Background: an optimization exercise with open tools, aiming at small area, a short achievable clock period and few clock cycles. Do not read the settings as production practice.
At most, simulation tests tie the RTL to the original design; equivalence was not proved.
Some runs may be left out. An edit can pass the tests and still lose a function that they never use.
Function not checked in runs 7 to 13: the RTL went through the layout flow alone.

File: config.mk
export PLATFORM = sky130hd
export DESIGN_NAME = MM
export DESIGN_NICKNAME = MM
export VERILOG_FILES = /design/flow/design.v
export SDC_FILE = /design/flow/constraint.sdc
export NUM_CORES = 4
export LEC_CHECK = 0
export CAP_MARGIN = 20
export CORE_MARGIN = 2
export CORE_UTILIZATION = 40
export SLEW_MARGIN = 20
File: constraint.sdc
create_clock -name core_clock -period 9.0 [get_ports {clk}]
set_input_delay 1.8000 -clock core_clock [delete_from_list [all_inputs] [get_ports {clk}]]
set_output_delay 1.8000 -clock core_clock [all_outputs]
set_load 0.01 [all_outputs]
File: design.v
module MM(clk,i,j,reset,read,write,index,read_data,write_data,finish);
	parameter n=20;
	input reset,clk;
	input signed [n-1:0]read_data;
	output [n-1:0]i,j;
	output read,write,index,finish;
	output signed[2*n-1:0]write_data;
	reg [1:0]state, next_state;
	reg signed [2*n-1:0]sum, next_sum;
	reg [n-1:0]row, next_row, col, next_col; 
	reg signed [n-1:0]rA, rB, next_rA, next_rB; 
	reg [n-1:0]ma, mb, mc, next_ma, next_mb, next_mc;
	reg [3:0]counter, next_counter; 
	reg idx_con, next_idx_con; 
	reg [n-1:0]B_col, next_B_col;
	wire signed [n-1:0]ra, rb;
	wire signed [n*2-1:0]p;
	assign ra = next_rA;
	assign rb = next_rB;
	assign p = ra*rb;
	always@(posedge clk)begin 
		if(reset == 1'd1)begin
			state <= 2'b00;
			sum <= 40'd0;
			row <= 20'd0;
			col <= 20'd0;
			idx_con <= 1'd0;
			counter <= 4'd0;
			B_col <= 20'd0;
			ma <= 20'd0;
			mb <= 20'd0;
			mc <= 20'd0;
			rA <= 20'd0;
			rB <= 20'd0;
		end
		else begin
			state <= next_state;
			sum <= next_sum;
			row <= next_row;
			col <= next_col;
			idx_con <= next_idx_con;
			counter <= next_counter;
			B_col <= next_B_col;
			ma <= next_ma;
			mb <= next_mb;
			mc <= next_mc;
			rA <= next_rA;
			rB <= next_rB;
		end
	end
	always@(*)begin 
		case(state)
			2'b00:begin 
				next_state = 2'b11;
			end
			2'b11:begin
				next_state = (row == 20'd2)? 2'b10 : 2'b11;
			end
			2'b10:begin
				next_state = (counter == 2*mb-1)? 2'b01 : 2'b10;
			end
			2'b01:begin
				next_state = 2'b10;
			end
			default:begin
				next_state = 2'b00;
			end
		endcase
	end
	always@(*)begin 
		case(state)
			2'b00:begin 
				next_sum = 40'd0;
				next_row = 20'd0;
				next_col = 20'd0;
				next_idx_con = 1'd0;
				next_counter = 4'd0;
				next_B_col = 20'd0;
			end
			2'b11:begin
				next_sum = sum; 
				next_row = (row == 20'd2)? 20'd0 : row + 20'd1;
				next_col = col; 
				next_idx_con = idx_con; 
				next_counter = 4'd0;
				next_B_col = 20'd0;
			end
			2'b10:begin
				next_sum = (idx_con == 1'd1)? sum + p : sum;
				next_row = row;
				next_col = (idx_con == 1'd1)? col + 20'd1 : col;
				next_idx_con = (idx_con == 1'd1)? 1'd0 : 1'd1;
				next_counter = (counter == 2*mb-1)? 4'd0 : counter + 4'd1;
				next_B_col = B_col;
			end
			2'b01:begin
				next_sum = 40'd0;
				next_row = (B_col == mc-1)? row + 20'b1 : row;
				next_col = 20'd0;
				next_idx_con = 1'd0;
				next_counter = 4'd0;
				next_B_col = (B_col == mc-1)? 20'd0 : B_col + 20'd1;
			end
			default:begin
				next_sum = 40'd0;
				next_row = 20'd0;
				next_col = 20'd0;
				next_idx_con = 1'd0;
				next_counter = 4'd0;
				next_B_col = 20'd0;
			end
		endcase
	end
	always@(*)begin
		case(state)
			2'b00:begin 
				next_ma = 20'd0;
				next_mb = 20'd0;
				next_mc = 20'd0;
				next_rA = 20'd0;
				next_rB = 20'd0;
			end
			2'b11:begin
				next_ma = (row == 20'd0)? read_data : ma; 
				next_mb = (row == 20'd1)? read_data : mb;
				next_mc = (row == 20'd2)? read_data : mc;
				next_rA = 20'd0;
				next_rB = 20'd0;
			end
			2'b10:begin
				next_ma = ma;
				next_mb = mb;
				next_mc = mc;
				next_rA = (idx_con == 1'd0)? read_data : rA;
				next_rB = (idx_con == 1'd1)? read_data : rB;
			end
			2'b01:begin
				next_ma = ma;
				next_mb = mb;
				next_mc = mc;
				next_rA = 20'd0;
				next_rB = 20'd0;
			end
			default:begin
				next_ma = 20'd0;
				next_mb = 20'd0;
				next_mc = 20'd0;
				next_rA = 20'd0;
				next_rB = 20'd0;
			end
		endcase
	end
	assign i = (idx_con == 1'b0)? row : col;
	assign j = (idx_con == 1'b0 && state != 2'b01)? col : B_col; 
	assign read = state[1];
	assign write = state[0];
	assign index = idx_con;
	assign finish = (state == 2'b10  && row == ma)? 1'd1 : 1'd0;
	assign write_data = sum;
endmodule
File: run.sh
#!/bin/bash
# synth_recipe.tcl (not shown) runs the flow's synth.tcl, then flattens the netlist and writes it again
# the make line also repeats each setting of config.mk as NAME=value (left out here)
make -C /OpenROAD-flow-scripts/flow DESIGN_CONFIG=/design/flow/config.mk WORK_HOME=/design/flow/orfs CLKGATE_MAP_FILE= SYNTH_SCRIPT=/design/flow/synth_recipe.tcl finish
**Run 1: sequential cells coloured by netlist name**

Drawn at 2 px/um. Other sequential cells in the stronger grey, the rest of the logic in the fainter grey.
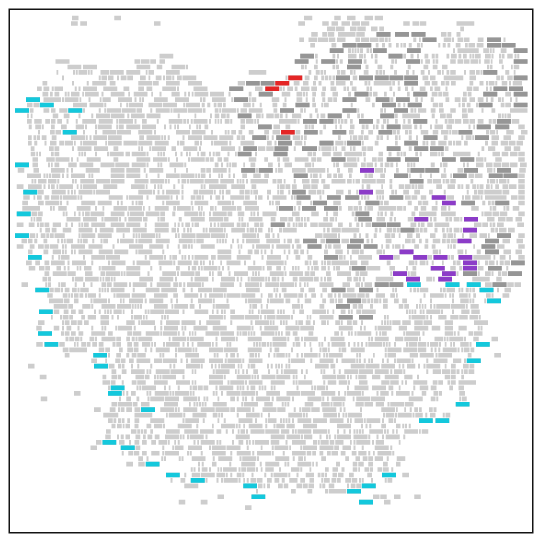
Key: `row` = purple [sequential cells 20, where right middle]; `sum` = cyan [sequential cells 40, where all over the die]; `counter` = red [sequential cells 4, where top middle]
Another 143 sequential cells are not coloured.

**Run 1: M1 wires**

Drawn at 2 px/um.
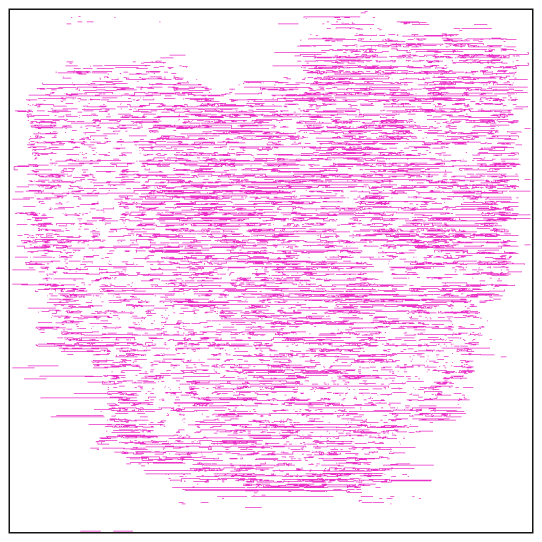
3750 nets have wire on it. The longest straight run is 81.0 um. The layer holds 44% of the routed length.

==> impl_metrics.toml, run 1 <==
[status]
status = "complete, no violations"

[cells_and_area]
area_growth_pct = 20.5
utilization = 0.485
antenna_cells = 0
largest_register = "sum"
fin_cells = 4284
design_area_um2 = 31800
largest_reg_flops = 40
drive_above_1_share = 0.146
fin_nets = 4031

[timing]
final_max_slew_viol_count = 0
period_needed_ns = 8.71
setup_viol = 0
finClkSkew_ns = 0.0238
slew_headroom = 0.304
worst_pin_slew_ns = 1.04
finalHoldViolCount = 0
fin_tns_setup_ns = 0
rsz0062_at_grt = "false"
setup_ws_ns = 0.286
whs_ns = 0.459
fmax_ghz = 0.115
fin_crit_sh = 0.968

[synth]
avgSynthCellArea_um2 = 8.59
ys_seq_area_frac = 0.157
synth_ff_type = "dfxtp_1"
yosys.area_share.simple = 0.163
yosys_warnings = 1
ys_ff_latch = 207
ys_types = 66
syn_inst = 3076
netlist.area_leader.share = 0.354
synth_async_sr_flop_share = 0
synth_edf_count = 0
synth_xor_area_frac = 0.0504
synth_mux_area_frac = 0.0337
syn-num-nets = 3708
synth_most_common_cell = "inv_1"
synth_compound_area_frac = 0.0613
synth_top_family_by_area = "adder cells"
synth_area_leader_cell = "fa_1"
syn-cell-area_um2 = 26400
netlist_top_cells_count = "inv_1 (649), fa_1 (468), nor2_1 (369)"
synthAdderAreaFrac = 0.422
yosys-top-cells-area = "fa_1 (35%), dfxtp_1 (16%), inv_1 (9.2%), ha_1 (6.7%), nor2_1 (5.2%)"

[drt]
wl_mm = 75.4
antenna_left = 0
drcViolationCount = 0
drt-initial-drc-count = 1419
avgRoutedWirePerCell_um = 17.6
drt_pre_antenna_iters = 6
vias = 21000
vias_per_cell = 4.90

[clock_network]
postCtsResizedCells = 3
clk_latency_ns = 0.60
postCtsSetupBuffers = 0
root_buffer = "clkbuf_16"
cts_sinks = 207
cts.clk_slew.worst_paths_ns = 0.06
h-tree-depth = 1
numCtsBuffers = 27
cts_buffer_depth = 3
cts_tree = "yes"
holdBufCountCts = 0

[placement]
io_buffers = 105
dp_cells = 4231
place_area_um2 = 30700
place_ws_ns = -1.10
hpwlAfterDp_mm = 63.1
gp_congestion = 0.914

[critical_path]
timing.rr.start = "state[0]$_SDFF_PP0_"
r2r-end = "sum[37]$_SDFFE_PP0P_"
slowest_delay_ns = 0.58
cp_common_cell = "fa_1"
crit_family = "adder cells"
crit_buf_inv = 6
cp.arrival_ns = 9.17
r2r_slack_ns = 0.64
cp.required_ns = 9.45
crit_type = "primary input to register"
worstSetupPathDepth = 26
startpoint_type = "primary input"
critPathMaxFanout = 5
critPathLaunch = "read_data[8]"
endpoint_kind = "register"
slowest_stage = "clkdlybuf4s50_1"
r2r_cells = 28
cp-endpoint = "sum[37]$_SDFFE_PP0P_"

[global_routing]
grt_pass1_vias = 21600
grt_max_degree = 70
grt_pass1_wl_mm = 122
track_usage = 0.229
antenna_found_initial = 0
overflow = 0

[worst_hold_path]
min_path_type = "register to register"
min_delay_worst_endpoint = "mb[13]$_SDFFE_PP0P_"
min-delay-start = "mb[13]$_SDFFE_PP0P_"
min_path_cells = 2

[floorplan]
core-area_um2 = 65600
start_util = 0.403
die_y_um = 261
die_w_um = 261
placementRows = 94
io-pin-count = 106
die_area_um2 = 68100

[job]
maxCapViolations = 0
Testbench counts for the RTL of run 1, summed over its fixed seeds: cycles 19,422.
**Run 1: placed cells, one colour a class**

Drawn at 2 px/um.
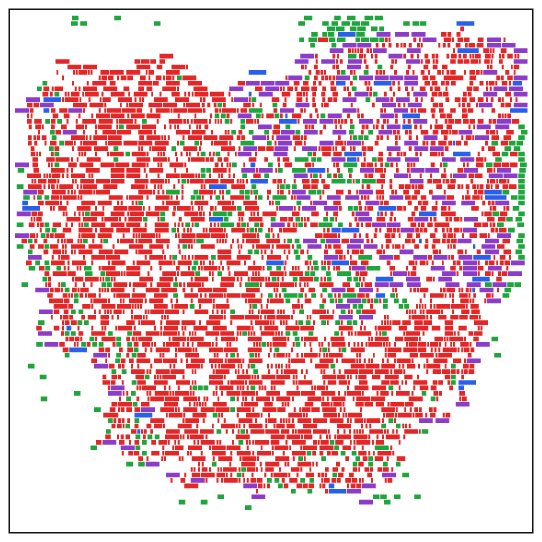
Key: remaining logic cells = red [cells 2726, share of their area 71%]; clock drivers and dummy loads = blue [cells 50, share of their area 3.0%]; remaining buffers and delay cells = green [cells 437, share of their area 12%]; sequential cells = purple [cells 207, share of their area 13%]

-- run 1: layout make-up --
cell class                      count  area, um2
Sequential cell                   207       4150
Tap cell                          864       1080
Clock buffer                       37        773
Multi-Input combinational cell   2076      19400
Timing Repair Buffer              437       3830
Inverter                          650       2440
Fill cell                        6426      33800
Clock inverter                     13        150
-- run 1: cell usage in the layout (no fill, tap or decap), types with 16 or more instances in the layout --
cell	Yosys	layout
and2_1	28	23
nor3_1	27	22
clkbuf_16	0	27
xor2_1	76	76
mux2_2	72	72
nand3_1	111	109
inv_1	649	648
fa_1	468	467
nor2_1	369	366
buf_4	2	310
buf_12	0	19
nor4_1	19	18
a21o_1	25	25
and3_1	19	19
dfxtp_1	207	206
clkdlybuf4s50_1	0	88
o21ai_0	25	25
a22o_1	19	19
ha_1	142	140
a21oi_1	106	102
dlymetal6s2s_1	0	16
nand4_1	21	21
nand2_1	331	322
xnor2_1	76	76
-- run 1: routing by layer --
metal  routed length [um]  share of wire  track usage
met3                 3070          0.041       0.0219
met1                33200           0.44        0.310
met5                    0              0            0
met2                36500           0.48        0.387
met4                 2620          0.035       0.0699
--- run 2 (changed files replaced; the others as in run 1) ---
==> design.v <==
module MM(clk,i,j,reset,read,write,index,read_data,write_data,finish);
	input clk, reset;
	input [19:0] read_data;
	output [19:0] i, j;
	output read, write, index, finish;
	output [39:0] write_data;
	localparam S_SZ = 3'd0, S_RA = 3'd1, S_RB = 3'd2, S_W = 3'd3,
	           S_X = 3'd4, S_DR = 3'd5, S_FIN = 3'd6;
	reg [2:0] st, st_n;
	reg [2:0] k, k_n;           
	reg pend, pend_n;           
	reg [1:0] dcnt, dcnt_n;
	reg lastw, lastw_n;
	reg [19:0] row, row_n, col, col_n;    
	reg [19:0] mcm1, mcm1_n;
	reg [2:0] mbm1, mbm1_n;
	reg [19:0] ir, ir_n, jr, jr_n;
	reg rd, rd_n, wr, wr_n, idx, idx_n, fin, fin_n;
	wire col0 = (col == 20'd0);
	wire row0 = (row == 20'd0);
	wire [19:0] rowm1 = row - 20'd1;
	wire [19:0] colm1 = col - 20'd1;
	wire [19:0] nrow = col0 ? rowm1 : row;
	wire [19:0] ncol = col0 ? mcm1 : colm1;
	wire elast = row0 & col0;
	wire nlast = col0 ? ((row == 20'd1) & (mcm1 == 20'd0)) : (row0 & (col == 20'd1));
	wire [19:0] rd_dec = read_data - 20'd1;
	always @(*) begin
		st_n = st; k_n = k; pend_n = pend; dcnt_n = dcnt; lastw_n = lastw;
		row_n = row; col_n = col; mcm1_n = mcm1; mbm1_n = mbm1;
		ir_n = ir; jr_n = jr;
		rd_n = 1'b0; wr_n = 1'b0; idx_n = 1'b0; fin_n = 1'b0;
		case (st)
		S_SZ: begin
			rd_n = 1'b1; wr_n = 1'b1;
			case (ir[1:0])
			2'd0: begin row_n = rd_dec; ir_n = 20'd1; end
			2'd1: begin mbm1_n = rd_dec[2:0]; ir_n = 20'd2; end
			default: begin
				mcm1_n = rd_dec; col_n = rd_dec;
				st_n = S_RA; k_n = 3'd0; pend_n = 1'b0; lastw_n = 1'b0;
				ir_n = row; jr_n = 20'd0; wr_n = 1'b0;
			end
			endcase
		end
		S_RA: begin
			if (k == 3'd1 && pend) begin
				st_n = S_W; ir_n = row; jr_n = col; wr_n = 1'b1;
			end else begin
				st_n = S_RB; ir_n = {17'd0, k}; jr_n = pend ? ncol : col;
				rd_n = 1'b1; idx_n = 1'b1;
			end
		end
		S_RB: begin
			if (k != mbm1) begin
				st_n = S_RA; k_n = k + 3'd1;
				ir_n = pend ? nrow : row; jr_n = {17'd0, k + 3'd1}; rd_n = 1'b1;
			end else if (pend) begin
				st_n = S_W; ir_n = row; jr_n = col; wr_n = 1'b1;
			end else if (elast) begin
				st_n = S_DR; dcnt_n = 2'd2;
			end else if (mbm1 == 3'd0) begin
				st_n = S_X; pend_n = 1'b1;
			end else begin
				st_n = S_RA; k_n = 3'd0; pend_n = 1'b1;
				ir_n = nrow; jr_n = 20'd0; rd_n = 1'b1;
			end
		end
		S_X: begin
			st_n = S_RA; k_n = 3'd0; ir_n = nrow; jr_n = 20'd0; rd_n = 1'b1;
		end
		S_W: begin
			if (lastw) begin
				st_n = S_FIN;
			end else begin
				row_n = nrow; col_n = ncol; pend_n = 1'b0;
				if (mbm1 != 3'd0) begin
					st_n = S_RB; ir_n = 20'd1; jr_n = ncol; rd_n = 1'b1; idx_n = 1'b1;
				end else if (nlast) begin
					st_n = S_DR; dcnt_n = 2'd1;
				end else begin
					st_n = S_X; pend_n = 1'b1;
				end
			end
		end
		S_DR: begin
			if (dcnt == 2'd0) begin
				st_n = S_W; lastw_n = 1'b1; ir_n = row; jr_n = col; wr_n = 1'b1; fin_n = 1'b1;
			end else dcnt_n = dcnt - 2'd1;
		end
		default: begin
			st_n = S_FIN;
		end
		endcase
	end
	always @(posedge clk) begin
		if (reset) begin
			st <= S_SZ; ir <= 20'd0; rd <= 1'b1; wr <= 1'b1; idx <= 1'b0; fin <= 1'b0;
		end else begin
			st <= st_n; ir <= ir_n; rd <= rd_n; wr <= wr_n; idx <= idx_n; fin <= fin_n;
		end
		k <= k_n; pend <= pend_n; dcnt <= dcnt_n; lastw <= lastw_n;
		row <= row_n; col <= col_n; mcm1 <= mcm1_n; mbm1 <= mbm1_n;
		jr <= jr_n;
	end
	assign i = ir;
	assign j = jr;
	assign read = rd;
	assign write = wr;
	assign index = idx;
	assign finish = fin;
	reg [19:0] areg, breg;
	always @(posedge clk) begin
		if (st == S_RA) areg <= read_data;
		if (st == S_RB) breg <= read_data;
	end
	wire [10:0] y = (st == S_RB) ? {areg[9:0], 1'b0} : areg[19:9];
	reg [4:0] e_one, e_two, e_neg;
	integer m;
	always @(posedge clk) begin
		for (m = 0; m < 5; m = m + 1) begin
			e_neg[m] <= y[2*m+2];
			e_one[m] <= y[2*m+1] ^ y[2*m];
			e_two[m] <= (y[2*m+2] & ~y[2*m+1] & ~y[2*m]) | (~y[2*m+2] & y[2*m+1] & y[2*m]);
		end
	end
	wire [20:0] bx = {breg[19], breg};
	wire [20:0] b2 = {breg, 1'b0};
	reg [29:0] r0, r1, r2, r3, r4, r5;
	reg [20:0] pp;
	integer q;
	always @(*) begin
		r0 = 30'd0; r1 = 30'd0; r2 = 30'd0; r3 = 30'd0; r4 = 30'd0; r5 = 30'd0;
		for (q = 0; q < 5; q = q + 1) begin
			pp = ((bx & {21{e_one[q]}}) | (b2 & {21{e_two[q]}})) ^ {21{e_neg[q]}};
			case (q)
			0: r0 = {9'd0, ~pp[20], pp[19:0]};
			1: r1 = {7'd0, ~pp[20], pp[19:0], 1'b0, e_neg[0]};
			2: r2 = {5'd0, ~pp[20], pp[19:0], 1'b0, e_neg[1], 2'd0};
			3: r3 = {3'd0, ~pp[20], pp[19:0], 1'b0, e_neg[2], 4'd0};
			default: r4 = {1'd0, ~pp[20], pp[19:0], 1'b0, e_neg[3], 6'd0};
			endcase
		end
		r5 = {21'd0, e_neg[4], 8'd0};
	end
	wire [29:0] a1s = r0 ^ r1 ^ r2;
	wire [29:0] a1c = {((r0 & r1) | (r0 & r2) | (r1 & r2)), 1'b0};
	wire [29:0] b1s = r3 ^ r4 ^ r5;
	wire [29:0] b1c = {((r3 & r4) | (r3 & r5) | (r4 & r5)), 1'b0};
	wire [29:0] a2s = a1s ^ a1c ^ b1s;
	wire [29:0] a2c = {((a1s & a1c) | (a1s & b1s) | (a1c & b1s)), 1'b0};
	wire [29:0] a3s = a2s ^ a2c ^ b1c;
	wire [29:0] a3c = {((a2s & a2c) | (a2s & b1c) | (a2c & b1c)), 1'b0};
	reg [29:0] ps, pc;
	reg v_lo1, f_lo1, v_hi1, v_lo2, f_lo2, v_hi2;
	always @(posedge clk) begin
		ps <= a3s; pc <= a3c;
		v_lo1 <= (st == S_RB); f_lo1 <= (st == S_RB) && (k == 3'd0);
		v_hi1 <= v_lo1; v_lo2 <= v_lo1; f_lo2 <= f_lo1; v_hi2 <= v_hi1;
	end
	reg [39:0] init;
	always @(*) begin
		case (mbm1)
		3'd0: init = 40'd0 - 40'd1 * 40'd341 * 40'd1025 * 40'd1048576;
		3'd1: init = 40'd0 - 40'd2 * 40'd341 * 40'd1025 * 40'd1048576;
		3'd2: init = 40'd0 - 40'd3 * 40'd341 * 40'd1025 * 40'd1048576;
		3'd3: init = 40'd0 - 40'd4 * 40'd341 * 40'd1025 * 40'd1048576;
		3'd4: init = 40'd0 - 40'd5 * 40'd341 * 40'd1025 * 40'd1048576;
		3'd5: init = 40'd0 - 40'd6 * 40'd341 * 40'd1025 * 40'd1048576;
		3'd6: init = 40'd0 - 40'd7 * 40'd341 * 40'd1025 * 40'd1048576;
		default: init = 40'd0 - 40'd8 * 40'd341 * 40'd1025 * 40'd1048576;
		endcase
	end
	reg [39:0] acc;
	wire [39:0] accm = f_lo2 ? init : acc;
	wire [39:0] sm = ({40{v_lo2}} & {10'd0, ps}) | ({40{v_hi2}} & {ps, 10'd0});
	wire [39:0] cm = ({40{v_lo2}} & {10'd0, pc}) | ({40{v_hi2}} & {pc, 10'd0});
	wire [39:0] t3 = accm ^ sm ^ cm;
	wire [39:0] w3 = {((accm & sm) | (accm & cm) | (sm & cm)), 1'b0};
	always @(posedge clk) acc <= t3 + w3;
	assign write_data = acc;
endmodule
==> config.mk <==
export PLATFORM = sky130hd
export DESIGN_NAME = MM
export DESIGN_NICKNAME = MM
export VERILOG_FILES = /design/flow/design.v
export SDC_FILE = /design/flow/constraint.sdc
export NUM_CORES = 4
export LEC_CHECK = 0
export ABC_CLOCK_PERIOD_IN_PS = 3000
export CAP_MARGIN = 20
export CORE_MARGIN = 2
export CORE_UTILIZATION = 40
export SETUP_SLACK_MARGIN = 5
export SLEW_MARGIN = 20
**Run 2: final layout**

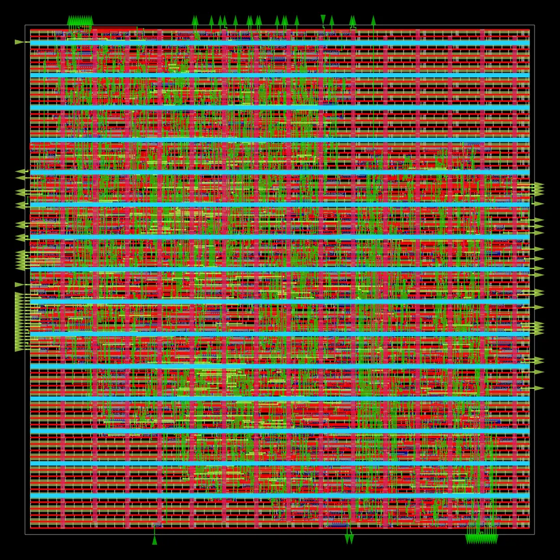
Core Util, Final: 0.464
die area: 45900 um2
Die W: 214 um
final instance area: 20400 um2
Die Y: 214 um

**Run 2: M1 wires**

Drawn at 3 px/um.
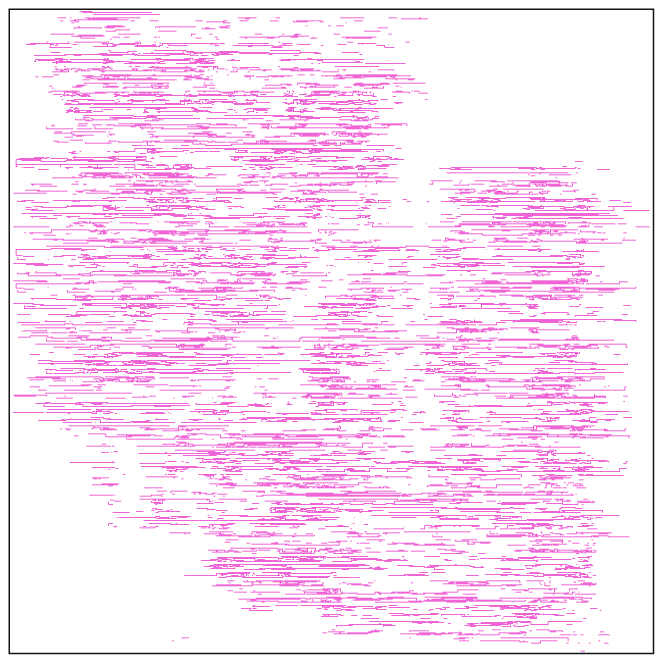
M1 GR Usage: 0.301
final wirelength: 50.1 mm

==> impl_metrics.toml, run 2 <==
[timing]
fmax_ghz = 0.258
fin_crit_sh = 0.431
setup_viol = 0
final_max_slew_viol_count = 0
period_needed_ns = 3.88
finalHoldViolCount = 0
finClkSkew_ns = 0.0311
worst_pin_slew_ns = 0.924
rsz0062_at_grt = "true"
fin_tns_setup_ns = 0
slew_headroom = 0.382

[cells_and_area]
final_common_cell = "xnor2_1"
antenna_cells = 0
largest_reg_flops = 40
area_growth_pct = 15.4
fin_nets = 2050
fill_cells = 4216
drive_above_1_share = 0.0598
largest_register = "acc"
layout_common_cells = "xnor2_1 (151), nor2_1 (147), dfxtp_1 (140), edfxtp_1 (130), nand2_1 (128)"

[synth]
synth_edf_count = 130
syn_inst = 1808
synth_most_common_cell = "xnor2_1"
ys_types = 73
synthAdderAreaFrac = 0.164
netlist.area_leader.share = 0.221
avgSynthCellArea_um2 = 9.78
synth_top_family_by_area = "compound AO/OA/AOI/OAI gates"
synth_mux_area_frac = 0.00814
ys_ff_latch = 271
yosys-top-cells-area = "edfxtp_1 (22%), dfxtp_1 (16%), fa_1 (10%), xnor2_1 (7.5%), ha_1 (6.2%)"
syn-cell-area_um2 = 17700
synth_xor_area_frac = 0.100
synth_ff_type = "dfxtp_1"
synth_async_sr_flop_share = 0
synth_compound_area_frac = 0.173
netlist_top_cells_count = "xnor2_1 (152), nor2_1 (148), dfxtp_1 (141)"
synth_area_leader_cell = "edfxtp_1"
syn-num-nets = 2008
yosys_warnings = 1
yosys.area_share.simple = 0.132
ys_seq_area_frac = 0.380

[placement]
gp_congestion = 0.874
hpwlAfterDp_mm = 37.8
place_area_um2 = 19200
io_buffers = 105

[critical_path]
cp.required_ns = 9.48
worstSetupPathDepth = 13
r2r-end = "acc[39]$_DFF_P_"
cp.arrival_ns = 4.36
slowest_stage = "edfxtp_1"
critPathLaunch = "mbm1[0]$_DFFE_PP_"
startpoint_type = "register"
crit_family = "compound AO/OA/AOI/OAI gates"
endpoint_kind = "register"
r2r_slack_ns = 5.12
crit_type = "register to register"
r2r_cells = 13
crit_buf_inv = 1
cp-endpoint = "acc[39]$_DFF_P_"
critPathMaxFanout = 7
timing.rr.start = "mbm1[0]$_DFFE_PP_"

[clock_network]
clk_latency_ns = 0.59
numCtsBuffers = 30
postCtsResizedCells = 7
cts.clk_slew.worst_paths_ns = 0.06
cts_buffer_depth = 3
cts_tree = "yes"
root_buffer = "clkbuf_16"
cts_sinks = 271
h-tree-depth = 1
holdBufCountCts = 0
postCtsSetupBuffers = 3

[global_routing]
grt_pass1_wl_mm = 78.6
overflow = 0
met3_usage = 0.0268
antenna_found_initial = 0
grtUsageMet2 = 0.341
grt_max_degree = 56
grt_pass1_vias = 13600
grt_busiest_layer = "met2"
track_usage = 0.214

[drt]
avgRoutedWirePerCell_um = 20.3
dr.max_layer_used = "met4"
drt_pre_antenna_iters = 5
drt-initial-drc-count = 1221
drcViolationCount = 0
antenna_left = 0
vias = 13700
drt-met1-wl_mm = 23.0
vias_per_cell = 5.57
dr_wl_met2_mm = 22.4
wl_met3_mm = 2.88

[worst_hold_path]
min_path_cells = 0
min-delay-start = "f_lo1$_DFF_P_"
min_path_type = "register to register"
min_delay_worst_endpoint = "f_lo2$_DFF_P_"

[job]
maxCapViolations = 0

[floorplan]
placementRows = 77
io-pin-count = 106
core-area_um2 = 43900
start_util = 0.402

[status]
status = "complete, no violations"
Testbench counts for the RTL of run 2, summed over its fixed seeds: cycles 19,549.
run 2: cell types whose count changed after synthesis, sizes merged, moves of 20 or more:
cell / before / now
nand3: 111 / 28
nor2: 369 / 148
ha: 142 / 88
dfxtp: 207 / 141
fa: 468 / 90
o21ai: 25 / 98
nand2: 332 / 128
mux2: 72 / 3
xnor2: 76 / 152
edfxtp: 0 / 130
clkbuf: 126 / 106
a22oi: 14 / 100
xor2: 76 / 50
inv: 649 / 71
run 2: cell type report:
cell class	count	area, um2	share of cell area
Clock buffer	34	766	0.0375
Inverter	72	270	0.0133
Sequential cell	271	6730	0.330
Multi-Input combinational cell	1343	10300	0.506
Tap cell	592	741	0.0363
Clock inverter	22	277	0.0136
Timing Repair Buffer	132	1300	0.0637
run 2: per-stage QoR:
step / std cells / setup WS (ns) / hold WS, ns
floorplan: 1808 / 5.18 / 0.310
global placement: 2400 / 4.68 / 0.311
detailed placement: 2402 / 4.60 / 0.315
CTS: 2461 / 5.03 / 0.326
global route: 2466 / 4.94 / 0.330
finish: 2466 / 5.12 / 0.324
==> run 2 -> run 3 <==
--- a/config.mk
+++ b/config.mk
@@ -5,7 +5,7 @@
 export SDC_FILE = /design/flow/constraint.sdc
 export NUM_CORES = 4
 export LEC_CHECK = 0
-export ABC_CLOCK_PERIOD_IN_PS = 3000
+export ABC_CLOCK_PERIOD_IN_PS = 2000
 export CAP_MARGIN = 20
 export CORE_MARGIN = 2
 export CORE_UTILIZATION = 40
**Run 3: placed cells, one colour a class**

Drawn at 3 px/um.
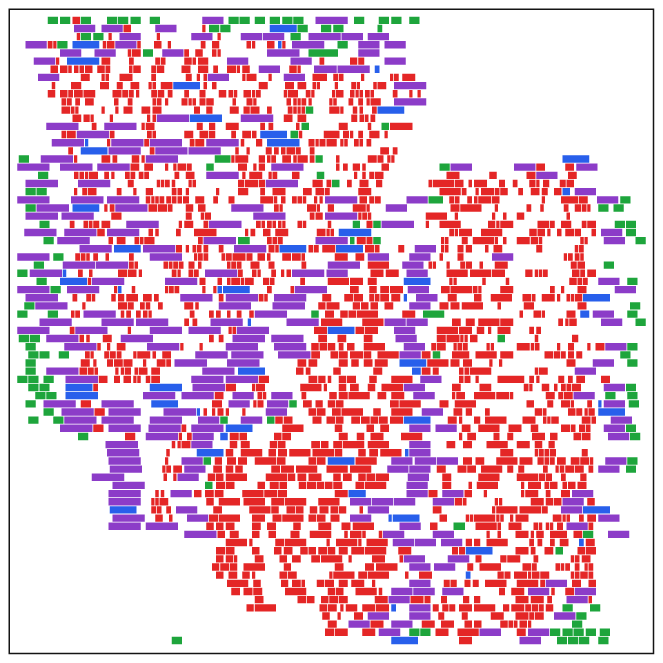
sequential cell area share: 0.330
core box area: 43900 um2
row count: 77

**Run 3: port wiring**

Drawn at 3 px/um.
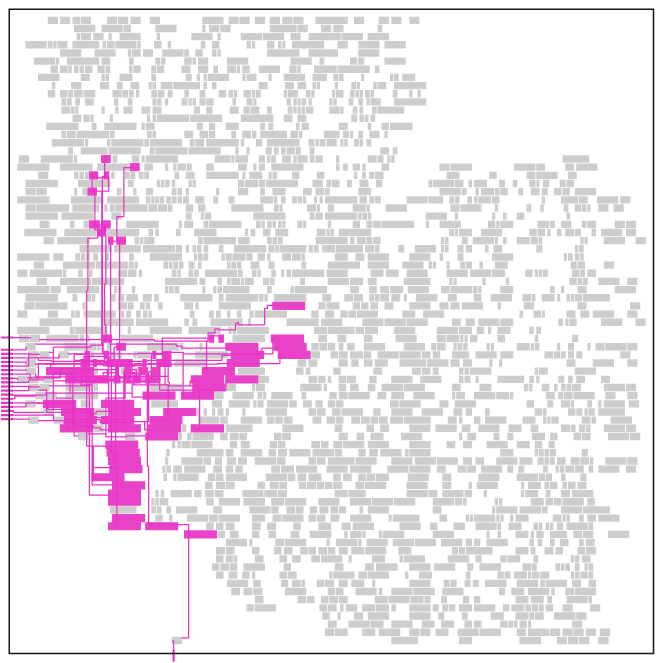
Key: `read_data` = magenta [direction input, edge 19 left, 1 bottom, end cells 80, buffers 20, wire 2190 um]

==> impl_metrics.toml, run 3 <==
[status]
status = "complete, no violations"

[synth]
synth_compound_area_frac = 0.173
syn_inst = 1808
synth_edf_count = 130
yosys-top-cells-area = "edfxtp_1 (22%), dfxtp_1 (16%), fa_1 (10%), xnor2_1 (7.5%), ha_1 (6.2%)"
synth_most_common_cell = "xnor2_1"
ys_seq_area_frac = 0.380
synthAdderAreaFrac = 0.164
synth_top_family_by_area = "compound AO/OA/AOI/OAI gates"
synth_async_sr_flop_share = 0
netlist_top_cells_count = "xnor2_1 (152), nor2_1 (148), dfxtp_1 (141)"
yosys.area_share.simple = 0.132
synth_ff_type = "dfxtp_1"
syn-num-nets = 2008
ys_types = 73
avgSynthCellArea_um2 = 9.78
synth_mux_area_frac = 0.00814

[drt]
antenna_left = 0
vias_per_cell = 5.57
avgRoutedWirePerCell_um = 20.3
wl_mm = 50.1
drcViolationCount = 0
drt-initial-drc-count = 1221
drt_pre_antenna_iters = 5
vias = 13700

[timing]
whs_ns = 0.324
period_needed_ns = 3.88
setup_ws_ns = 5.12
finClkSkew_ns = 0.0311
fin_crit_sh = 0.431
fin_tns_setup_ns = 0
final_max_slew_viol_count = 0
rsz0062_at_grt = "true"
finalHoldViolCount = 0
fmax_ghz = 0.258
slew_headroom = 0.382

[cells_and_area]
seqCellArea_um2 = 6730
area_growth_pct = 15.4
fin_cells = 2466
final_common_cell = "xnor2_1"
largest_register = "acc"
fin_nets = 2050
multiInputGateArea_um2 = 10300
largest_reg_flops = 40
drive_above_1_share = 0.0598
fill_cells = 4216
antenna_cells = 0

[clock_network]
numCtsBuffers = 30
cts.clk_slew.worst_paths_ns = 0.06
clk_latency_ns = 0.59
cts_buffer_depth = 3
cts_sinks = 271
root_buffer = "clkbuf_16"
cts_tree = "yes"
h-tree-depth = 1

[critical_path]
cp-endpoint = "acc[39]$_DFF_P_"
r2r-end = "acc[39]$_DFF_P_"
crit_buf_inv = 1
critPathMaxFanout = 7
critPathLaunch = "mbm1[0]$_DFFE_PP_"
timing.rr.start = "mbm1[0]$_DFFE_PP_"
r2r_cells = 13
cp.required_ns = 9.48
cp.arrival_ns = 4.36
startpoint_type = "register"
worstSetupPathDepth = 13
crit_family = "compound AO/OA/AOI/OAI gates"
crit_type = "register to register"
slowest_delay_ns = 0.52
endpoint_kind = "register"

[floorplan]
die_w_um = 214
start_util = 0.402
io-pin-count = 106
die_area_um2 = 45900
die_y_um = 214

[placement]
dp_cells = 2402
gp_congestion = 0.874
hpwlAfterDp_mm = 37.8
place_ws_ns = 4.60
io_buffers = 105

[global_routing]
grt_max_degree = 56
grt_pass1_wl_mm = 78.6
overflow = 0
antenna_found_initial = 0
grt_pass1_vias = 13600

[worst_hold_path]
min-delay-start = "f_lo1$_DFF_P_"
min_delay_worst_endpoint = "f_lo2$_DFF_P_"
min_path_cells = 0

[job]
maxCapViolations = 0
[run 3: cell counts after synthesis]
No cell type changed its count.
[run 3: per-layer routing]
metal  wire (um)  global-route usage  part of all wire
met2       22400               0.341              0.45
met1       23000               0.301              0.46
met5           0                   0                 0
met4        1830              0.0771             0.036
met3        2880              0.0268             0.057
[run 3: area by class of cell]
cell class / count / area share
Tap cell: 592 / 0.0363
Inverter: 72 / 0.0133
Sequential cell: 271 / 0.330
Timing Repair Buffer: 132 / 0.0637
Multi-Input combinational cell: 1343 / 0.506
Clock inverter: 22 / 0.0136
Clock buffer: 34 / 0.0375
[run 3: repair_timing]
action                     in CTS  in global routing
buffers inserted                3                  4
hold buffers                    0                  0
setup endpoints to repair      25                 14
pin swaps                       1                  2
resized for setup               7                 17
[run 3: stage by stage]
stage	utilization	cell area (um2)
floorplan	-	17700
global placement	0.436	19200
detailed placement	0.437	19200
CTS	0.462	20300
global route	0.464	20400
finish	0.464	20400
==> run 3 -> run 4 <==
==> config.mk (replaced) <==
export PLATFORM = sky130hd
export DESIGN_NAME = MM
export DESIGN_NICKNAME = MM
export VERILOG_FILES = /design/flow/design.v
export SDC_FILE = /design/flow/constraint.sdc
export NUM_CORES = 4
export LEC_CHECK = 0
export CAP_MARGIN = 20
export CORE_MARGIN = 2
export CORE_UTILIZATION = 40
export SLEW_MARGIN = 20
**Run 4: placed cells, one colour a class**

Drawn at 3 px/um.
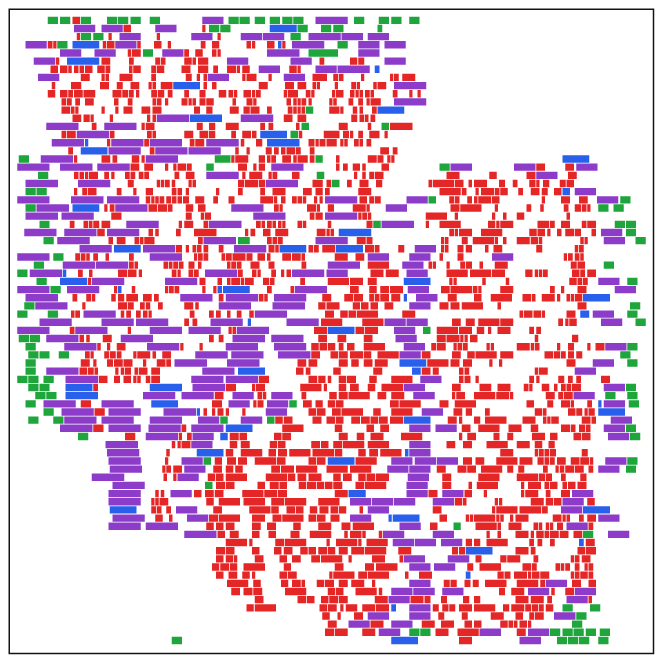
Key: clock drivers and dummy loads = blue [cells 56, share of their area 5.3%]; sequential cells = purple [cells 271, share of their area 34%]; remaining logic cells = red [cells 1415, share of their area 54%]; remaining buffers and delay cells = green [cells 125, share of their area 6.3%]

**Run 4: M1 wires**

Drawn at 3 px/um.
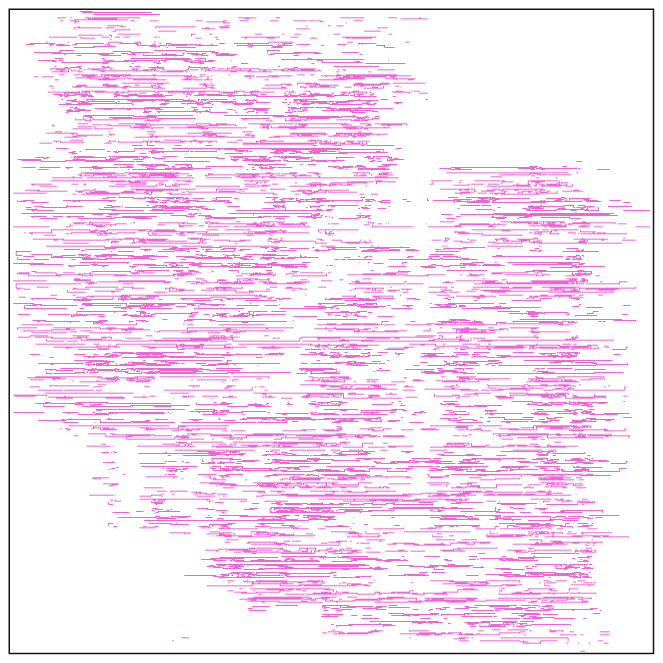
final wirelength: 49.8 mm
via count: 13.7k
M1 GR Usage: 0.302

==> impl_metrics.toml, run 4 <==
[status]
status = "complete, no violations"

[critical_path]
r2r_slack_ns = 4.59
cp.required_ns = 9.48
critPathMaxFanout = 41
critPathLaunch = "f_lo2$_DFF_P_"
startpoint_type = "register"
r2r-end = "acc[39]$_DFF_P_"
cp.arrival_ns = 4.89
endpoint_kind = "register"

[synth]
synthAdderAreaFrac = 0.164
ys_types = 73
yosys-top-cells-area = "edfxtp_1 (22%), dfxtp_1 (16%), fa_1 (10%), xnor2_1 (7.5%), ha_1 (6.2%)"
syn_inst = 1808
synth_async_sr_flop_share = 0
synth_area_leader_cell = "edfxtp_1"
ys_seq_area_frac = 0.380
yosys_warnings = 1
synth_most_common_cell = "xnor2_1"

[timing]
fin_crit_sh = 0.490
final_max_slew_viol_count = 0
setup_ws_ns = 4.59
whs_ns = 0.324
period_needed_ns = 4.41
finalHoldViolCount = 0

[clock_network]
postCtsSetupBuffers = 0
cts_buffer_depth = 3
cts_sinks = 271
cts.clk_slew.worst_paths_ns = 0.06
numCtsBuffers = 30
clk_latency_ns = 0.59
holdBufCountCts = 0
root_buffer = "clkbuf_16"
postCtsResizedCells = 0

[worst_hold_path]
min-delay-start = "f_lo1$_DFF_P_"
min_delay_worst_endpoint = "f_lo2$_DFF_P_"
min_path_type = "register to register"
min_path_cells = 0

[placement]
gp_congestion = 0.874
io_buffers = 105

[floorplan]
core-area_um2 = 43900
die_w_um = 214
die_area_um2 = 45900
placementRows = 77

[global_routing]
grt_pass1_wl_mm = 78.6
grt_busiest_layer = "met2"
track_usage = 0.214
overflow = 0

[job]
maxCapViolations = 0

[cells_and_area]
fin_nets = 2043
seqCellArea_um2 = 6730
largest_register = "acc"
design_area_um2 = 20300
multiInputGateArea_um2 = 10200
largest_reg_flops = 40
final_common_cell = "xnor2_1"
antenna_cells = 0

[drt]
antenna_left = 0
avgRoutedWirePerCell_um = 20.3
wl_met3_mm = 3.09
drt-met1-wl_mm = 22.6
run 4: cell counts after synthesis:
No cell type changed its count.
run 4: how the worst max path moves through the flow:
| stage | endpoint | slack, ns | depth (start not counted) |
|---|---|---|---|
| after floorplan | acc[39]$_DFF_P_ | 5.18 | 15 |
| after global placement | acc[39]$_DFF_P_ | 4.68 | 14 |
| after detailed placement | acc[39]$_DFF_P_ | 4.60 | 14 |
| after CTS | acc[39]$_DFF_P_ | 4.57 | 14 |
| after global routing | acc[39]$_DFF_P_ | 4.26 | 14 |
| final | acc[39]$_DFF_P_ | 4.59 | 14 |
run 4: cell type report:
cell class / count / area share
timing repair buffer: 125 / 0.0606
clock inverter: 22 / 0.0137
sequential: 271 / 0.332
clock buffer: 34 / 0.0378
tap: 592 / 0.0366
inverter: 72 / 0.0133
multi-input combinational: 1343 / 0.506
run 4: worst max-delay path, stage by stage (launching register included):
cell,delay (ns)
dfxtp_1,0.30
buf_4,0.36
inv_1,0.22
a211oi_1,0.76
nor2_1,0.14
fa_1,0.46
ha_1,0.44
and3_1,0.26
and3_1,0.20
nand4_1,0.10
a211o_1,0.28
a211o_1,0.31
o211ai_1,0.20
a21oi_1,0.11
xnor2_1,0.13
==> run 4 -> run 5 <==
==> flow/run.sh (new file) <==
#!/bin/bash
# Standard ORFS layout, with repair_timing aiming further below the clock period.
set -euo pipefail
bash standard.sh SETUP_SLACK_MARGIN=6.0 finish > standard_flow.log 2>&1
==> standard.sh (new file) <==
#!/bin/bash
# synth_recipe.tcl (not shown) runs the flow's synth.tcl, then flattens the netlist and writes it again
# the make line also repeats each setting of config.mk as NAME=value (left out here)
make -C /OpenROAD-flow-scripts/flow DESIGN_CONFIG=/design/flow/config.mk WORK_HOME=/design/flow/orfs CLKGATE_MAP_FILE= SYNTH_SCRIPT=/design/flow/synth_recipe.tcl "${@:-finish}"
--- a/config.mk
+++ b/config.mk
@@ -8,4 +8,5 @@
 export CAP_MARGIN = 20
 export CORE_MARGIN = 2
 export CORE_UTILIZATION = 40
+export SETUP_SLACK_MARGIN = 5
 export SLEW_MARGIN = 20
removed: run.sh
**Run 5: placed cells, one colour a class**

Drawn at 3 px/um.
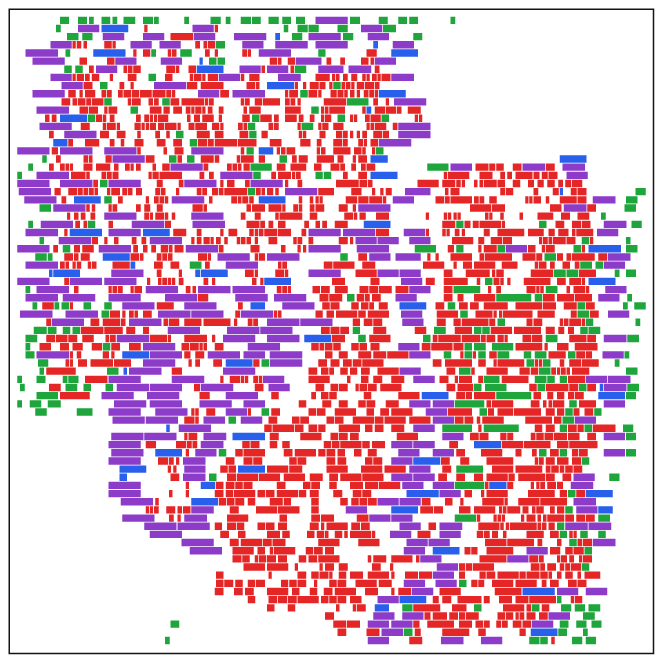
Key: remaining buffers and delay cells = green [cells 248, share of their area 10%]; sequential cells = purple [cells 271, share of their area 30%]; clock drivers and dummy loads = blue [cells 60, share of their area 5.4%]; remaining logic cells = red [cells 1422, share of their area 54%]

**Run 5: final layout**

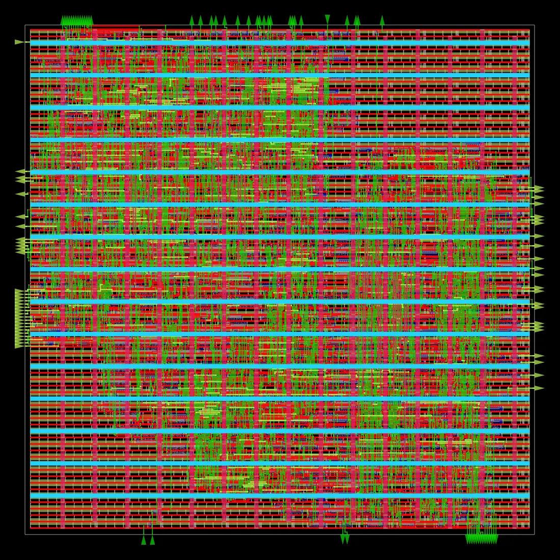
final wirelength: 55.8 mm
I/O pin count: 106
Final Non-Filler Cells: 2593
final instance area: 23100 um2
Core Util, Final: 0.526

==> impl_metrics.toml, run 5 <==
[status]
status = "complete, no violations"

[floorplan]
die_area_um2 = 45900
placementRows = 77
die_w_um = 214
start_util = 0.402
core-area_um2 = 43900

[cells_and_area]
multiInputGateArea_um2 = 11800
final_common_cell = "xnor2_1"
fin_nets = 2177
antenna_cells = 0
largest_reg_flops = 40
area_growth_pct = 30.6
seqCellArea_um2 = 6770

[clock_network]
numCtsBuffers = 34
clk_latency_ns = 0.57
holdBufCountCts = 0
cts.clk_slew.worst_paths_ns = 0.06
cts_tree = "yes"
root_buffer = "clkbuf_16"
postCtsSetupBuffers = 79
cts_buffer_depth = 3

[drt]
dr.max_layer_used = "met4"
drt-initial-drc-count = 1301
drt-met1-wl_mm = 24.2
drcViolationCount = 0
antenna_left = 0
dr_wl_met2_mm = 26.1
wl_met3_mm = 3.10
vias_per_cell = 5.65

[synth]
ys_ff_latch = 271
synth_edf_count = 130
syn-cell-area_um2 = 17700
ys_types = 73
synth_most_common_cell = "xnor2_1"
yosys_warnings = 1
synth_area_leader_cell = "edfxtp_1"
ys_seq_area_frac = 0.380
netlist_top_cells_count = "xnor2_1 (152), nor2_1 (148), dfxtp_1 (141)"
synth_ff_type = "dfxtp_1"
avgSynthCellArea_um2 = 9.78
syn-num-nets = 2008
synth_async_sr_flop_share = 0
netlist.area_leader.share = 0.221

[placement]
gp_congestion = 0.887
hpwlAfterDp_mm = 37.8
io_buffers = 105

[global_routing]
track_usage = 0.234
grt_pass1_wl_mm = 84.8
overflow = 0
antenna_found_initial = 0
grt_pass1_vias = 14600
grt_max_degree = 55
met3_usage = 0.0384

[job]
maxCapViolations = 0

[timing]
finalHoldViolCount = 0
fmax_ghz = 0.277
finClkSkew_ns = 0.0487
setup_viol = 0
period_needed_ns = 3.61
whs_ns = 0.328
fin_tns_setup_ns = 0
setup_ws_ns = 5.39
fin_crit_sh = 0.401
slew_headroom = 0.298

[critical_path]
crit_buf_inv = 2
cp.arrival_ns = 4.05
cp.required_ns = 9.44
slowest_stage = "edfxtp_1"
crit_family = "adder cells"
crit_type = "register to register"
critPathMaxFanout = 5
endpoint_kind = "register"

[worst_hold_path]
min_path_type = "register to register"
==> run 5: cell families (layout without fill, tap and decap cells) <==
group / Yosys count / in the layout / synth area share
compound gates: 466 / 469 / 0.173
fa+ha+maj: 178 / 178 / 0.164
mux: 14 / 14 / 0.00814
flops: 271 / 271 / 0.380
xor+xnor: 202 / 202 / 0.100
simple gates: 483 / 487 / 0.132
buf+inv: 194 / 380 / 0.0425
==> run 5: per-stage QoR <==
stage               cells  cell area, um2
CTS                  2552           22300
finish               2593           23100
floorplan            1808           18000
detailed placement   2400           19400
global route         2593           23100
global placement     2399           19400
==> run 5: path summary, 6_finish.rpt <==
path	from	to	slack, ns	cells after the start
hold reg to reg	f_lo1$_DFF_P_	f_lo2$_DFF_P_	0.33	0
setup reg to reg	mbm1[0]$_DFFE_PP_	acc[39]$_DFF_P_	5.39	14
setup / recovery	mbm1[0]$_DFFE_PP_	acc[39]$_DFF_P_	5.39	14
hold / removal	f_lo1$_DFF_P_	f_lo2$_DFF_P_	0.33	0
==> run 5: area by class of cell <==
cell class	instances	share of cell area
tap	592	0.0321
timing repair buffer	248	0.100
clock buffer	45	0.0414
multi-input combinational	1350	0.511
clock inverter	15	0.0106
inverter	72	0.0120
sequential	271	0.293
==> run 5 -> run 6 <==
==> flow/run.sh (replaced) <==
#!/bin/bash
# Standard ORFS layout, with repair_timing aiming further below the clock period.
set -euo pipefail
bash standard.sh SETUP_SLACK_MARGIN=5.6 finish > standard_flow.log 2>&1
**Run 6: M1 wires**

Drawn at 3 px/um.
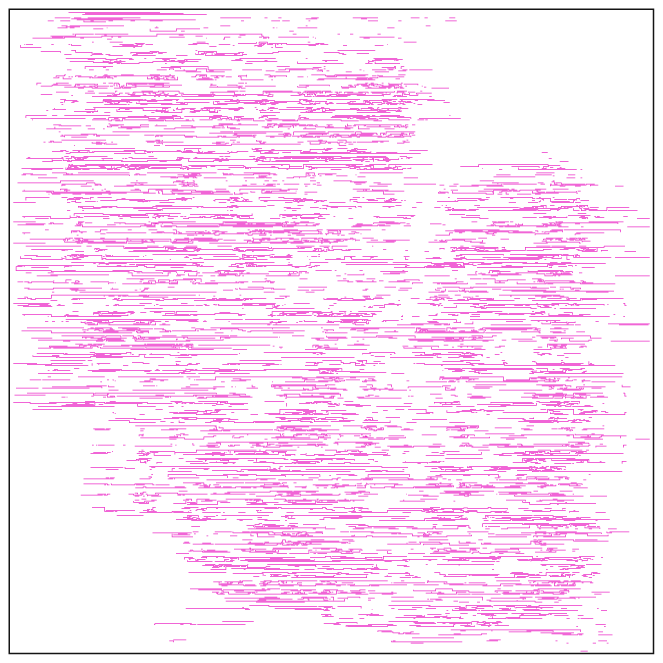
1940 nets have wire on it. The longest straight run is 45.5 um.

**Run 6: sequential cells coloured by netlist name**

Drawn at 3 px/um. Other sequential cells in the stronger grey, the rest of the logic in the fainter grey.
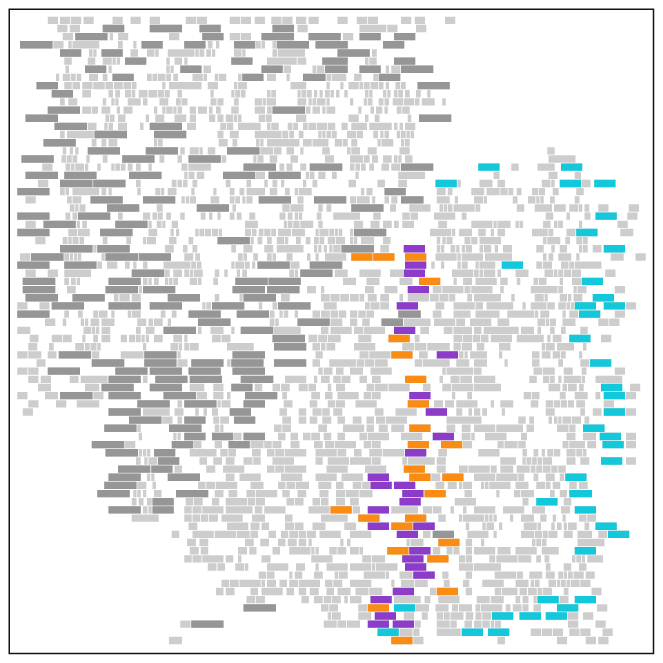
Register Area: 6740 um2
sequential cell area share: 0.320
Core Util, Final: 0.479

==> impl_metrics.toml, run 6 <==
[clock_network]
numCtsBuffers = 31
cts_sinks = 271
cts_tree = "yes"
clk_latency_ns = 0.60
root_buffer = "clkbuf_16"
postCtsSetupBuffers = 16
cts_buffer_depth = 3

[status]
status = "complete, no violations"

[worst_hold_path]
min_path_cells = 0
min-delay-start = "v_lo1$_DFF_P_"
min_delay_worst_endpoint = "v_lo2$_DFF_P_"
min_path_type = "register to register"

[drt]
drcViolationCount = 0
drt_pre_antenna_iters = 7
vias = 13900
wl_mm = 50.9
vias_per_cell = 5.59
avgRoutedWirePerCell_um = 20.5

[timing]
slew_headroom = 0.309
finalHoldViolCount = 0
rsz0062_at_grt = "true"
period_needed_ns = 3.66
final_max_slew_viol_count = 0
fmax_ghz = 0.273
finClkSkew_ns = 0.0279
fin_tns_setup_ns = 0
worst_pin_slew_ns = 1.03
fin_crit_sh = 0.406
setup_viol = 0

[synth]
yosys-top-cells-area = "edfxtp_1 (22%), dfxtp_1 (16%), fa_1 (10%), xnor2_1 (7.5%), ha_1 (6.2%)"
syn_inst = 1808
ys_types = 73
synth_xor_area_frac = 0.100
synth_compound_area_frac = 0.173
netlist_top_cells_count = "xnor2_1 (152), nor2_1 (148), dfxtp_1 (141)"
ys_ff_latch = 271
synthAdderAreaFrac = 0.164
synth_top_family_by_area = "compound AO/OA/AOI/OAI gates"
synth_area_leader_cell = "edfxtp_1"
netlist.area_leader.share = 0.221
yosys_warnings = 1
syn-num-nets = 2008
synth_ff_type = "dfxtp_1"
avgSynthCellArea_um2 = 9.78
ys_seq_area_frac = 0.380
synth_async_sr_flop_share = 0
yosys.area_share.simple = 0.132

[cells_and_area]
largest_reg_flops = 40
fin_cells = 2491
fin_nets = 2075
area_growth_pct = 19.0
fill_cells = 4156
final_common_cell = "xnor2_1"
antenna_cells = 0
layout_common_cells = "xnor2_1 (151), nor2_1 (144), dfxtp_1 (135), edfxtp_1 (130), nand2_1 (125)"
drive_above_1_share = 0.106
largest_register = "acc"

[critical_path]
cp.required_ns = 9.49
slowest_delay_ns = 0.50
cp.arrival_ns = 4.15
worstPathCellList = "buf_6 > buf_6 > or3_4 > a31oi_4 > fa_1 > ha_4 > and3_4 > and3_4 > nand4_1 > a211o_1 > a211o_1 > o211ai_1 > a21oi_1 > xnor2_1"
cp-endpoint = "acc[39]$_DFF_P_"
r2r_slack_ns = 5.34
r2r_cells = 14
startpoint_type = "register"
endpoint_kind = "register"
crit_type = "register to register"

[global_routing]
antenna_found_initial = 0
grt_pass1_vias = 13900
track_usage = 0.218
grt_max_degree = 55

[placement]
gp_congestion = 0.889
io_buffers = 105
dp_cells = 2400

[floorplan]
die_y_um = 214
core-area_um2 = 43900
placementRows = 77
io-pin-count = 106
start_util = 0.402

[job]
maxCapViolations = 0

[power_and_ir_drop]
run 6: cell counts after synthesis:
Identical to the previous run, type by type.
run 6: per-stage QoR:
step	setup slack (ns)	area (um2)	utilization	hold slack, ns
2_1_floorplan	5.55	17800	-	0.310
3_5_place_dp	4.84	19200	0.437	0.313
6_report	5.34	21000	0.479	0.326
5_1_grt	5.26	21000	0.479	0.342
4_1_cts	5.34	20700	0.471	0.326
3_3_place_gp	4.89	19200	0.437	0.311
run 6: area by class of cell:
cell class,instances,share of cell area
Clock buffer,37,0.0399
Clock inverter,20,0.00844
Inverter,72,0.0130
Multi-Input combinational cell,1343,0.509
Sequential cell,271,0.320
Tap cell,592,0.0352
Timing Repair Buffer,156,0.0747
run 6: layer usage:
layer | global-route usage | part of all wire | up-vias
met5 | 0 | 0 | -
li1 | - | - | 6592
met1 | 0.302 | 0.46 | 6771
met4 | 0.0861 | 0.038 | 0
met3 | 0.0292 | 0.055 | 99
met2 | 0.346 | 0.45 | 452
==> run 6 -> run 7 <==
--- a/design.v
+++ b/design.v
@@ -171,8 +171,10 @@
 		default: init = 40'd0 - 40'd8 * 40'd341 * 40'd1025 * 40'd1048576;
 		endcase
 	end
+	reg [19:0] initr;    
+	always @(posedge clk) initr <= init[39:20];
 	reg [39:0] acc;
-	wire [39:0] accm = f_lo2 ? init : acc;
+	wire [39:0] accm = f_lo2 ? {initr, 20'd0} : acc;
 	wire [39:0] sm = ({40{v_lo2}} & {10'd0, ps}) | ({40{v_hi2}} & {ps, 10'd0});
 	wire [39:0] cm = ({40{v_lo2}} & {10'd0, pc}) | ({40{v_hi2}} & {pc, 10'd0});
 	wire [39:0] t3 = accm ^ sm ^ cm;
==> flow/run.sh (replaced) <==
#!/bin/bash
# Standard ORFS layout, with repair_timing aiming further below the clock period.
set -euo pipefail
bash standard.sh SETUP_SLACK_MARGIN=6.0 finish > standard_flow.log 2>&1
**Run 7: M1 wires**

Drawn at 3 px/um.
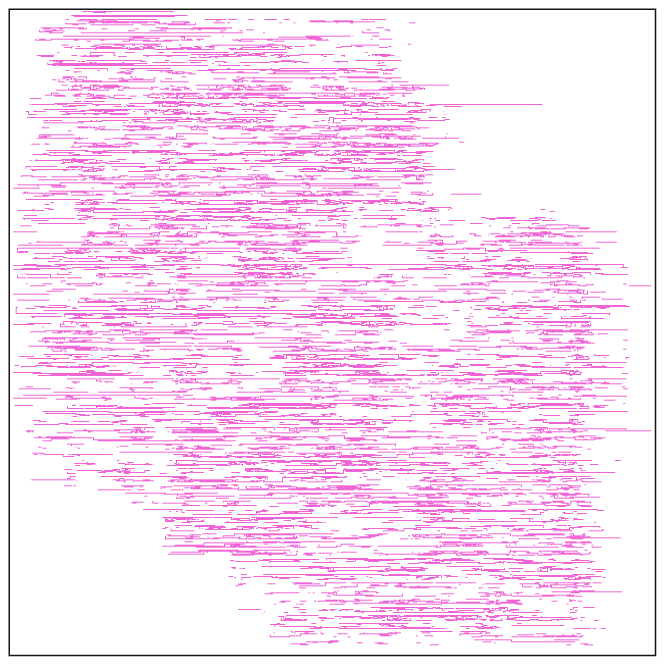
The layer holds 46% of the routed length. The wires run mostly horizontal. The longest straight run is 53.8 um. 2032 nets have wire on it. The layer carries 24.6 mm of wire.

**Run 7: sequential cells coloured by netlist name**

Drawn at 3 px/um. Other sequential cells in the stronger grey, the rest of the logic in the fainter grey.
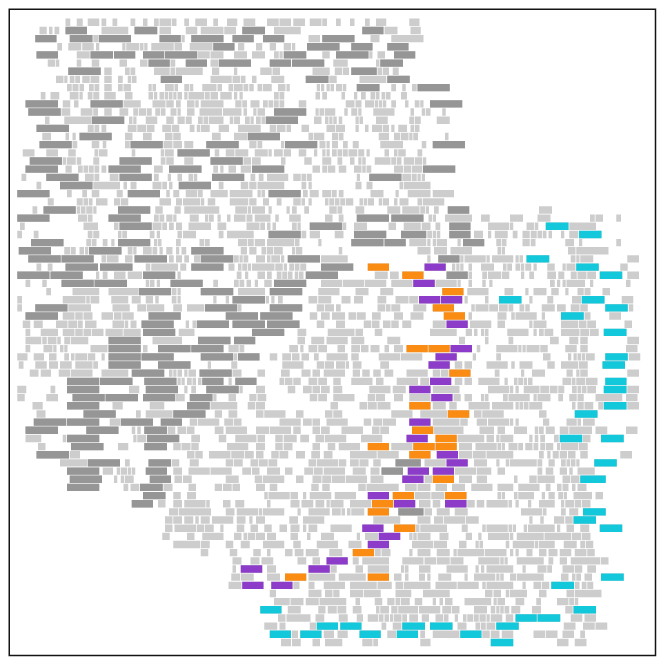
Key: `ps` = purple [sequential cells 29]; `pc` = orange [sequential cells 25]; `acc` = cyan [sequential cells 40]
Another 183 sequential cells are not coloured.

==> impl_metrics.toml, run 7 <==
[status]
status = "complete, no violations"

[synth]
synthAdderAreaFrac = 0.164
netlist_top_cells_count = "xnor2_1 (155), nand2_1 (154), dfxtp_1 (147)"
yosys_warnings = 1
syn-cell-area_um2 = 17800
synth_xor_area_frac = 0.0970
syn_inst = 1835
synth_async_sr_flop_share = 0
yosys.area_share.simple = 0.124
synth_ff_type = "dfxtp_1"
syn-num-nets = 2036
synth_most_common_cell = "xnor2_1"
synth_top_family_by_area = "compound AO/OA/AOI/OAI gates"
ys_seq_area_frac = 0.385
ys_types = 76
synth_compound_area_frac = 0.169
synth_mux_area_frac = 0.00914
synth_edf_count = 130
synth_area_leader_cell = "edfxtp_1"
avgSynthCellArea_um2 = 9.70
netlist.area_leader.share = 0.219
ys_ff_latch = 277
yosys-top-cells-area = "edfxtp_1 (22%), dfxtp_1 (17%), fa_1 (10%), xnor2_1 (7.6%), ha_1 (6.3%)"

[critical_path]
slowest_stage = "fa_1"
startpoint_type = "register"
cp.required_ns = 9.46
worstPathCellList = "buf_6 > clkbuf_16 > and2_4 > fa_1 > ha_4 > a21oi_4 > o221ai_2 > o21bai_4 > a21oi_4 > o21a_4 > o21ai_4 > a311o_1 > buf_4 > xor2_1"
cp.arrival_ns = 3.80
slowest_delay_ns = 0.56
crit_type = "register to register"
critPathMaxFanout = 7
endpoint_kind = "register"
timing.rr.start = "v_lo2$_DFF_P_"
cp_common_cell = "a21oi_4"
critPathLaunch = "v_lo2$_DFF_P_"

[floorplan]
placementRows = 77
die_w_um = 215
die_area_um2 = 46200
die_y_um = 215
core-area_um2 = 44000
io-pin-count = 106
start_util = 0.404

[drt]
drcViolationCount = 0
antenna_left = 0
wl_mm = 53.6
vias_per_cell = 5.61
avgRoutedWirePerCell_um = 20.6
drt-initial-drc-count = 1213
vias = 14600
drt_pre_antenna_iters = 5

[global_routing]
grt_max_degree = 58
grt_pass1_vias = 14100
overflow = 0
track_usage = 0.221
grt_pass1_wl_mm = 81.2
antenna_found_initial = 0

[clock_network]
root_buffer = "clkbuf_16"
h-tree-depth = 1
cts_tree = "yes"
cts_buffer_depth = 3
postCtsResizedCells = 431
numCtsBuffers = 30
cts_sinks = 277
holdBufCountCts = 0
clk_latency_ns = 0.61
cts.clk_slew.worst_paths_ns = 0.07
postCtsSetupBuffers = 51

[timing]
worst_pin_slew_ns = 1.31
finClkSkew_ns = 0.0429
fin_crit_sh = 0.372
finalHoldViolCount = 0
setup_viol = 0
fin_tns_setup_ns = 0
fmax_ghz = 0.299
period_needed_ns = 3.35
rsz0062_at_grt = "true"
slew_headroom = 0.126
setup_ws_ns = 5.65
final_max_slew_viol_count = 0
whs_ns = 0.324

[placement]
dp_cells = 2429
place_area_um2 = 19500
place_ws_ns = 4.53
hpwlAfterDp_mm = 36.2
io_buffers = 105
gp_congestion = 0.860

[worst_hold_path]
min-delay-start = "f_lo1$_DFF_P_"
min_path_type = "register to register"

[cells_and_area]
antenna_cells = 0
fin_nets = 2194
layout_common_cells = "xnor2_1 (154), nand2_1 (143), edfxtp_1 (130), a21oi_1 (123), a22oi_1 (112)"
final_common_cell = "xnor2_1"
fill_cells = 3906
biggestRegsByFlops = "acc x40, ps x29, pc x25"
largest_register = "acc"
largest_reg_flops = 40
drive_above_1_share = 0.262
multiInputGateArea_um2 = 11400
fin_cells = 2607
utilization = 0.515
design_area_um2 = 22700
seqCellArea_um2 = 6920
area_growth_pct = 27.4

[job]
maxCapViolations = 0
[run 7: routing by layer]
layer / vias up / global-route usage / part of all wire
met5: - / 0 / 0
met4: 0 / 0.0637 / 0.028
met3: 98 / 0.0242 / 0.062
met2: 529 / 0.346 / 0.45
met1: 7217 / 0.322 / 0.46
li1: 6788 / - / -
[run 7: final timing paths]
check | endpoint | slack (ns) | cells after the start
setup / recovery | acc[26]$_DFF_P_ | 5.65 | 14
hold / removal | f_lo2$_DFF_P_ | 0.32 | 0
setup reg to reg | acc[26]$_DFF_P_ | 5.65 | 14
hold reg to reg | f_lo2$_DFF_P_ | 0.32 | 0
[run 7: area by class of cell]
cell class | instances | share of cell area
Timing Repair Buffer | 232 | 0.0944
Clock inverter | 22 | 0.00960
Tap cell | 592 | 0.0327
Clock buffer | 32 | 0.0339
Inverter | 119 | 0.0205
Sequential cell | 277 | 0.305
Multi-Input combinational cell | 1330 | 0.503
Timing Repair inverter | 3 | 0.000994
[run 7: critical path, delay by kind of cell (launching register included)]
kind,cells,cell delay [ns]
AOI/OAI and AO/OA,7,1.34
adders and majority gates,2,0.80
buffers and inverters,3,0.45
DFF,1,0.36
and+or+nand+nor,1,0.13
xor gates and xnor gates,1,0.13
==> run 7 -> run 8 <==
--- a/design.v
+++ b/design.v
@@ -171,14 +171,31 @@
 		default: init = 40'd0 - 40'd8 * 40'd341 * 40'd1025 * 40'd1048576;
 		endcase
 	end
-	reg [19:0] initr;    
-	always @(posedge clk) initr <= init[39:20];
 	reg [39:0] acc;
-	wire [39:0] accm = f_lo2 ? {initr, 20'd0} : acc;
+	wire [39:0] accm = f_lo2 ? init : acc;
 	wire [39:0] sm = ({40{v_lo2}} & {10'd0, ps}) | ({40{v_hi2}} & {ps, 10'd0});
 	wire [39:0] cm = ({40{v_lo2}} & {10'd0, pc}) | ({40{v_hi2}} & {pc, 10'd0});
 	wire [39:0] t3 = accm ^ sm ^ cm;
 	wire [39:0] w3 = {((accm & sm) | (accm & cm) | (sm & cm)), 1'b0};
-	always @(posedge clk) acc <= t3 + w3;
+	wire [39:0] g0 = t3 & w3;
+	wire [39:0] p0 = t3 ^ w3;
+	reg [39:0] gg, pp2, gn, pn;
+	integer s, b;
+	always @(*) begin
+		gg = g0; pp2 = p0;
+		for (s = 1; s < 40; s = s * 2) begin
+			for (b = 0; b < 40; b = b + 1) begin
+				if (b >= s) begin
+					gn[b] = gg[b] | (pp2[b] & gg[b-s]);
+					pn[b] = pp2[b] & pp2[b-s];
+				end else begin
+					gn[b] = gg[b];
+					pn[b] = pp2[b];
+				end
+			end
+			gg = gn; pp2 = pn;
+		end
+	end
+	always @(posedge clk) acc <= p0 ^ {gg[38:0], 1'b0};
 	assign write_data = acc;
 endmodule
**Run 8: sequential cells coloured by netlist name**

Drawn at 3 px/um. Other sequential cells in the stronger grey, the rest of the logic in the fainter grey.
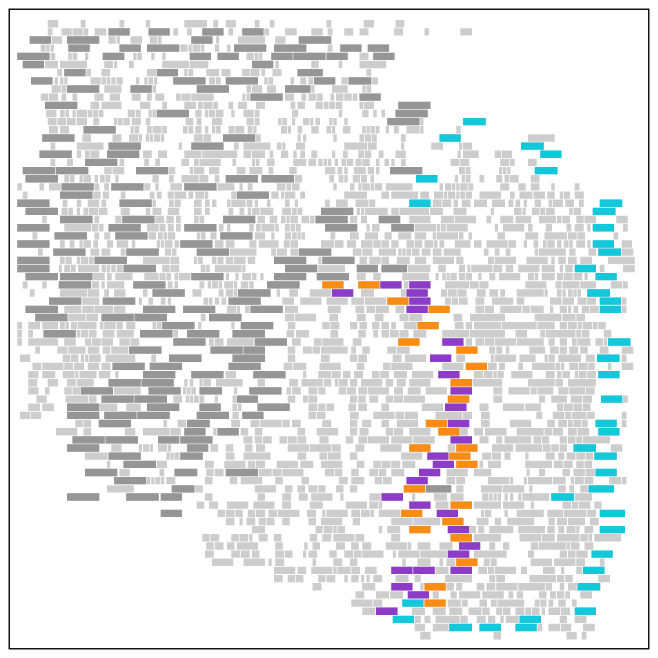
Key: `pc` = orange [sequential cells 25]; `acc` = cyan [sequential cells 40]; `ps` = purple [sequential cells 29]
Another 177 sequential cells are not coloured.

**Run 8: final layout**

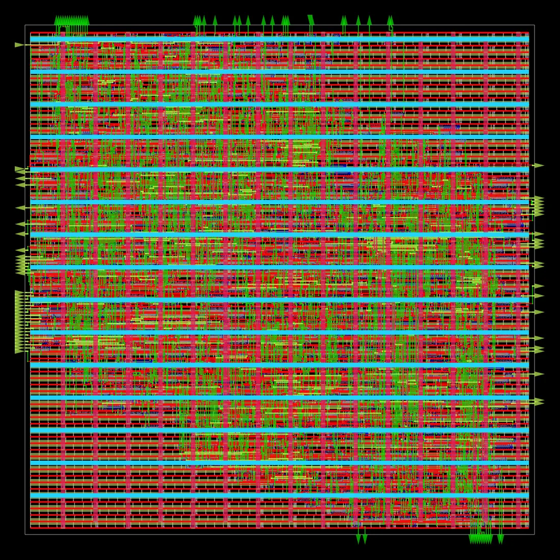
final instance area: 22100 um2
row count: 76
Core Util, Final: 0.513

==> impl_metrics.toml, run 8 <==
[cells_and_area]
dominant_cells = "multi-input gates"
final_common_cell = "xnor2_1"
seq_cell_count = 271
fin_nets = 2094
area_growth_pct = 26.7
clock_area_frac = 0.0424
multiInputGateArea_um2 = 11300
fill_cells = 3899
largest_reg_flops = 40
clock_buffers = 41
multi_input_area_share = 0.510
seqCellArea_um2 = 6780
inverters = 71
multi_input_comb_cells = 1290
biggestRegsByFlops = "acc x40, ps x29, pc x25"
largest_register = "acc"
drive_above_1_share = 0.251
signal_buffers = 232
buf_share = 0.0942
sh_seq_area = 0.307
layout_common_cells = "xnor2_1 (136), edfxtp_1 (130), dfxtp_1 (113), nor2_1 (103), nand2_1 (97)"

[timing]
fin_crit_sh = 0.419
fin_tns_setup_ns = 0
rsz0062_at_grt = "true"
period_needed_ns = 3.77
fmax_ghz = 0.265
final_max_slew_viol_count = 0

[clock_network]
clk_latency_ns = 0.59
numCtsBuffers = 29
h-tree-depth = 1
cts.clk_slew.worst_paths_ns = 0.06
cts_sinks = 271
cts_buffer_depth = 3
holdBufCountCts = 0
root_buffer = "clkbuf_16"

[floorplan]
start_util = 0.405
io-pin-count = 106
nWellTaps = 585
core-area_um2 = 43000
die_area_um2 = 45200
die_w_um = 213

[critical_path]
endpoint_kind = "register"
cp.arrival_ns = 4.27
crit_family = "compound AO/OA/AOI/OAI gates"
cp.required_ns = 9.50
worstSetupPathDepth = 15
r2r_cells = 15
r2r_slack_ns = 5.23
cp_common_cell = "and3_1"
crit_type = "register to register"
crit_buf_inv = 1
cp-endpoint = "acc[39]$_DFF_P_"
startpoint_type = "register"
slowest_stage = "fa_1"
timing.rr.start = "mbm1[2]$_DFFE_PP_"

[global_routing]
grt_pass1_wl_mm = 79.1
antenna_found_initial = 0
track_usage = 0.225
use_met1 = 0.312
met3_usage = 0.0338

[synth]
synth_most_common_cell = "dfxtp_1"
netlist_top_cells_count = "dfxtp_1 (141), xnor2_1 (139), edfxtp_1 (130)"
netlist.area_leader.share = 0.224
yosys_warnings = 1
syn-cell-area_um2 = 17400
yosys.area_share.simple = 0.132
synth_area_leader_cell = "edfxtp_1"
yosys-top-cells-area = "edfxtp_1 (22%), dfxtp_1 (16%), fa_1 (10%), xnor2_1 (7.0%), ha_1 (6.3%)"
synth_mux_area_frac = 0.00769
ys_types = 74
syn_inst = 1741
synthAdderAreaFrac = 0.166
synth_top_family_by_area = "compound AO/OA/AOI/OAI gates"
synth_edf_count = 130
synth_async_sr_flop_share = 0
avgSynthCellArea_um2 = 10.0
synth_compound_area_frac = 0.169
ys_ff_latch = 271
synth_ff_type = "dfxtp_1"

[drt]
vias_per_cell = 5.59
drt_pre_antenna_iters = 5
drcViolationCount = 0
drt-initial-drc-count = 1067
wl_mm = 52.4
antenna_left = 0
dr.max_layer_used = "met4"
drt-met1-wl_mm = 23.5
wl_met3_mm = 2.95

[worst_hold_path]
min-delay-start = "f_lo1$_DFF_P_"
min_delay_worst_endpoint = "f_lo2$_DFF_P_"
min_path_type = "register to register"
min_path_cells = 0

[status]
status = "complete, no violations"

[placement]
io_buffers = 105
hpwlAfterDp_mm = 35.1
gp_congestion = 0.887
[run 8: worst register-to-register path: cells and delay by family, from the launching register on]
| kind | cells | cell delay (ns) |
|---|---|---|
| AO/OA/AOI/OAI | 7 | 1.30 |
| adder cells (fa/ha/maj) | 2 | 0.83 |
| AND/OR/NAND/NOR | 3 | 0.70 |
| flip-flops | 1 | 0.40 |
| XOR/XNOR | 2 | 0.30 |
| buffers and inverters | 1 | 0.16 |
[run 8: what timing repair did]
item | in CTS | in global routing
setup endpoints to repair | 229 | 186
hold endpoints to repair | 0 | 0
gates cloned | 8 | 4
setup buffers | 63 | 42
gates resized for setup | 388 | 175
pin swaps | 44 | 73
[run 8: metrics by stage]
step           hold slack, ns  instances  area [um2]   util  setup slack [ns]
6_report                0.327       2503       22100  0.513              5.23
4_1_cts                 0.329       2457       21300  0.496              5.20
3_3_place_gp            0.310       2332       19200  0.447              4.53
3_5_place_dp            0.315       2332       19200  0.447              4.45
2_1_floorplan           0.310       1741       17900      -              5.21
5_1_grt                 0.332       2503       22100  0.513              5.10
--- run 9 (changed files replaced; the others as in run 8) ---
==> design.v <==
module MM(clk,i,j,reset,read,write,index,read_data,write_data,finish);
	input clk, reset;
	input [19:0] read_data;
	output [19:0] i, j;
	output read, write, index, finish;
	output [39:0] write_data;
	localparam S_SZ = 3'd0, S_RA = 3'd1, S_RB = 3'd2, S_W = 3'd3,
	           S_X = 3'd4, S_DR = 3'd5, S_FIN = 3'd6;
	reg [2:0] st, st_n;
	reg [2:0] k, k_n;           
	reg pend, pend_n;           
	reg [1:0] dcnt, dcnt_n;
	reg xcnt, xcnt_n;
	reg lastw, lastw_n;
	reg [19:0] row, row_n, col, col_n;    
	reg [19:0] mcm1, mcm1_n;
	reg [2:0] mbm1, mbm1_n;
	reg [19:0] ir, ir_n, jr, jr_n;
	reg rd, rd_n, wr, wr_n, idx, idx_n, fin, fin_n;
	wire col0 = (col == 20'd0);
	wire row0 = (row == 20'd0);
	wire [19:0] rowm1 = row - 20'd1;
	wire [19:0] colm1 = col - 20'd1;
	wire [19:0] nrow = col0 ? rowm1 : row;
	wire [19:0] ncol = col0 ? mcm1 : colm1;
	wire elast = row0 & col0;
	wire nlast = col0 ? ((row == 20'd1) & (mcm1 == 20'd0)) : (row0 & (col == 20'd1));
	wire [19:0] rd_dec = read_data - 20'd1;
	wire b1 = (mbm1 == 3'd0);
	wire b2 = (mbm1 == 3'd1);
	always @(*) begin
		st_n = st; k_n = k; pend_n = pend; dcnt_n = dcnt; xcnt_n = xcnt; lastw_n = lastw;
		row_n = row; col_n = col; mcm1_n = mcm1; mbm1_n = mbm1;
		ir_n = ir; jr_n = jr;
		rd_n = 1'b0; wr_n = 1'b0; idx_n = 1'b0; fin_n = 1'b0;
		case (st)
		S_SZ: begin
			rd_n = 1'b1; wr_n = 1'b1;
			case (ir[1:0])
			2'd0: begin row_n = rd_dec; ir_n = 20'd1; end
			2'd1: begin mbm1_n = rd_dec[2:0]; ir_n = 20'd2; end
			default: begin
				mcm1_n = rd_dec; col_n = rd_dec;
				st_n = S_RA; k_n = 3'd0; pend_n = 1'b0; lastw_n = 1'b0;
				ir_n = row; jr_n = 20'd0; wr_n = 1'b0;
			end
			endcase
		end
		S_RA: begin
			st_n = S_RB; ir_n = {17'd0, k}; jr_n = pend ? ncol : col;
			rd_n = 1'b1; idx_n = 1'b1;
		end
		S_RB: begin
			if (pend && (k == 3'd1 || b1)) begin
				st_n = S_W; ir_n = row; jr_n = col; wr_n = 1'b1;
			end else if (k != mbm1) begin
				st_n = S_RA; k_n = k + 3'd1;
				ir_n = pend ? nrow : row; jr_n = {17'd0, k + 3'd1}; rd_n = 1'b1;
			end else if (elast) begin
				st_n = S_DR; dcnt_n = 2'd3;
			end else if (b1 | b2) begin
				st_n = S_X; xcnt_n = b1; pend_n = 1'b1;
			end else begin
				st_n = S_RA; k_n = 3'd0; pend_n = 1'b1;
				ir_n = nrow; jr_n = 20'd0; rd_n = 1'b1;
			end
		end
		S_X: begin
			if (xcnt) xcnt_n = 1'b0;
			else begin
				st_n = S_RA; k_n = 3'd0; ir_n = nrow; jr_n = 20'd0; rd_n = 1'b1;
			end
		end
		S_W: begin
			if (lastw) begin
				st_n = S_FIN;
			end else begin
				row_n = nrow; col_n = ncol; pend_n = 1'b0;
				if (k != mbm1) begin
					st_n = S_RA; k_n = k + 3'd1;
					ir_n = nrow; jr_n = {17'd0, k + 3'd1}; rd_n = 1'b1;
				end else if (nlast) begin
					st_n = S_DR; dcnt_n = 2'd2;
				end else begin
					st_n = S_X; xcnt_n = 1'b0; pend_n = 1'b1;
				end
			end
		end
		S_DR: begin
			if (dcnt == 2'd0) begin
				st_n = S_W; lastw_n = 1'b1; ir_n = row; jr_n = col; wr_n = 1'b1; fin_n = 1'b1;
			end else dcnt_n = dcnt - 2'd1;
		end
		default: begin
			st_n = S_FIN;
		end
		endcase
	end
	always @(posedge clk) begin
		if (reset) begin
			st <= S_SZ; ir <= 20'd0; rd <= 1'b1; wr <= 1'b1; idx <= 1'b0; fin <= 1'b0;
		end else begin
			st <= st_n; ir <= ir_n; rd <= rd_n; wr <= wr_n; idx <= idx_n; fin <= fin_n;
		end
		k <= k_n; pend <= pend_n; dcnt <= dcnt_n; xcnt <= xcnt_n; lastw <= lastw_n;
		row <= row_n; col <= col_n; mcm1 <= mcm1_n; mbm1 <= mbm1_n;
		jr <= jr_n;
	end
	assign i = ir;
	assign j = jr;
	assign read = rd;
	assign write = wr;
	assign index = idx;
	assign finish = fin;
	reg [19:0] areg, breg;
	always @(posedge clk) begin
		if (st == S_RA) areg <= read_data;
		if (st == S_RB) breg <= read_data;
	end
	wire [10:0] y = (st == S_RB) ? {areg[9:0], 1'b0} : areg[19:9];
	reg [4:0] e_one, e_two, e_neg;
	integer m;
	always @(posedge clk) begin
		for (m = 0; m < 5; m = m + 1) begin
			e_neg[m] <= y[2*m+2];
			e_one[m] <= y[2*m+1] ^ y[2*m];
			e_two[m] <= (y[2*m+2] & ~y[2*m+1] & ~y[2*m]) | (~y[2*m+2] & y[2*m+1] & y[2*m]);
		end
	end
	wire [20:0] bx = {breg[19], breg};
	wire [20:0] b2x = {breg, 1'b0};
	reg [29:0] r0, r1, r2, r3, r4, r5;
	reg [20:0] pp;
	integer q;
	always @(*) begin
		r0 = 30'd0; r1 = 30'd0; r2 = 30'd0; r3 = 30'd0; r4 = 30'd0; r5 = 30'd0;
		for (q = 0; q < 5; q = q + 1) begin
			pp = ((bx & {21{e_one[q]}}) | (b2x & {21{e_two[q]}})) ^ {21{e_neg[q]}};
			case (q)
			0: r0 = {9'd0, ~pp[20], pp[19:0]};
			1: r1 = {7'd0, ~pp[20], pp[19:0], 1'b0, e_neg[0]};
			2: r2 = {5'd0, ~pp[20], pp[19:0], 1'b0, e_neg[1], 2'd0};
			3: r3 = {3'd0, ~pp[20], pp[19:0], 1'b0, e_neg[2], 4'd0};
			default: r4 = {1'd0, ~pp[20], pp[19:0], 1'b0, e_neg[3], 6'd0};
			endcase
		end
		r5 = {21'd0, e_neg[4], 8'd0};
	end
	wire [29:0] a1s = r0 ^ r1 ^ r2;
	wire [29:0] a1c = {((r0 & r1) | (r0 & r2) | (r1 & r2)), 1'b0};
	wire [29:0] b1s = r3 ^ r4 ^ r5;
	wire [29:0] b1c = {((r3 & r4) | (r3 & r5) | (r4 & r5)), 1'b0};
	wire [29:0] a2s = a1s ^ a1c ^ b1s;
	wire [29:0] a2c = {((a1s & a1c) | (a1s & b1s) | (a1c & b1s)), 1'b0};
	wire [29:0] a3s = a2s ^ a2c ^ b1c;
	wire [29:0] a3c = {((a2s & a2c) | (a2s & b1c) | (a2c & b1c)), 1'b0};
	reg [29:0] ps, pc, pr;
	reg v_lo1, f_lo1, v_hi1, v_lo2, f_lo2, v_hi2, v_lo3, f_lo3, v_hi3;
	always @(posedge clk) begin
		ps <= a3s; pc <= a3c;
		pr <= ps + pc;
		v_lo1 <= (st == S_RB); f_lo1 <= (st == S_RB) && (k == 3'd0);
		v_hi1 <= v_lo1; v_lo2 <= v_lo1; f_lo2 <= f_lo1; v_hi2 <= v_hi1;
		v_lo3 <= v_lo2; f_lo3 <= f_lo2; v_hi3 <= v_hi2;
	end
	reg [39:0] init;
	always @(*) begin
		case (mbm1)
		3'd0: init = 40'd0 - 40'd1 * 40'd341 * 40'd1025 * 40'd1048576;
		3'd1: init = 40'd0 - 40'd2 * 40'd341 * 40'd1025 * 40'd1048576;
		3'd2: init = 40'd0 - 40'd3 * 40'd341 * 40'd1025 * 40'd1048576;
		3'd3: init = 40'd0 - 40'd4 * 40'd341 * 40'd1025 * 40'd1048576;
		3'd4: init = 40'd0 - 40'd5 * 40'd341 * 40'd1025 * 40'd1048576;
		3'd5: init = 40'd0 - 40'd6 * 40'd341 * 40'd1025 * 40'd1048576;
		3'd6: init = 40'd0 - 40'd7 * 40'd341 * 40'd1025 * 40'd1048576;
		default: init = 40'd0 - 40'd8 * 40'd341 * 40'd1025 * 40'd1048576;
		endcase
	end
	reg [39:0] acc;
	wire [39:0] accm = f_lo3 ? init : acc;
	wire [39:0] pm = ({40{v_lo3}} & {10'd0, pr}) | ({40{v_hi3}} & {pr, 10'd0});
	always @(posedge clk) acc <= accm + pm;
	assign write_data = acc;
endmodule
**Run 9: port wiring**

Drawn at 2 px/um.
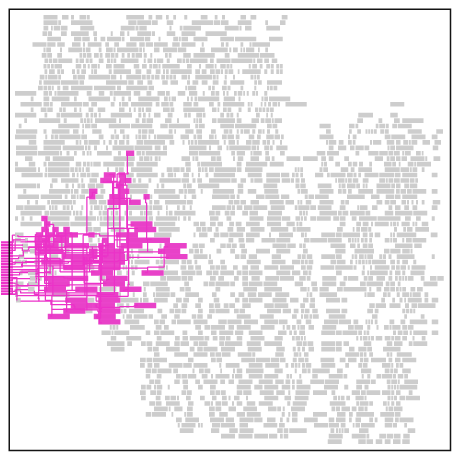
port bufs: 105

**Run 9: sequential cells coloured by netlist name**

Drawn at 3 px/um. Other sequential cells in the stronger grey, the rest of the logic in the fainter grey.
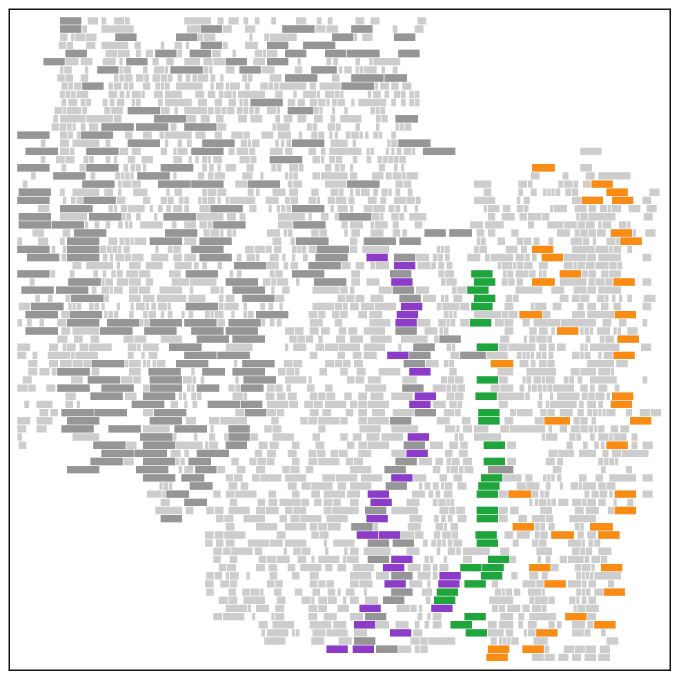
Core Util, Final: 0.501
sequential cell area share: 0.321

==> impl_metrics.toml, run 9 <==
[synth]
yosys.area_share.simple = 0.139
synth_async_sr_flop_share = 0
ys_types = 81
avgSynthCellArea_um2 = 9.69
netlist.area_leader.share = 0.211
syn-cell-area_um2 = 18600
syn_inst = 1923
synth_most_common_cell = "dfxtp_1"
synth_mux_area_frac = 0.00879
synthAdderAreaFrac = 0.134
yosys-top-cells-area = "edfxtp_1 (21%), dfxtp_1 (19%), xnor2_1 (7.9%), ha_1 (7.5%), fa_1 (5.9%)"
synth_edf_count = 131
synth_xor_area_frac = 0.102
syn-num-nets = 2111
netlist_top_cells_count = "dfxtp_1 (173), xnor2_1 (168), nor2_1 (151)"
ys_seq_area_frac = 0.397
synth_area_leader_cell = "edfxtp_1"
synth_compound_area_frac = 0.181
yosys_warnings = 1
synth_ff_type = "dfxtp_1"
ys_ff_latch = 304
synth_top_family_by_area = "compound AO/OA/AOI/OAI gates"

[global_routing]
grt_busiest_layer = "met2"
grt_pass1_wl_mm = 79.6
use_met1 = 0.283
grt_max_degree = 60
track_usage = 0.209
met3_usage = 0.0385
grtUsageMet2 = 0.337
grt_pass1_vias = 14500
overflow = 0
antenna_found_initial = 0

[timing]
setup_viol = 0
fin_tns_setup_ns = 0
finClkSkew_ns = 0.0288
slew_headroom = 0.371
finalHoldViolCount = 0
fmax_ghz = 0.298
period_needed_ns = 3.36
fin_crit_sh = 0.373
worst_pin_slew_ns = 0.942
final_max_slew_viol_count = 0
rsz0062_at_grt = "true"

[job]
maxCapViolations = 0

[cells_and_area]
clock_buffers = 49
dominant_cells = "multi-input gates"
design_area_um2 = 23200
multiInputGateArea_um2 = 11500
multi_input_area_share = 0.495
antenna_cells = 0
drive_above_1_share = 0.197
largest_register = "acc"
signal_buffers = 218
biggestRegsByFlops = "acc x40, pr x30, ps x29"
buf_share = 0.0848
multi_input_comb_cells = 1440
fin_nets = 2256
seqCellArea_um2 = 7440
largest_reg_flops = 40
fill_cells = 4220
layout_common_cells = "xnor2_1 (166), dfxtp_1 (150), edfxtp_1 (131), nor2_1 (127), a21oi_1 (120)"
clock_area_frac = 0.0551
inverters = 68
area_growth_pct = 24.3
seq_cell_count = 304
final_common_cell = "xnor2_1"

[clock_network]
h-tree-depth = 2
cts.clk_slew.worst_paths_ns = 0.07
cts_tree = "yes"
root_buffer = "clkbuf_16"
numCtsBuffers = 36
cts_sinks = 304
cts_buffer_depth = 3
holdBufCountCts = 0
clk_latency_ns = 0.57

[floorplan]
placementRows = 79
nWellTaps = 607
core-area_um2 = 46300
die_y_um = 220
die_w_um = 220
io-pin-count = 106
start_util = 0.403
die_area_um2 = 48300

[drt]
wl_met3_mm = 3.24
dr_wl_met2_mm = 24.5
drcViolationCount = 0
vias = 15200
wl_mm = 52.8
drt-met1-wl_mm = 23.5
drt_pre_antenna_iters = 7
avgRoutedWirePerCell_um = 19.6
dr.max_layer_used = "met4"
vias_per_cell = 5.61
drt-initial-drc-count = 1263
antenna_left = 0

[critical_path]
critPathMaxFanout = 4
startpoint_type = "register"
critPathLaunch = "mbm1[2]$_DFFE_PP_"
crit_type = "register to register"
crit_family = "compound AO/OA/AOI/OAI gates"
crit_buf_inv = 1
slowest_delay_ns = 0.50
timing.rr.start = "mbm1[2]$_DFFE_PP_"
cp.arrival_ns = 3.82
endpoint_kind = "register"
slowest_stage = "edfxtp_1"
worstPathCellList = "inv_2 > or3_4 > o211a_4 > nor2_4 > ha_4 > a21o_1 > a22o_1 > o41ai_4 > o2111ai_2 > a21oi_2 > o31ai_4 > or4_1 > and3_1"
cp.required_ns = 9.46

[placement]
hpwlAfterDp_mm = 35.6
gp_congestion = 0.871
place_area_um2 = 20300

[worst_hold_path]
min_path_type = "register to register"
min-delay-start = "f_lo2$_DFF_P_"

[status]
status = "complete, no violations"
==> run 9: cell types whose count changed in the layout (fill, tap and decap cells not counted), sizes merged, moves of 13 or more <==
cell and change:
and2 -13, a211oi +16, buf -22, a21oi +35
ha +24, dlygate4sd2 +13, xnor2 +29, dfxtp +32
o21ai +21, fa -35, nor2 +30
==> run 9: per-stage QoR <==
stage	hold WS, ns	setup WS, ns	instances
4_1_cts	0.317	5.57	2651
3_3_place_gp	0.313	4.66	2536
2_1_floorplan	0.310	5.44	1923
6_report	0.320	5.64	2703
3_5_place_dp	0.314	4.61	2536
5_1_grt	0.334	5.54	2703
==> run 9: path summary, 6_finish.rpt <==
kind	end	slack (ns)	cells past startpoint
setup / recovery	acc[39]$_DFF_P_	5.64	13
hold / removal	f_lo3$_DFF_P_	0.32	0
setup reg to reg	acc[39]$_DFF_P_	5.64	13
hold reg to reg	f_lo3$_DFF_P_	0.32	0
==> run 9: repair_timing <==
item,in CTS,in global routing
buffers inserted,45,45
endpoints found under the setup margin,242,160
cloned,4,7
pin swaps,35,58
resized for setup,316,178
==> run 9 -> run 10 <==
--- a/design.v
+++ b/design.v
@@ -158,27 +158,14 @@
 	reg v_lo1, f_lo1, v_hi1, v_lo2, f_lo2, v_hi2, v_lo3, f_lo3, v_hi3;
 	always @(posedge clk) begin
 		ps <= a3s; pc <= a3c;
-		pr <= ps + pc;
+		pr <= ps + pc + {10'd683, 20'd0};    
 		v_lo1 <= (st == S_RB); f_lo1 <= (st == S_RB) && (k == 3'd0);
 		v_hi1 <= v_lo1; v_lo2 <= v_lo1; f_lo2 <= f_lo1; v_hi2 <= v_hi1;
 		v_lo3 <= v_lo2; f_lo3 <= f_lo2; v_hi3 <= v_hi2;
 	end
-	reg [39:0] init;
-	always @(*) begin
-		case (mbm1)
-		3'd0: init = 40'd0 - 40'd1 * 40'd341 * 40'd1025 * 40'd1048576;
-		3'd1: init = 40'd0 - 40'd2 * 40'd341 * 40'd1025 * 40'd1048576;
-		3'd2: init = 40'd0 - 40'd3 * 40'd341 * 40'd1025 * 40'd1048576;
-		3'd3: init = 40'd0 - 40'd4 * 40'd341 * 40'd1025 * 40'd1048576;
-		3'd4: init = 40'd0 - 40'd5 * 40'd341 * 40'd1025 * 40'd1048576;
-		3'd5: init = 40'd0 - 40'd6 * 40'd341 * 40'd1025 * 40'd1048576;
-		3'd6: init = 40'd0 - 40'd7 * 40'd341 * 40'd1025 * 40'd1048576;
-		default: init = 40'd0 - 40'd8 * 40'd341 * 40'd1025 * 40'd1048576;
-		endcase
-	end
 	reg [39:0] acc;
-	wire [39:0] accm = f_lo3 ? init : acc;
-	wire [39:0] pm = ({40{v_lo3}} & {10'd0, pr}) | ({40{v_hi3}} & {pr, 10'd0});
+	wire [39:0] accm = f_lo3 ? 40'd0 : acc;
+	wire [39:0] pm = ({40{v_lo3}} & {{10{pr[29]}}, pr}) | ({40{v_hi3}} & {pr, 10'd0});
 	always @(posedge clk) acc <= accm + pm;
 	assign write_data = acc;
 endmodule
**Run 10: port wiring**

Drawn at 2 px/um.
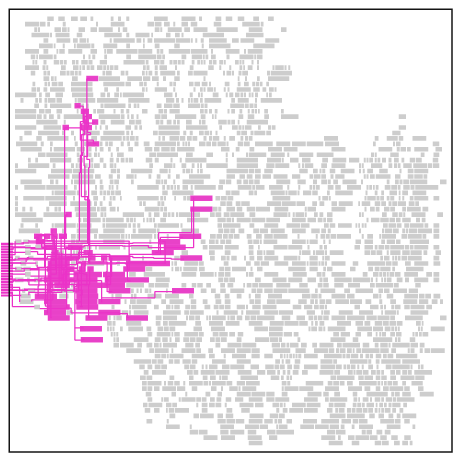
Key: `read_data` = magenta [direction input, edge left, end cells 77, buffers 21, wire 2130 um]

**Run 10: sequential cells coloured by netlist name**

Drawn at 3 px/um. Other sequential cells in the stronger grey, the rest of the logic in the fainter grey.
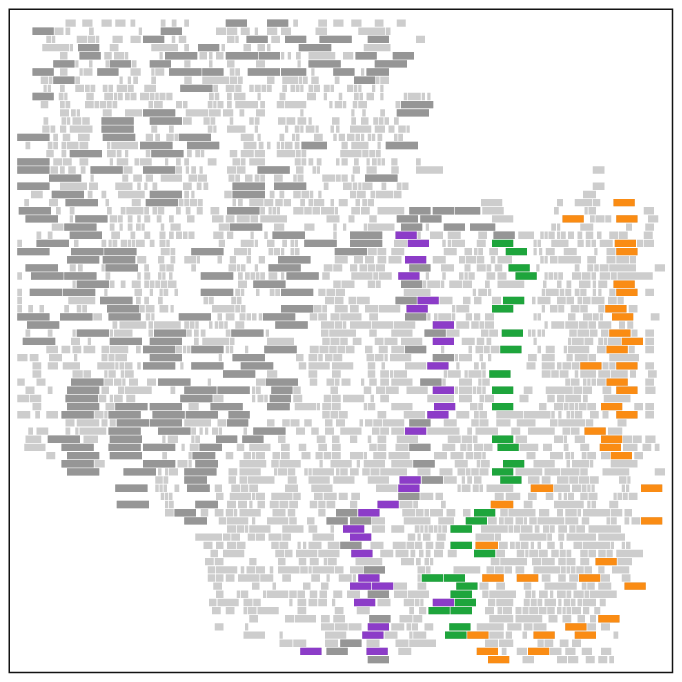
Register Area: 7430 um2
sequential cell area share: 0.323
Core Util, Final: 0.494

==> impl_metrics.toml, run 10 <==
[status]
status = "complete, no violations"

[synth]
synth_edf_count = 131
synth_async_sr_flop_share = 0
synth_compound_area_frac = 0.171
yosys-top-cells-area = "edfxtp_1 (21%), dfxtp_1 (18%), ha_1 (8.9%), xnor2_1 (6.2%), fa_1 (5.9%)"
yosys_warnings = 1
netlist.area_leader.share = 0.210
netlist_top_cells_count = "dfxtp_1 (173), a21oi_1 (142), ha_1 (134)"
avgSynthCellArea_um2 = 9.69
ys_types = 77
synth_xor_area_frac = 0.102
synth_most_common_cell = "dfxtp_1"
synth_area_leader_cell = "edfxtp_1"
yosys.area_share.simple = 0.134
ys_seq_area_frac = 0.394
synthAdderAreaFrac = 0.148
syn-cell-area_um2 = 18800
syn-num-nets = 2147
ys_ff_latch = 304
syn_inst = 1936
synth_mux_area_frac = 0.00653
synth_top_family_by_area = "compound AO/OA/AOI/OAI gates"
synth_ff_type = "dfxtp_1"

[critical_path]
critPathMaxFanout = 3
worstPathCellList = "buf_12 > nor2b_4 > ha_4 > fa_2 > a21oi_4 > o211ai_1 > a2111o_1 > o221ai_2 > o21ai_2 > a211oi_4 > buf_6 > a31oi_4 > a31oi_1 > o41ai_2"
cp.arrival_ns = 3.57
cp.required_ns = 9.43
critPathLaunch = "f_lo3$_DFF_P_"
endpoint_kind = "register"
cp-endpoint = "acc[36]$_DFF_P_"
startpoint_type = "register"
slowest_delay_ns = 0.42
crit_type = "register to register"
worstSetupPathDepth = 14
slowest_stage = "fa_2"
crit_buf_inv = 2
r2r_cells = 14
r2r-end = "acc[36]$_DFF_P_"
crit_family = "compound AO/OA/AOI/OAI gates"
timing.rr.start = "f_lo3$_DFF_P_"
r2r_slack_ns = 5.86

[clock_network]
numCtsBuffers = 37
root_buffer = "clkbuf_16"
cts_buffer_depth = 3
postCtsSetupBuffers = 39
h-tree-depth = 2
clk_latency_ns = 0.57
cts_tree = "yes"
cts_sinks = 304
postCtsResizedCells = 306
cts.clk_slew.worst_paths_ns = 0.05
holdBufCountCts = 0

[timing]
final_max_slew_viol_count = 0
setup_ws_ns = 5.86
setup_viol = 0
fin_crit_sh = 0.349
whs_ns = 0.323
finClkSkew_ns = 0.0291
worst_pin_slew_ns = 1.01
fmax_ghz = 0.319
finalHoldViolCount = 0
slew_headroom = 0.325
period_needed_ns = 3.14
rsz0062_at_grt = "true"
fin_tns_setup_ns = 0

[floorplan]
die_y_um = 221
die_area_um2 = 48700
die_w_um = 221
start_util = 0.404
io-pin-count = 106
core-area_um2 = 46500
placementRows = 79

[placement]
gp_congestion = 0.915
place_ws_ns = 4.86
dp_cells = 2546
hpwlAfterDp_mm = 35.2
place_area_um2 = 20300
io_buffers = 105

[global_routing]
overflow = 0
grt_pass1_vias = 14500
antenna_found_initial = 0
grt_max_degree = 55
grt_pass1_wl_mm = 79.4
track_usage = 0.207

[drt]
wl_mm = 51.2
avgRoutedWirePerCell_um = 19.1
antenna_left = 0
vias_per_cell = 5.55
drt_pre_antenna_iters = 5
drt-initial-drc-count = 1258
vias = 14900
drcViolationCount = 0

[job]
maxCapViolations = 0

[cells_and_area]
area_growth_pct = 22.3
biggestRegsByFlops = "acc x40, pr x30, ps x29"
fin_cells = 2684
antenna_cells = 0
multiInputGateArea_um2 = 11500
largest_register = "acc"
design_area_um2 = 23000
layout_common_cells = "dfxtp_1 (157), edfxtp_1 (131), xnor2_1 (130), a21oi_1 (126), nand2_1 (125)"
fin_nets = 2263
final_common_cell = "dfxtp_1"
largest_reg_flops = 40
drive_above_1_share = 0.171
fill_cells = 4265

[worst_hold_path]
min_delay_worst_endpoint = "f_lo3$_DFF_P_"
min_path_type = "register to register"
min_path_cells = 0
min-delay-start = "f_lo2$_DFF_P_"
run 10: changes by cell type in the layout (fill, tap and decap cells not counted), moves of 20 or more:
| cell | before | now |
|---|---|---|
| xor2_1 | 47 | 85 |
| buf_4 | 85 | 65 |
| inv_1 | 60 | 91 |
| xnor2_1 | 166 | 130 |
run 10: metal layers:
| layer | wire length, um | vias to the layer above | track usage |
|---|---|---|---|
| li1 | - | 7157 | - |
| met1 | 22400 | 7140 | 0.275 |
| met2 | 24100 | 491 | 0.341 |
| met3 | 3140 | 95 | 0.0338 |
| met4 | 1530 | 0 | 0.0727 |
| met5 | 0 | - | 0 |
run 10: worst register-to-register path, delay by kind of cell (launching register included):
kind | cells | cell delay [ns]
flops | 1 | 0.37
buf+inv | 2 | 0.29
fa+ha+maj | 2 | 0.58
simple gates | 1 | 0.05
compound gates | 9 | 1.73
run 10: layout make-up:
class | instances | share of cell area
multi-input combinational | 1424 | 0.499
sequential | 304 | 0.323
timing repair buffer | 189 | 0.0749
clock buffer | 49 | 0.0454
tap | 607 | 0.0331
inverter | 95 | 0.0157
clock inverter | 15 | 0.00796
timing repair inverter | 1 | 0.000218
==> run 10 -> run 11 <==
==> flow/run.sh (replaced) <==
#!/bin/bash
# Standard ORFS layout, with repair_timing aiming further below the clock period.
set -euo pipefail
bash standard.sh SETUP_SLACK_MARGIN=5.3 finish > standard_flow.log 2>&1
**Run 11: port wiring**

Drawn at 2 px/um.
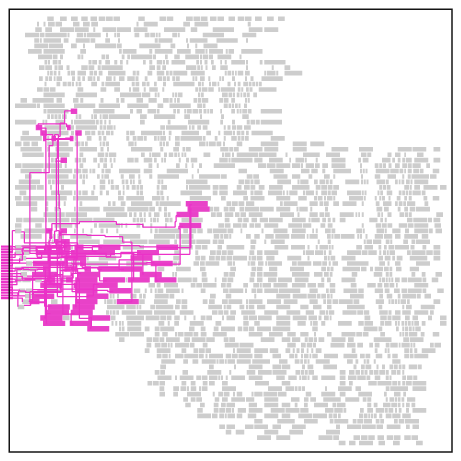
Key: `read_data` = magenta [direction input, edge left, end cells 77, buffers 20, wire 2010 um]

**Run 11: final layout**

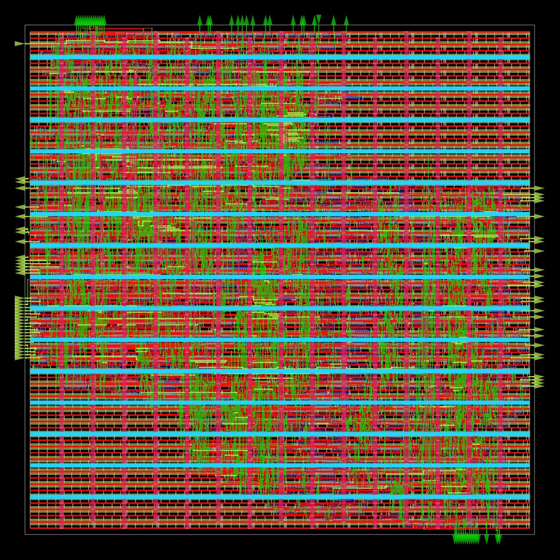
row count: 79
Die Y: 221 um

==> impl_metrics.toml, run 11 <==
[synth]
ys_ff_latch = 304
synth_top_family_by_area = "compound AO/OA/AOI/OAI gates"
yosys.area_share.simple = 0.134
yosys_warnings = 1
synth_compound_area_frac = 0.171
netlist_top_cells_count = "dfxtp_1 (173), a21oi_1 (142), ha_1 (134)"
synthAdderAreaFrac = 0.148
synth_ff_type = "dfxtp_1"
synth_mux_area_frac = 0.00653
yosys-top-cells-area = "edfxtp_1 (21%), dfxtp_1 (18%), ha_1 (8.9%), xnor2_1 (6.2%), fa_1 (5.9%)"
synth_area_leader_cell = "edfxtp_1"
synth_most_common_cell = "dfxtp_1"
synth_edf_count = 131
synth_async_sr_flop_share = 0
netlist.area_leader.share = 0.210
syn-num-nets = 2147
ys_types = 77
avgSynthCellArea_um2 = 9.69
synth_xor_area_frac = 0.102
syn-cell-area_um2 = 18800
ys_seq_area_frac = 0.394
syn_inst = 1936

[timing]
rsz0062_at_grt = "false"
setup_ws_ns = 5.45
setup_viol = 0
period_needed_ns = 3.55
finalHoldViolCount = 0
final_max_slew_viol_count = 0
finClkSkew_ns = 0.0431
fin_crit_sh = 0.394
slew_headroom = 0.376
worst_pin_slew_ns = 0.935
fmax_ghz = 0.282

[drt]
wl_met3_mm = 2.36
drt-met1-wl_mm = 21.6
avgRoutedWirePerCell_um = 18.0
dr.max_layer_used = "met4"
vias = 14300
drcViolationCount = 0
drt_pre_antenna_iters = 6
antenna_left = 0
wl_mm = 46.9
drt-initial-drc-count = 1238
vias_per_cell = 5.48

[clock_network]
cts_buffer_depth = 3
h-tree-depth = 2
cts_tree = "yes"
root_buffer = "clkbuf_16"
clk_latency_ns = 0.58
numCtsBuffers = 35
cts_sinks = 304

[floorplan]
core-area_um2 = 46500
die_area_um2 = 48700
nWellTaps = 607
die_w_um = 221
start_util = 0.404
io-pin-count = 106

[job]
maxCapViolations = 0

[cells_and_area]
antenna_cells = 1
drive_above_1_share = 0.0579
area_growth_pct = 14.9
signal_buffers = 117
multi_input_comb_cells = 1422
largest_reg_flops = 40
seq_cell_count = 304
biggestRegsByFlops = "acc x40, pr x30, ps x29"
fin_cells = 2610
design_area_um2 = 21600
clock_area_frac = 0.0584
sh_seq_area = 0.343
fin_nets = 2186
final_common_cell = "dfxtp_1"
fill_cells = 4334
clock_buffers = 44
buf_share = 0.0534
largest_register = "acc"
dominant_cells = "multi-input gates"
inverters = 95
layout_common_cells = "dfxtp_1 (169), a21oi_1 (141), ha_1 (134), xnor2_1 (132), edfxtp_1 (131)"
multiInputGateArea_um2 = 10600
multi_input_area_share = 0.493
seqCellArea_um2 = 7410

[critical_path]
crit_type = "primary input to register"
cp.required_ns = 9.31
worstSetupPathDepth = 9
r2r-end = "jr[7]$_DFFE_PP_"
crit_family = "simple AND/OR/NAND/NOR gates"
cp.arrival_ns = 3.86
crit_buf_inv = 1
timing.rr.start = "row[9]$_DFFE_PP_"
startpoint_type = "primary input"
slowest_delay_ns = 0.52
slowest_stage = "clkdlybuf4s50_1"
critPathLaunch = "read_data[5]"
endpoint_kind = "register"
r2r_cells = 8
critPathMaxFanout = 4
cp-endpoint = "col[19]$_DFFE_PP_"
r2r_slack_ns = 5.47
worstPathCellList = "clkdlybuf4s50_1 > nor4_4 > nand2_1 > nor3_4 > nand3_2 > nor3_1 > xor2_1 > nor2_1 > a21oi_1"

[global_routing]
use_met1 = 0.267
grt_pass1_wl_mm = 75.7
grt_busiest_layer = "met2"
overflow = 0
track_usage = 0.195
met3_usage = 0.0320
grt_max_degree = 58
grtUsageMet2 = 0.311
antenna_found_initial = 1
grt_pass1_vias = 14100

[placement]
place_ws_ns = 4.42
gp_congestion = 0.926
hpwlAfterDp_mm = 34.4
place_area_um2 = 20200
dp_cells = 2544
io_buffers = 105

[worst_hold_path]
min_delay_worst_endpoint = "v_lo2$_DFF_P_"
min-delay-start = "v_lo1$_DFF_P_"
min_path_cells = 0
min_path_type = "register to register"

[status]
status = "complete, no violations"
==> run 11: cell count changes in the layout (fill, tap and decap cells not counted), sizes merged <==
cell	before	now
and2	18	17
buf	102	13
bufbuf	1	0
bufinv	3	5
clkbuf	65	44
clkdlybuf4s15	32	0
clkdlybuf4s50	2	103
clkinv	10	7
clkinvlp	2	7
diode	0	1
dlygate4sd2	35	0
o22ai	8	7
==> run 11: metrics by stage <==
stage | hold WS, ns | utilization
2_1_floorplan | 0.310 | -
3_3_place_gp | 0.317 | 0.435
3_5_place_dp | 0.312 | 0.435
4_1_cts | 0.327 | 0.463
5_1_grt | 0.330 | 0.464
6_report | 0.325 | 0.464
==> run 11: what timing repair did <==
| action | 4_1_cts | 5_1_grt |
|---|---|---|
| gates resized for setup | 6 | 14 |
| endpoints found under the setup margin | 25 | 32 |
| cloned | 0 | 0 |
| buffers inserted | 1 | 0 |
| hold buffers | 0 | 0 |
| pin swaps | 1 | 0 |
==> run 11: worst register-to-register path, stage by stage, from the launching register on <==
cell	delay (ns)
edfxtp_1	0.52
or3_1	0.48
or4_1	0.56
nor4_4	0.33
nand3_2	0.21
a21oi_2	0.26
a211oi_4	0.08
buf_4	0.29
and2_2	0.44
==> run 11 -> run 12 <==
==> flow/run.sh (replaced) <==
#!/bin/bash
# Standard ORFS layout, with repair_timing aiming further below the clock period.
set -euo pipefail
bash standard.sh SETUP_SLACK_MARGIN=5.7 finish > standard_flow.log 2>&1
**Run 12: M1 wires**

Drawn at 3 px/um.
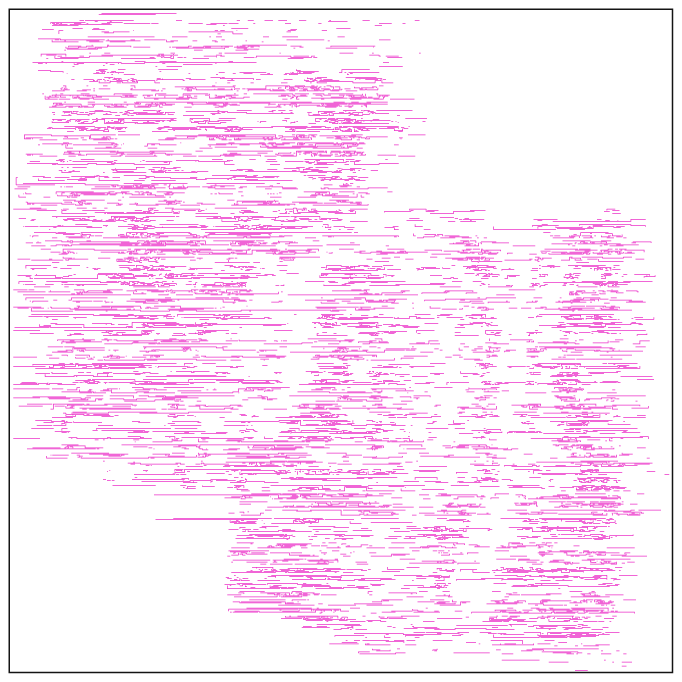
via count: 14.7k
M1 GR Usage: 0.266
final wirelength: 48.6 mm

**Run 12: sequential cells coloured by netlist name**

Drawn at 3 px/um. Other sequential cells in the stronger grey, the rest of the logic in the fainter grey.
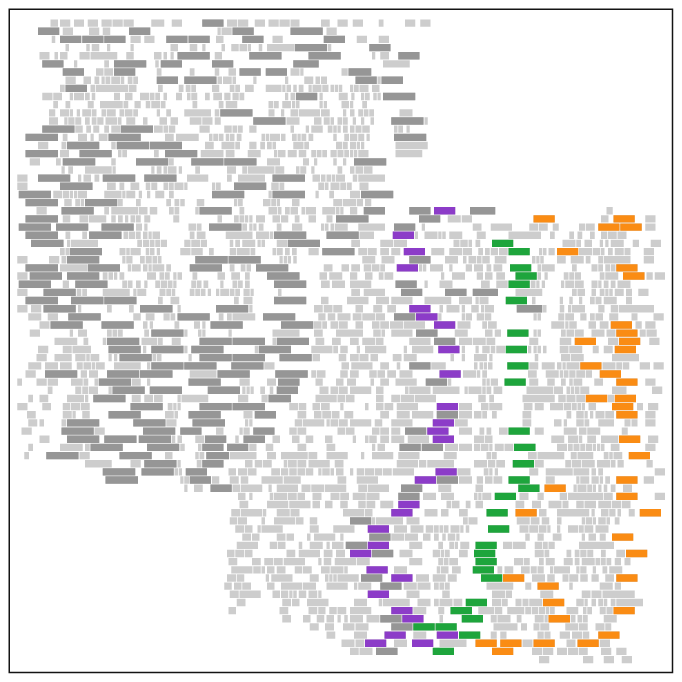
Core Util, Final: 0.474
Register Area: 7420 um2

==> impl_metrics.toml, run 12 <==
[cells_and_area]
biggestRegsByFlops = "acc x40, pr x30, ps x29"
largest_reg_flops = 40
drive_above_1_share = 0.0923
fin_nets = 2211
area_growth_pct = 17.4
layout_common_cells = "dfxtp_1 (166), a21oi_1 (133), xnor2_1 (132), edfxtp_1 (131), ha_1 (129)"
fill_cells = 4298
fin_cells = 2634
design_area_um2 = 22000
final_common_cell = "dfxtp_1"
largest_register = "acc"
antenna_cells = 0

[floorplan]
die_y_um = 221
placementRows = 79
die_area_um2 = 48700
start_util = 0.404
die_w_um = 221
core-area_um2 = 46500
io-pin-count = 106

[critical_path]
slowest_delay_ns = 0.45
endpoint_kind = "register"
worstPathCellList = "buf_6 > and2_1 > ha_2 > fa_2 > a21oi_4 > o211ai_1 > a2111o_1 > o221ai_2 > o21ai_2 > a211oi_2 > buf_4 > a31oi_2 > a31oi_1 > o41ai_1"
critPathMaxFanout = 9
startpoint_type = "register"
slowest_stage = "a2111o_1"
crit_type = "register to register"
cp.arrival_ns = 3.79
cp.required_ns = 9.42
crit_family = "compound AO/OA/AOI/OAI gates"
crit_buf_inv = 2

[placement]
place_ws_ns = 4.82
place_area_um2 = 20300
dp_cells = 2545
io_buffers = 105
hpwlAfterDp_mm = 34.7
gp_congestion = 0.913

[clock_network]
cts.clk_slew.worst_paths_ns = 0.06
postCtsSetupBuffers = 6
cts_sinks = 304
cts_tree = "yes"
holdBufCountCts = 0
h-tree-depth = 2
postCtsResizedCells = 53
cts_buffer_depth = 3
numCtsBuffers = 36
clk_latency_ns = 0.55
root_buffer = "clkbuf_16"

[global_routing]
antenna_found_initial = 0
grt_pass1_vias = 14200
track_usage = 0.197
grt_busiest_layer = "met2"
overflow = 0
met3_usage = 0.0341
grt_max_degree = 58
grt_pass1_wl_mm = 76.6
grtUsageMet2 = 0.322

[timing]
fin_tns_setup_ns = 0
setup_viol = 0
setup_ws_ns = 5.64
fmax_ghz = 0.297
finClkSkew_ns = 0.0194
period_needed_ns = 3.36
final_max_slew_viol_count = 0
worst_pin_slew_ns = 0.919
rsz0062_at_grt = "true"
fin_crit_sh = 0.374
whs_ns = 0.325
finalHoldViolCount = 0
slew_headroom = 0.382

[synth]
synth_xor_area_frac = 0.102
netlist_top_cells_count = "dfxtp_1 (173), a21oi_1 (142), ha_1 (134)"
ys_ff_latch = 304
ys_types = 77
synth_top_family_by_area = "compound AO/OA/AOI/OAI gates"
yosys.area_share.simple = 0.134
avgSynthCellArea_um2 = 9.69
synthAdderAreaFrac = 0.148
syn-num-nets = 2147
synth_area_leader_cell = "edfxtp_1"
yosys-top-cells-area = "edfxtp_1 (21%), dfxtp_1 (18%), ha_1 (8.9%), xnor2_1 (6.2%), fa_1 (5.9%)"
netlist.area_leader.share = 0.210
synth_edf_count = 131
syn_inst = 1936
syn-cell-area_um2 = 18800
ys_seq_area_frac = 0.394
synth_compound_area_frac = 0.171
synth_most_common_cell = "dfxtp_1"
synth_ff_type = "dfxtp_1"
synth_mux_area_frac = 0.00653
yosys_warnings = 1
synth_async_sr_flop_share = 0

[drt]
drt-initial-drc-count = 1423
drcViolationCount = 0
avgRoutedWirePerCell_um = 18.5
antenna_left = 0
vias_per_cell = 5.57
drt_pre_antenna_iters = 6

[status]
status = "complete, no violations"

[worst_hold_path]
min_path_type = "register to register"

[job]
maxCapViolations = 0
-- run 12: cell counts after synthesis --
Identical to the previous run, type by type.
-- run 12: path summary, 6_finish.rpt --
kind	startpoint	end	slack, ns	cells after the start
setup / recovery	v_hi2$_DFF_P_	acc[36]$_DFF_P_	5.64	14
hold reg to reg	v_lo2$_DFF_P_	v_hi2$_DFF_P_	0.32	0
setup reg to reg	v_hi2$_DFF_P_	acc[36]$_DFF_P_	5.64	14
hold / removal	v_lo2$_DFF_P_	v_hi2$_DFF_P_	0.32	0
-- run 12: metal layers --
metal,share of wire,wire length [um],vias up
li1,-,-,7043
met1,0.44,21600,7014
met2,0.47,22700,525
met3,0.061,2950,91
met4,0.027,1320,0
met5,0,0,-
-- run 12: layout make-up --
class                      instances  area, um2  area share
tap                              607        759      0.0345
clock buffer                      45        986      0.0448
sequential                       304       7420       0.337
timing repair buffer             140       1390      0.0631
clock inverter                    20        277      0.0126
inverter                          95        360      0.0164
multi-input combinational       1423      10800       0.492
==> run 12 -> run 13 <==
--- a/design.v
+++ b/design.v
@@ -31,7 +31,7 @@
 	always @(*) begin
 		st_n = st; k_n = k; pend_n = pend; dcnt_n = dcnt; xcnt_n = xcnt; lastw_n = lastw;
 		row_n = row; col_n = col; mcm1_n = mcm1; mbm1_n = mbm1;
-		ir_n = ir; jr_n = jr;
+		ir_n = row; jr_n = col;    
 		rd_n = 1'b0; wr_n = 1'b0; idx_n = 1'b0; fin_n = 1'b0;
 		case (st)
 		S_SZ: begin
@@ -154,18 +154,30 @@
 	wire [29:0] a2c = {((a1s & a1c) | (a1s & b1s) | (a1c & b1s)), 1'b0};
 	wire [29:0] a3s = a2s ^ a2c ^ b1c;
 	wire [29:0] a3c = {((a2s & a2c) | (a2s & b1c) | (a2c & b1c)), 1'b0};
-	reg [29:0] ps, pc, pr;
-	reg v_lo1, f_lo1, v_hi1, v_lo2, f_lo2, v_hi2, v_lo3, f_lo3, v_hi3;
+	reg [29:0] ps, pc;
+	reg v_lo1, f_lo1, v_hi1, v_lo2, f_lo2, v_hi2, f_lo3;
 	always @(posedge clk) begin
 		ps <= a3s; pc <= a3c;
-		pr <= ps + pc + {10'd683, 20'd0};    
 		v_lo1 <= (st == S_RB); f_lo1 <= (st == S_RB) && (k == 3'd0);
 		v_hi1 <= v_lo1; v_lo2 <= v_lo1; f_lo2 <= f_lo1; v_hi2 <= v_hi1;
-		v_lo3 <= v_lo2; f_lo3 <= f_lo2; v_hi3 <= v_hi2;
+		f_lo3 <= f_lo2;
 	end
-	reg [39:0] acc;
-	wire [39:0] accm = f_lo3 ? 40'd0 : acc;
-	wire [39:0] pm = ({40{v_lo3}} & {{10{pr[29]}}, pr}) | ({40{v_hi3}} & {pr, 10'd0});
-	always @(posedge clk) acc <= accm + pm;
+	wire [29:0] pr = ps + pc + {10'd683, 20'd0};
+	reg [29:0] qh;     
+	reg [9:0] ql;      
+	always @(posedge clk) begin
+		qh <= ({30{v_lo2}} & {{10{pr[29]}}, pr[29:10]}) | ({30{v_hi2}} & pr);
+		ql <= {10{v_lo2}} & pr[9:0];
+	end
+	reg [29:0] acch;
+	reg [9:0] accl;
+	reg cy;
+	wire [29:0] acchm = f_lo3 ? 30'd0 : acch;
+	wire [9:0] acclm = f_lo3 ? 10'd0 : accl;
+	always @(posedge clk) begin
+		acch <= acchm + qh + {29'd0, cy};
+		{cy, accl} <= {1'b0, acclm} + {1'b0, ql};
+	end
+	wire [39:0] acc = {acch, accl};
 	assign write_data = acc;
 endmodule
==> flow/run.sh (replaced) <==
#!/bin/bash
# Standard ORFS layout, with repair_timing aiming further below the clock period.
set -euo pipefail
bash standard.sh SETUP_SLACK_MARGIN=6.4 finish > standard_flow.log 2>&1
**Run 13: M1 wires**

Drawn at 3 px/um.
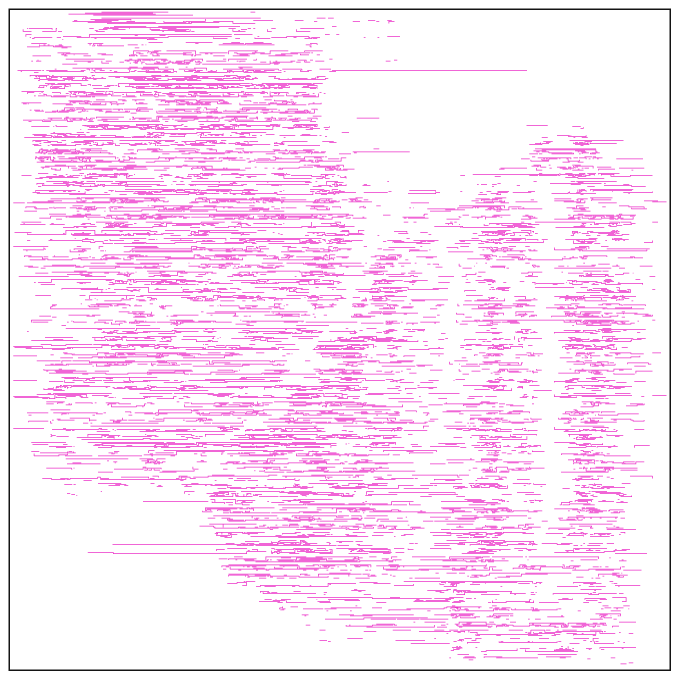
The wires run mostly horizontal. The longest straight run is 64.9 um.

**Run 13: port wiring**

Drawn at 2 px/um.
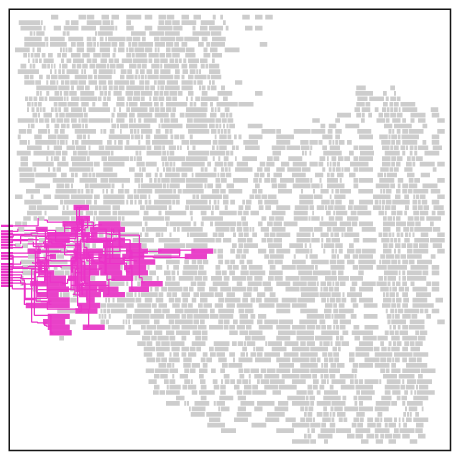
Key: `read_data` = magenta [direction input, edge left, end cells 79, buffers 25, wire 1770 um]

==> impl_metrics.toml, run 13 <==
[cells_and_area]
fin_nets = 2381
buf_share = 0.125
multi_input_area_share = 0.496
seq_cell_count = 314
multiInputGateArea_um2 = 13000
signal_buffers = 343
clock_area_frac = 0.0491
fin_cells = 2804

[global_routing]
grt_busiest_layer = "met2"
overflow = 0
track_usage = 0.224

[timing]
setup_viol = 0
fin_crit_sh = 0.342
slew_headroom = 0.355
worst_pin_slew_ns = 0.957
setup_ws_ns = 5.92
finClkSkew_ns = 0.0466

[clock_network]
cts_tree = "yes"
cts_buffer_depth = 3
numCtsBuffers = 38

[status]
status = "complete, no violations"

[drt]
antenna_left = 0
vias_per_cell = 5.64
drt-met1-wl_mm = 23.6
dr_wl_met2_mm = 27.3
drcViolationCount = 0
drt-initial-drc-count = 1413

[floorplan]
nWellTaps = 607
io-pin-count = 106
core-area_um2 = 46300

[synth]
synth_top_family_by_area = "compound AO/OA/AOI/OAI gates"
netlist.area_leader.share = 0.218
synth_ff_type = "dfxtp_1"
yosys-top-cells-area = "dfxtp_1 (22%), edfxtp_1 (18%), ha_1 (8.9%), xnor2_1 (7.9%), fa_1 (6.1%)"
synth_area_leader_cell = "dfxtp_1"
synthAdderAreaFrac = 0.151
synth_edf_count = 111

[job]
maxCapViolations = 0

[placement]
hpwlAfterDp_mm = 35.9
dp_cells = 2510

[critical_path]
slowest_stage = "nor4_4"
cp.required_ns = 9.26
critPathMaxFanout = 4
crit_type = "primary input to register"
cp.arrival_ns = 3.34
endpoint_kind = "register"
r2r_slack_ns = 6.10

[worst_hold_path]
min_path_type = "register to register"
==> run 13: cell count changes in the layout (fill, tap and decap cells not counted), moves of 47 or more <==
cell | previous run | this run
buf_6 | 3 | 123
buf_4 | 27 | 178
nor2_1 | 125 | 78
clkdlybuf4s50_1 | 86 | 6
dfxtp_2 | 3 | 93
dfxtp_1 | 166 | 98
==> run 13: worst reg2reg max path: stages (launching register included) <==
cell and delay [ns]:
edfxtp_1 0.39, or4_4 0.59, nor3b_4 0.27, nand4_4 0.28
nor3_4 0.28, nand2_1 0.15, nor3_2 0.24, xnor2_1 0.28
a21oi_1 0.13
==> run 13: path summary, 6_finish.rpt <==
path | start | endpoint | depth (start not counted)
setup / recovery | read_data[3] | col[13]$_DFFE_PP_ | 9
setup reg to reg | col[6]$_DFFE_PP_ | row[8]$_DFFE_PP_ | 8
hold reg to reg | f_lo1$_DFF_P_ | f_lo2$_DFF_P_ | 0
hold / removal | f_lo1$_DFF_P_ | f_lo2$_DFF_P_ | 0
==> run 13: what timing repair did <==
item,in CTS,in global routing
endpoints found under the setup margin,279,247
pin swaps,162,167
hold endpoints to repair,0,0
resized for setup,814,290
gates cloned,7,0
setup buffers,147,72

==> notes/layouts.md <==
Pictures saved along the way, in no particular order.

Sequential cells coloured by netlist name.
Drawn at 3 px/um. Other sequential cells in the stronger grey, the rest of the logic in the fainter grey.
picture 1
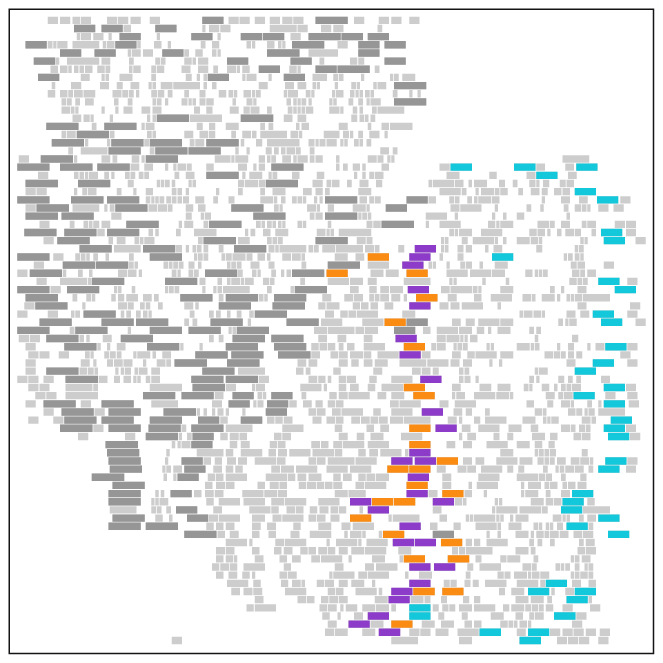
picture 2
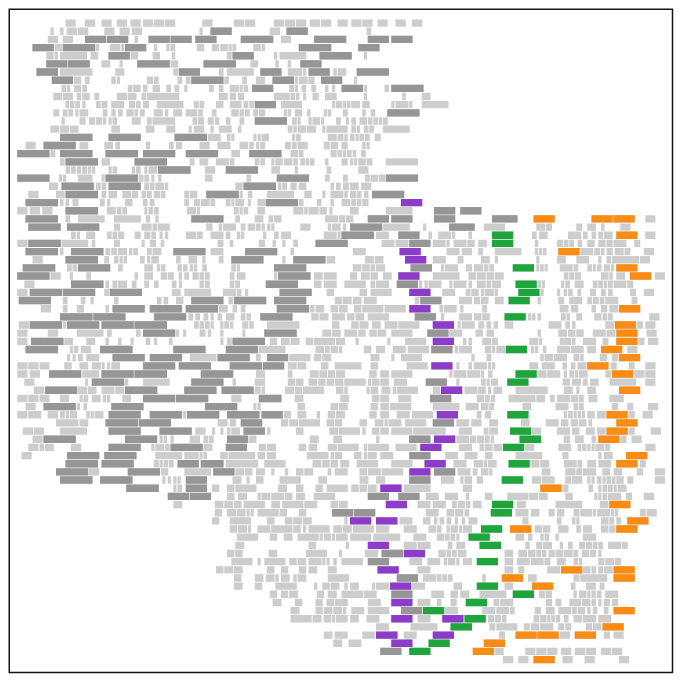
picture 1: run 4
picture 2: run 11

Key to picture 1:
Key: `pc` = orange [sequential cells 25]; `acc` = cyan [sequential cells 40, where a column on the right]; `ps` = purple [sequential cells 29]


## Gallery

Port wiring.
shot_01.png
Drawn at 3 px/um.
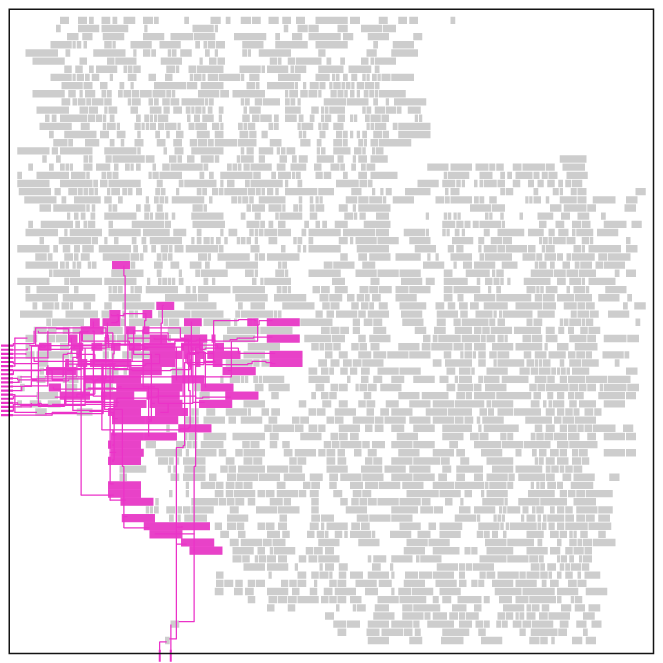
shot_02.png
Drawn at 2 px/um.
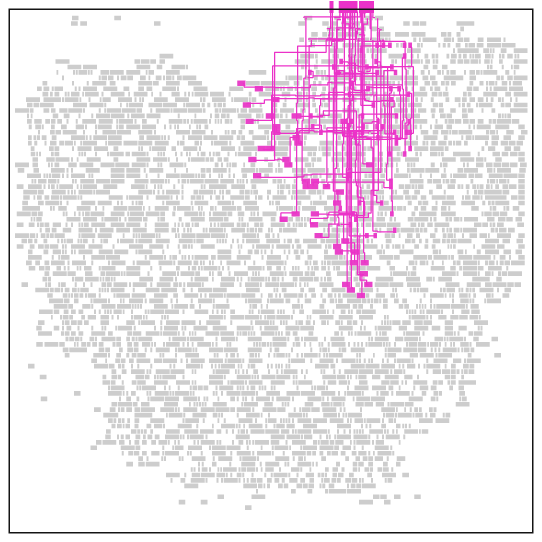
- run 1 = shot_02.png
- run 5 = shot_01.png

Key to shot_02.png:
Key: `read_data` = magenta [direction input, edge top, end cells 101, buffers 42, wire 4080 um]

re-timing with driven ports:
In the flow no input, the clock included, has a driving cell. The finished layouts below were timed again as built, in two steps. Step 1 (the two cells are an assumption about what drives the block):
set clk [get_ports {clk}]
set_driving_cell -lib_cell sky130_fd_sc_hd__clkbuf_16 $clk
set_driving_cell -lib_cell sky130_fd_sc_hd__buf_2 [delete_from_list [all_inputs] $clk]
Step 2, shift: input delay + t, output delay - t, t = (earliest + latest rising clock arrival at the registers) / 2. This alone moves slack from input paths to output paths. a / b / c = no drivers / after step 1 / after step 2; a / b = the first two.
run | t, ns | slack for setup (ns) | worst hold slack (ns) | worst setup path after step 2 | worst slew at a driven data input, ns
run 1 | 0.650 | 0.286 / 0.313 / -0.337 | 0.459 / 0.459 / 0.459 | input to register | 0.04
run 2 | 0.635 | 5.120 / 5.120 / 4.629 | 0.324 / 0.324 / 0.324 | input to register | 0.04
run 3 | 0.635 | 5.120 / 5.120 / 4.629 | 0.324 / 0.324 / 0.324 | input to register | 0.04
run 4 | 0.635 | 4.588 / 4.588 / 4.588 | 0.324 / 0.324 / 0.324 | register to register | 0.05
run 5 | 0.605 | 5.389 / 5.389 / 5.389 | 0.328 / 0.328 / 0.328 | register to register | 0.06
run 6 | 0.651 | 5.343 / 5.343 / 5.122 | 0.326 / 0.326 / 0.326 | input to register | 0.04
run 7 | 0.650 | 5.653 / 5.653 / 5.141 | 0.324 / 0.324 / 0.324 | input to register | 0.05
run 8 | 0.635 | 5.231 / 5.231 / 4.827 | 0.327 / 0.327 / 0.327 | input to register | 0.07
run 9 | 0.613 | 5.643 / 5.643 / 5.101 | 0.320 / 0.320 / 0.320 | input to register | 0.05
run 10 | 0.614 | 5.862 / 5.862 / 5.400 | 0.323 / 0.323 / 0.323 | input to register | 0.06
run 11 | 0.621 | 5.453 / 5.467 / 4.868 | 0.325 / 0.325 / 0.325 | input to register | 0.03
run 12 | 0.599 | 5.636 / 5.636 / 5.159 | 0.325 / 0.325 / 0.325 | input to register | 0.03
run 13 | 0.605 | 5.922 / 5.934 / 5.329 | 0.327 / 0.327 / 0.327 | input to register | 0.08
With both steps, setup timing fails in run 1, where it was met with ideal ports. For run 1, which loses most, drivers alone change the setup slack by +0.027 ns; drivers and shift together by -0.623 ns.
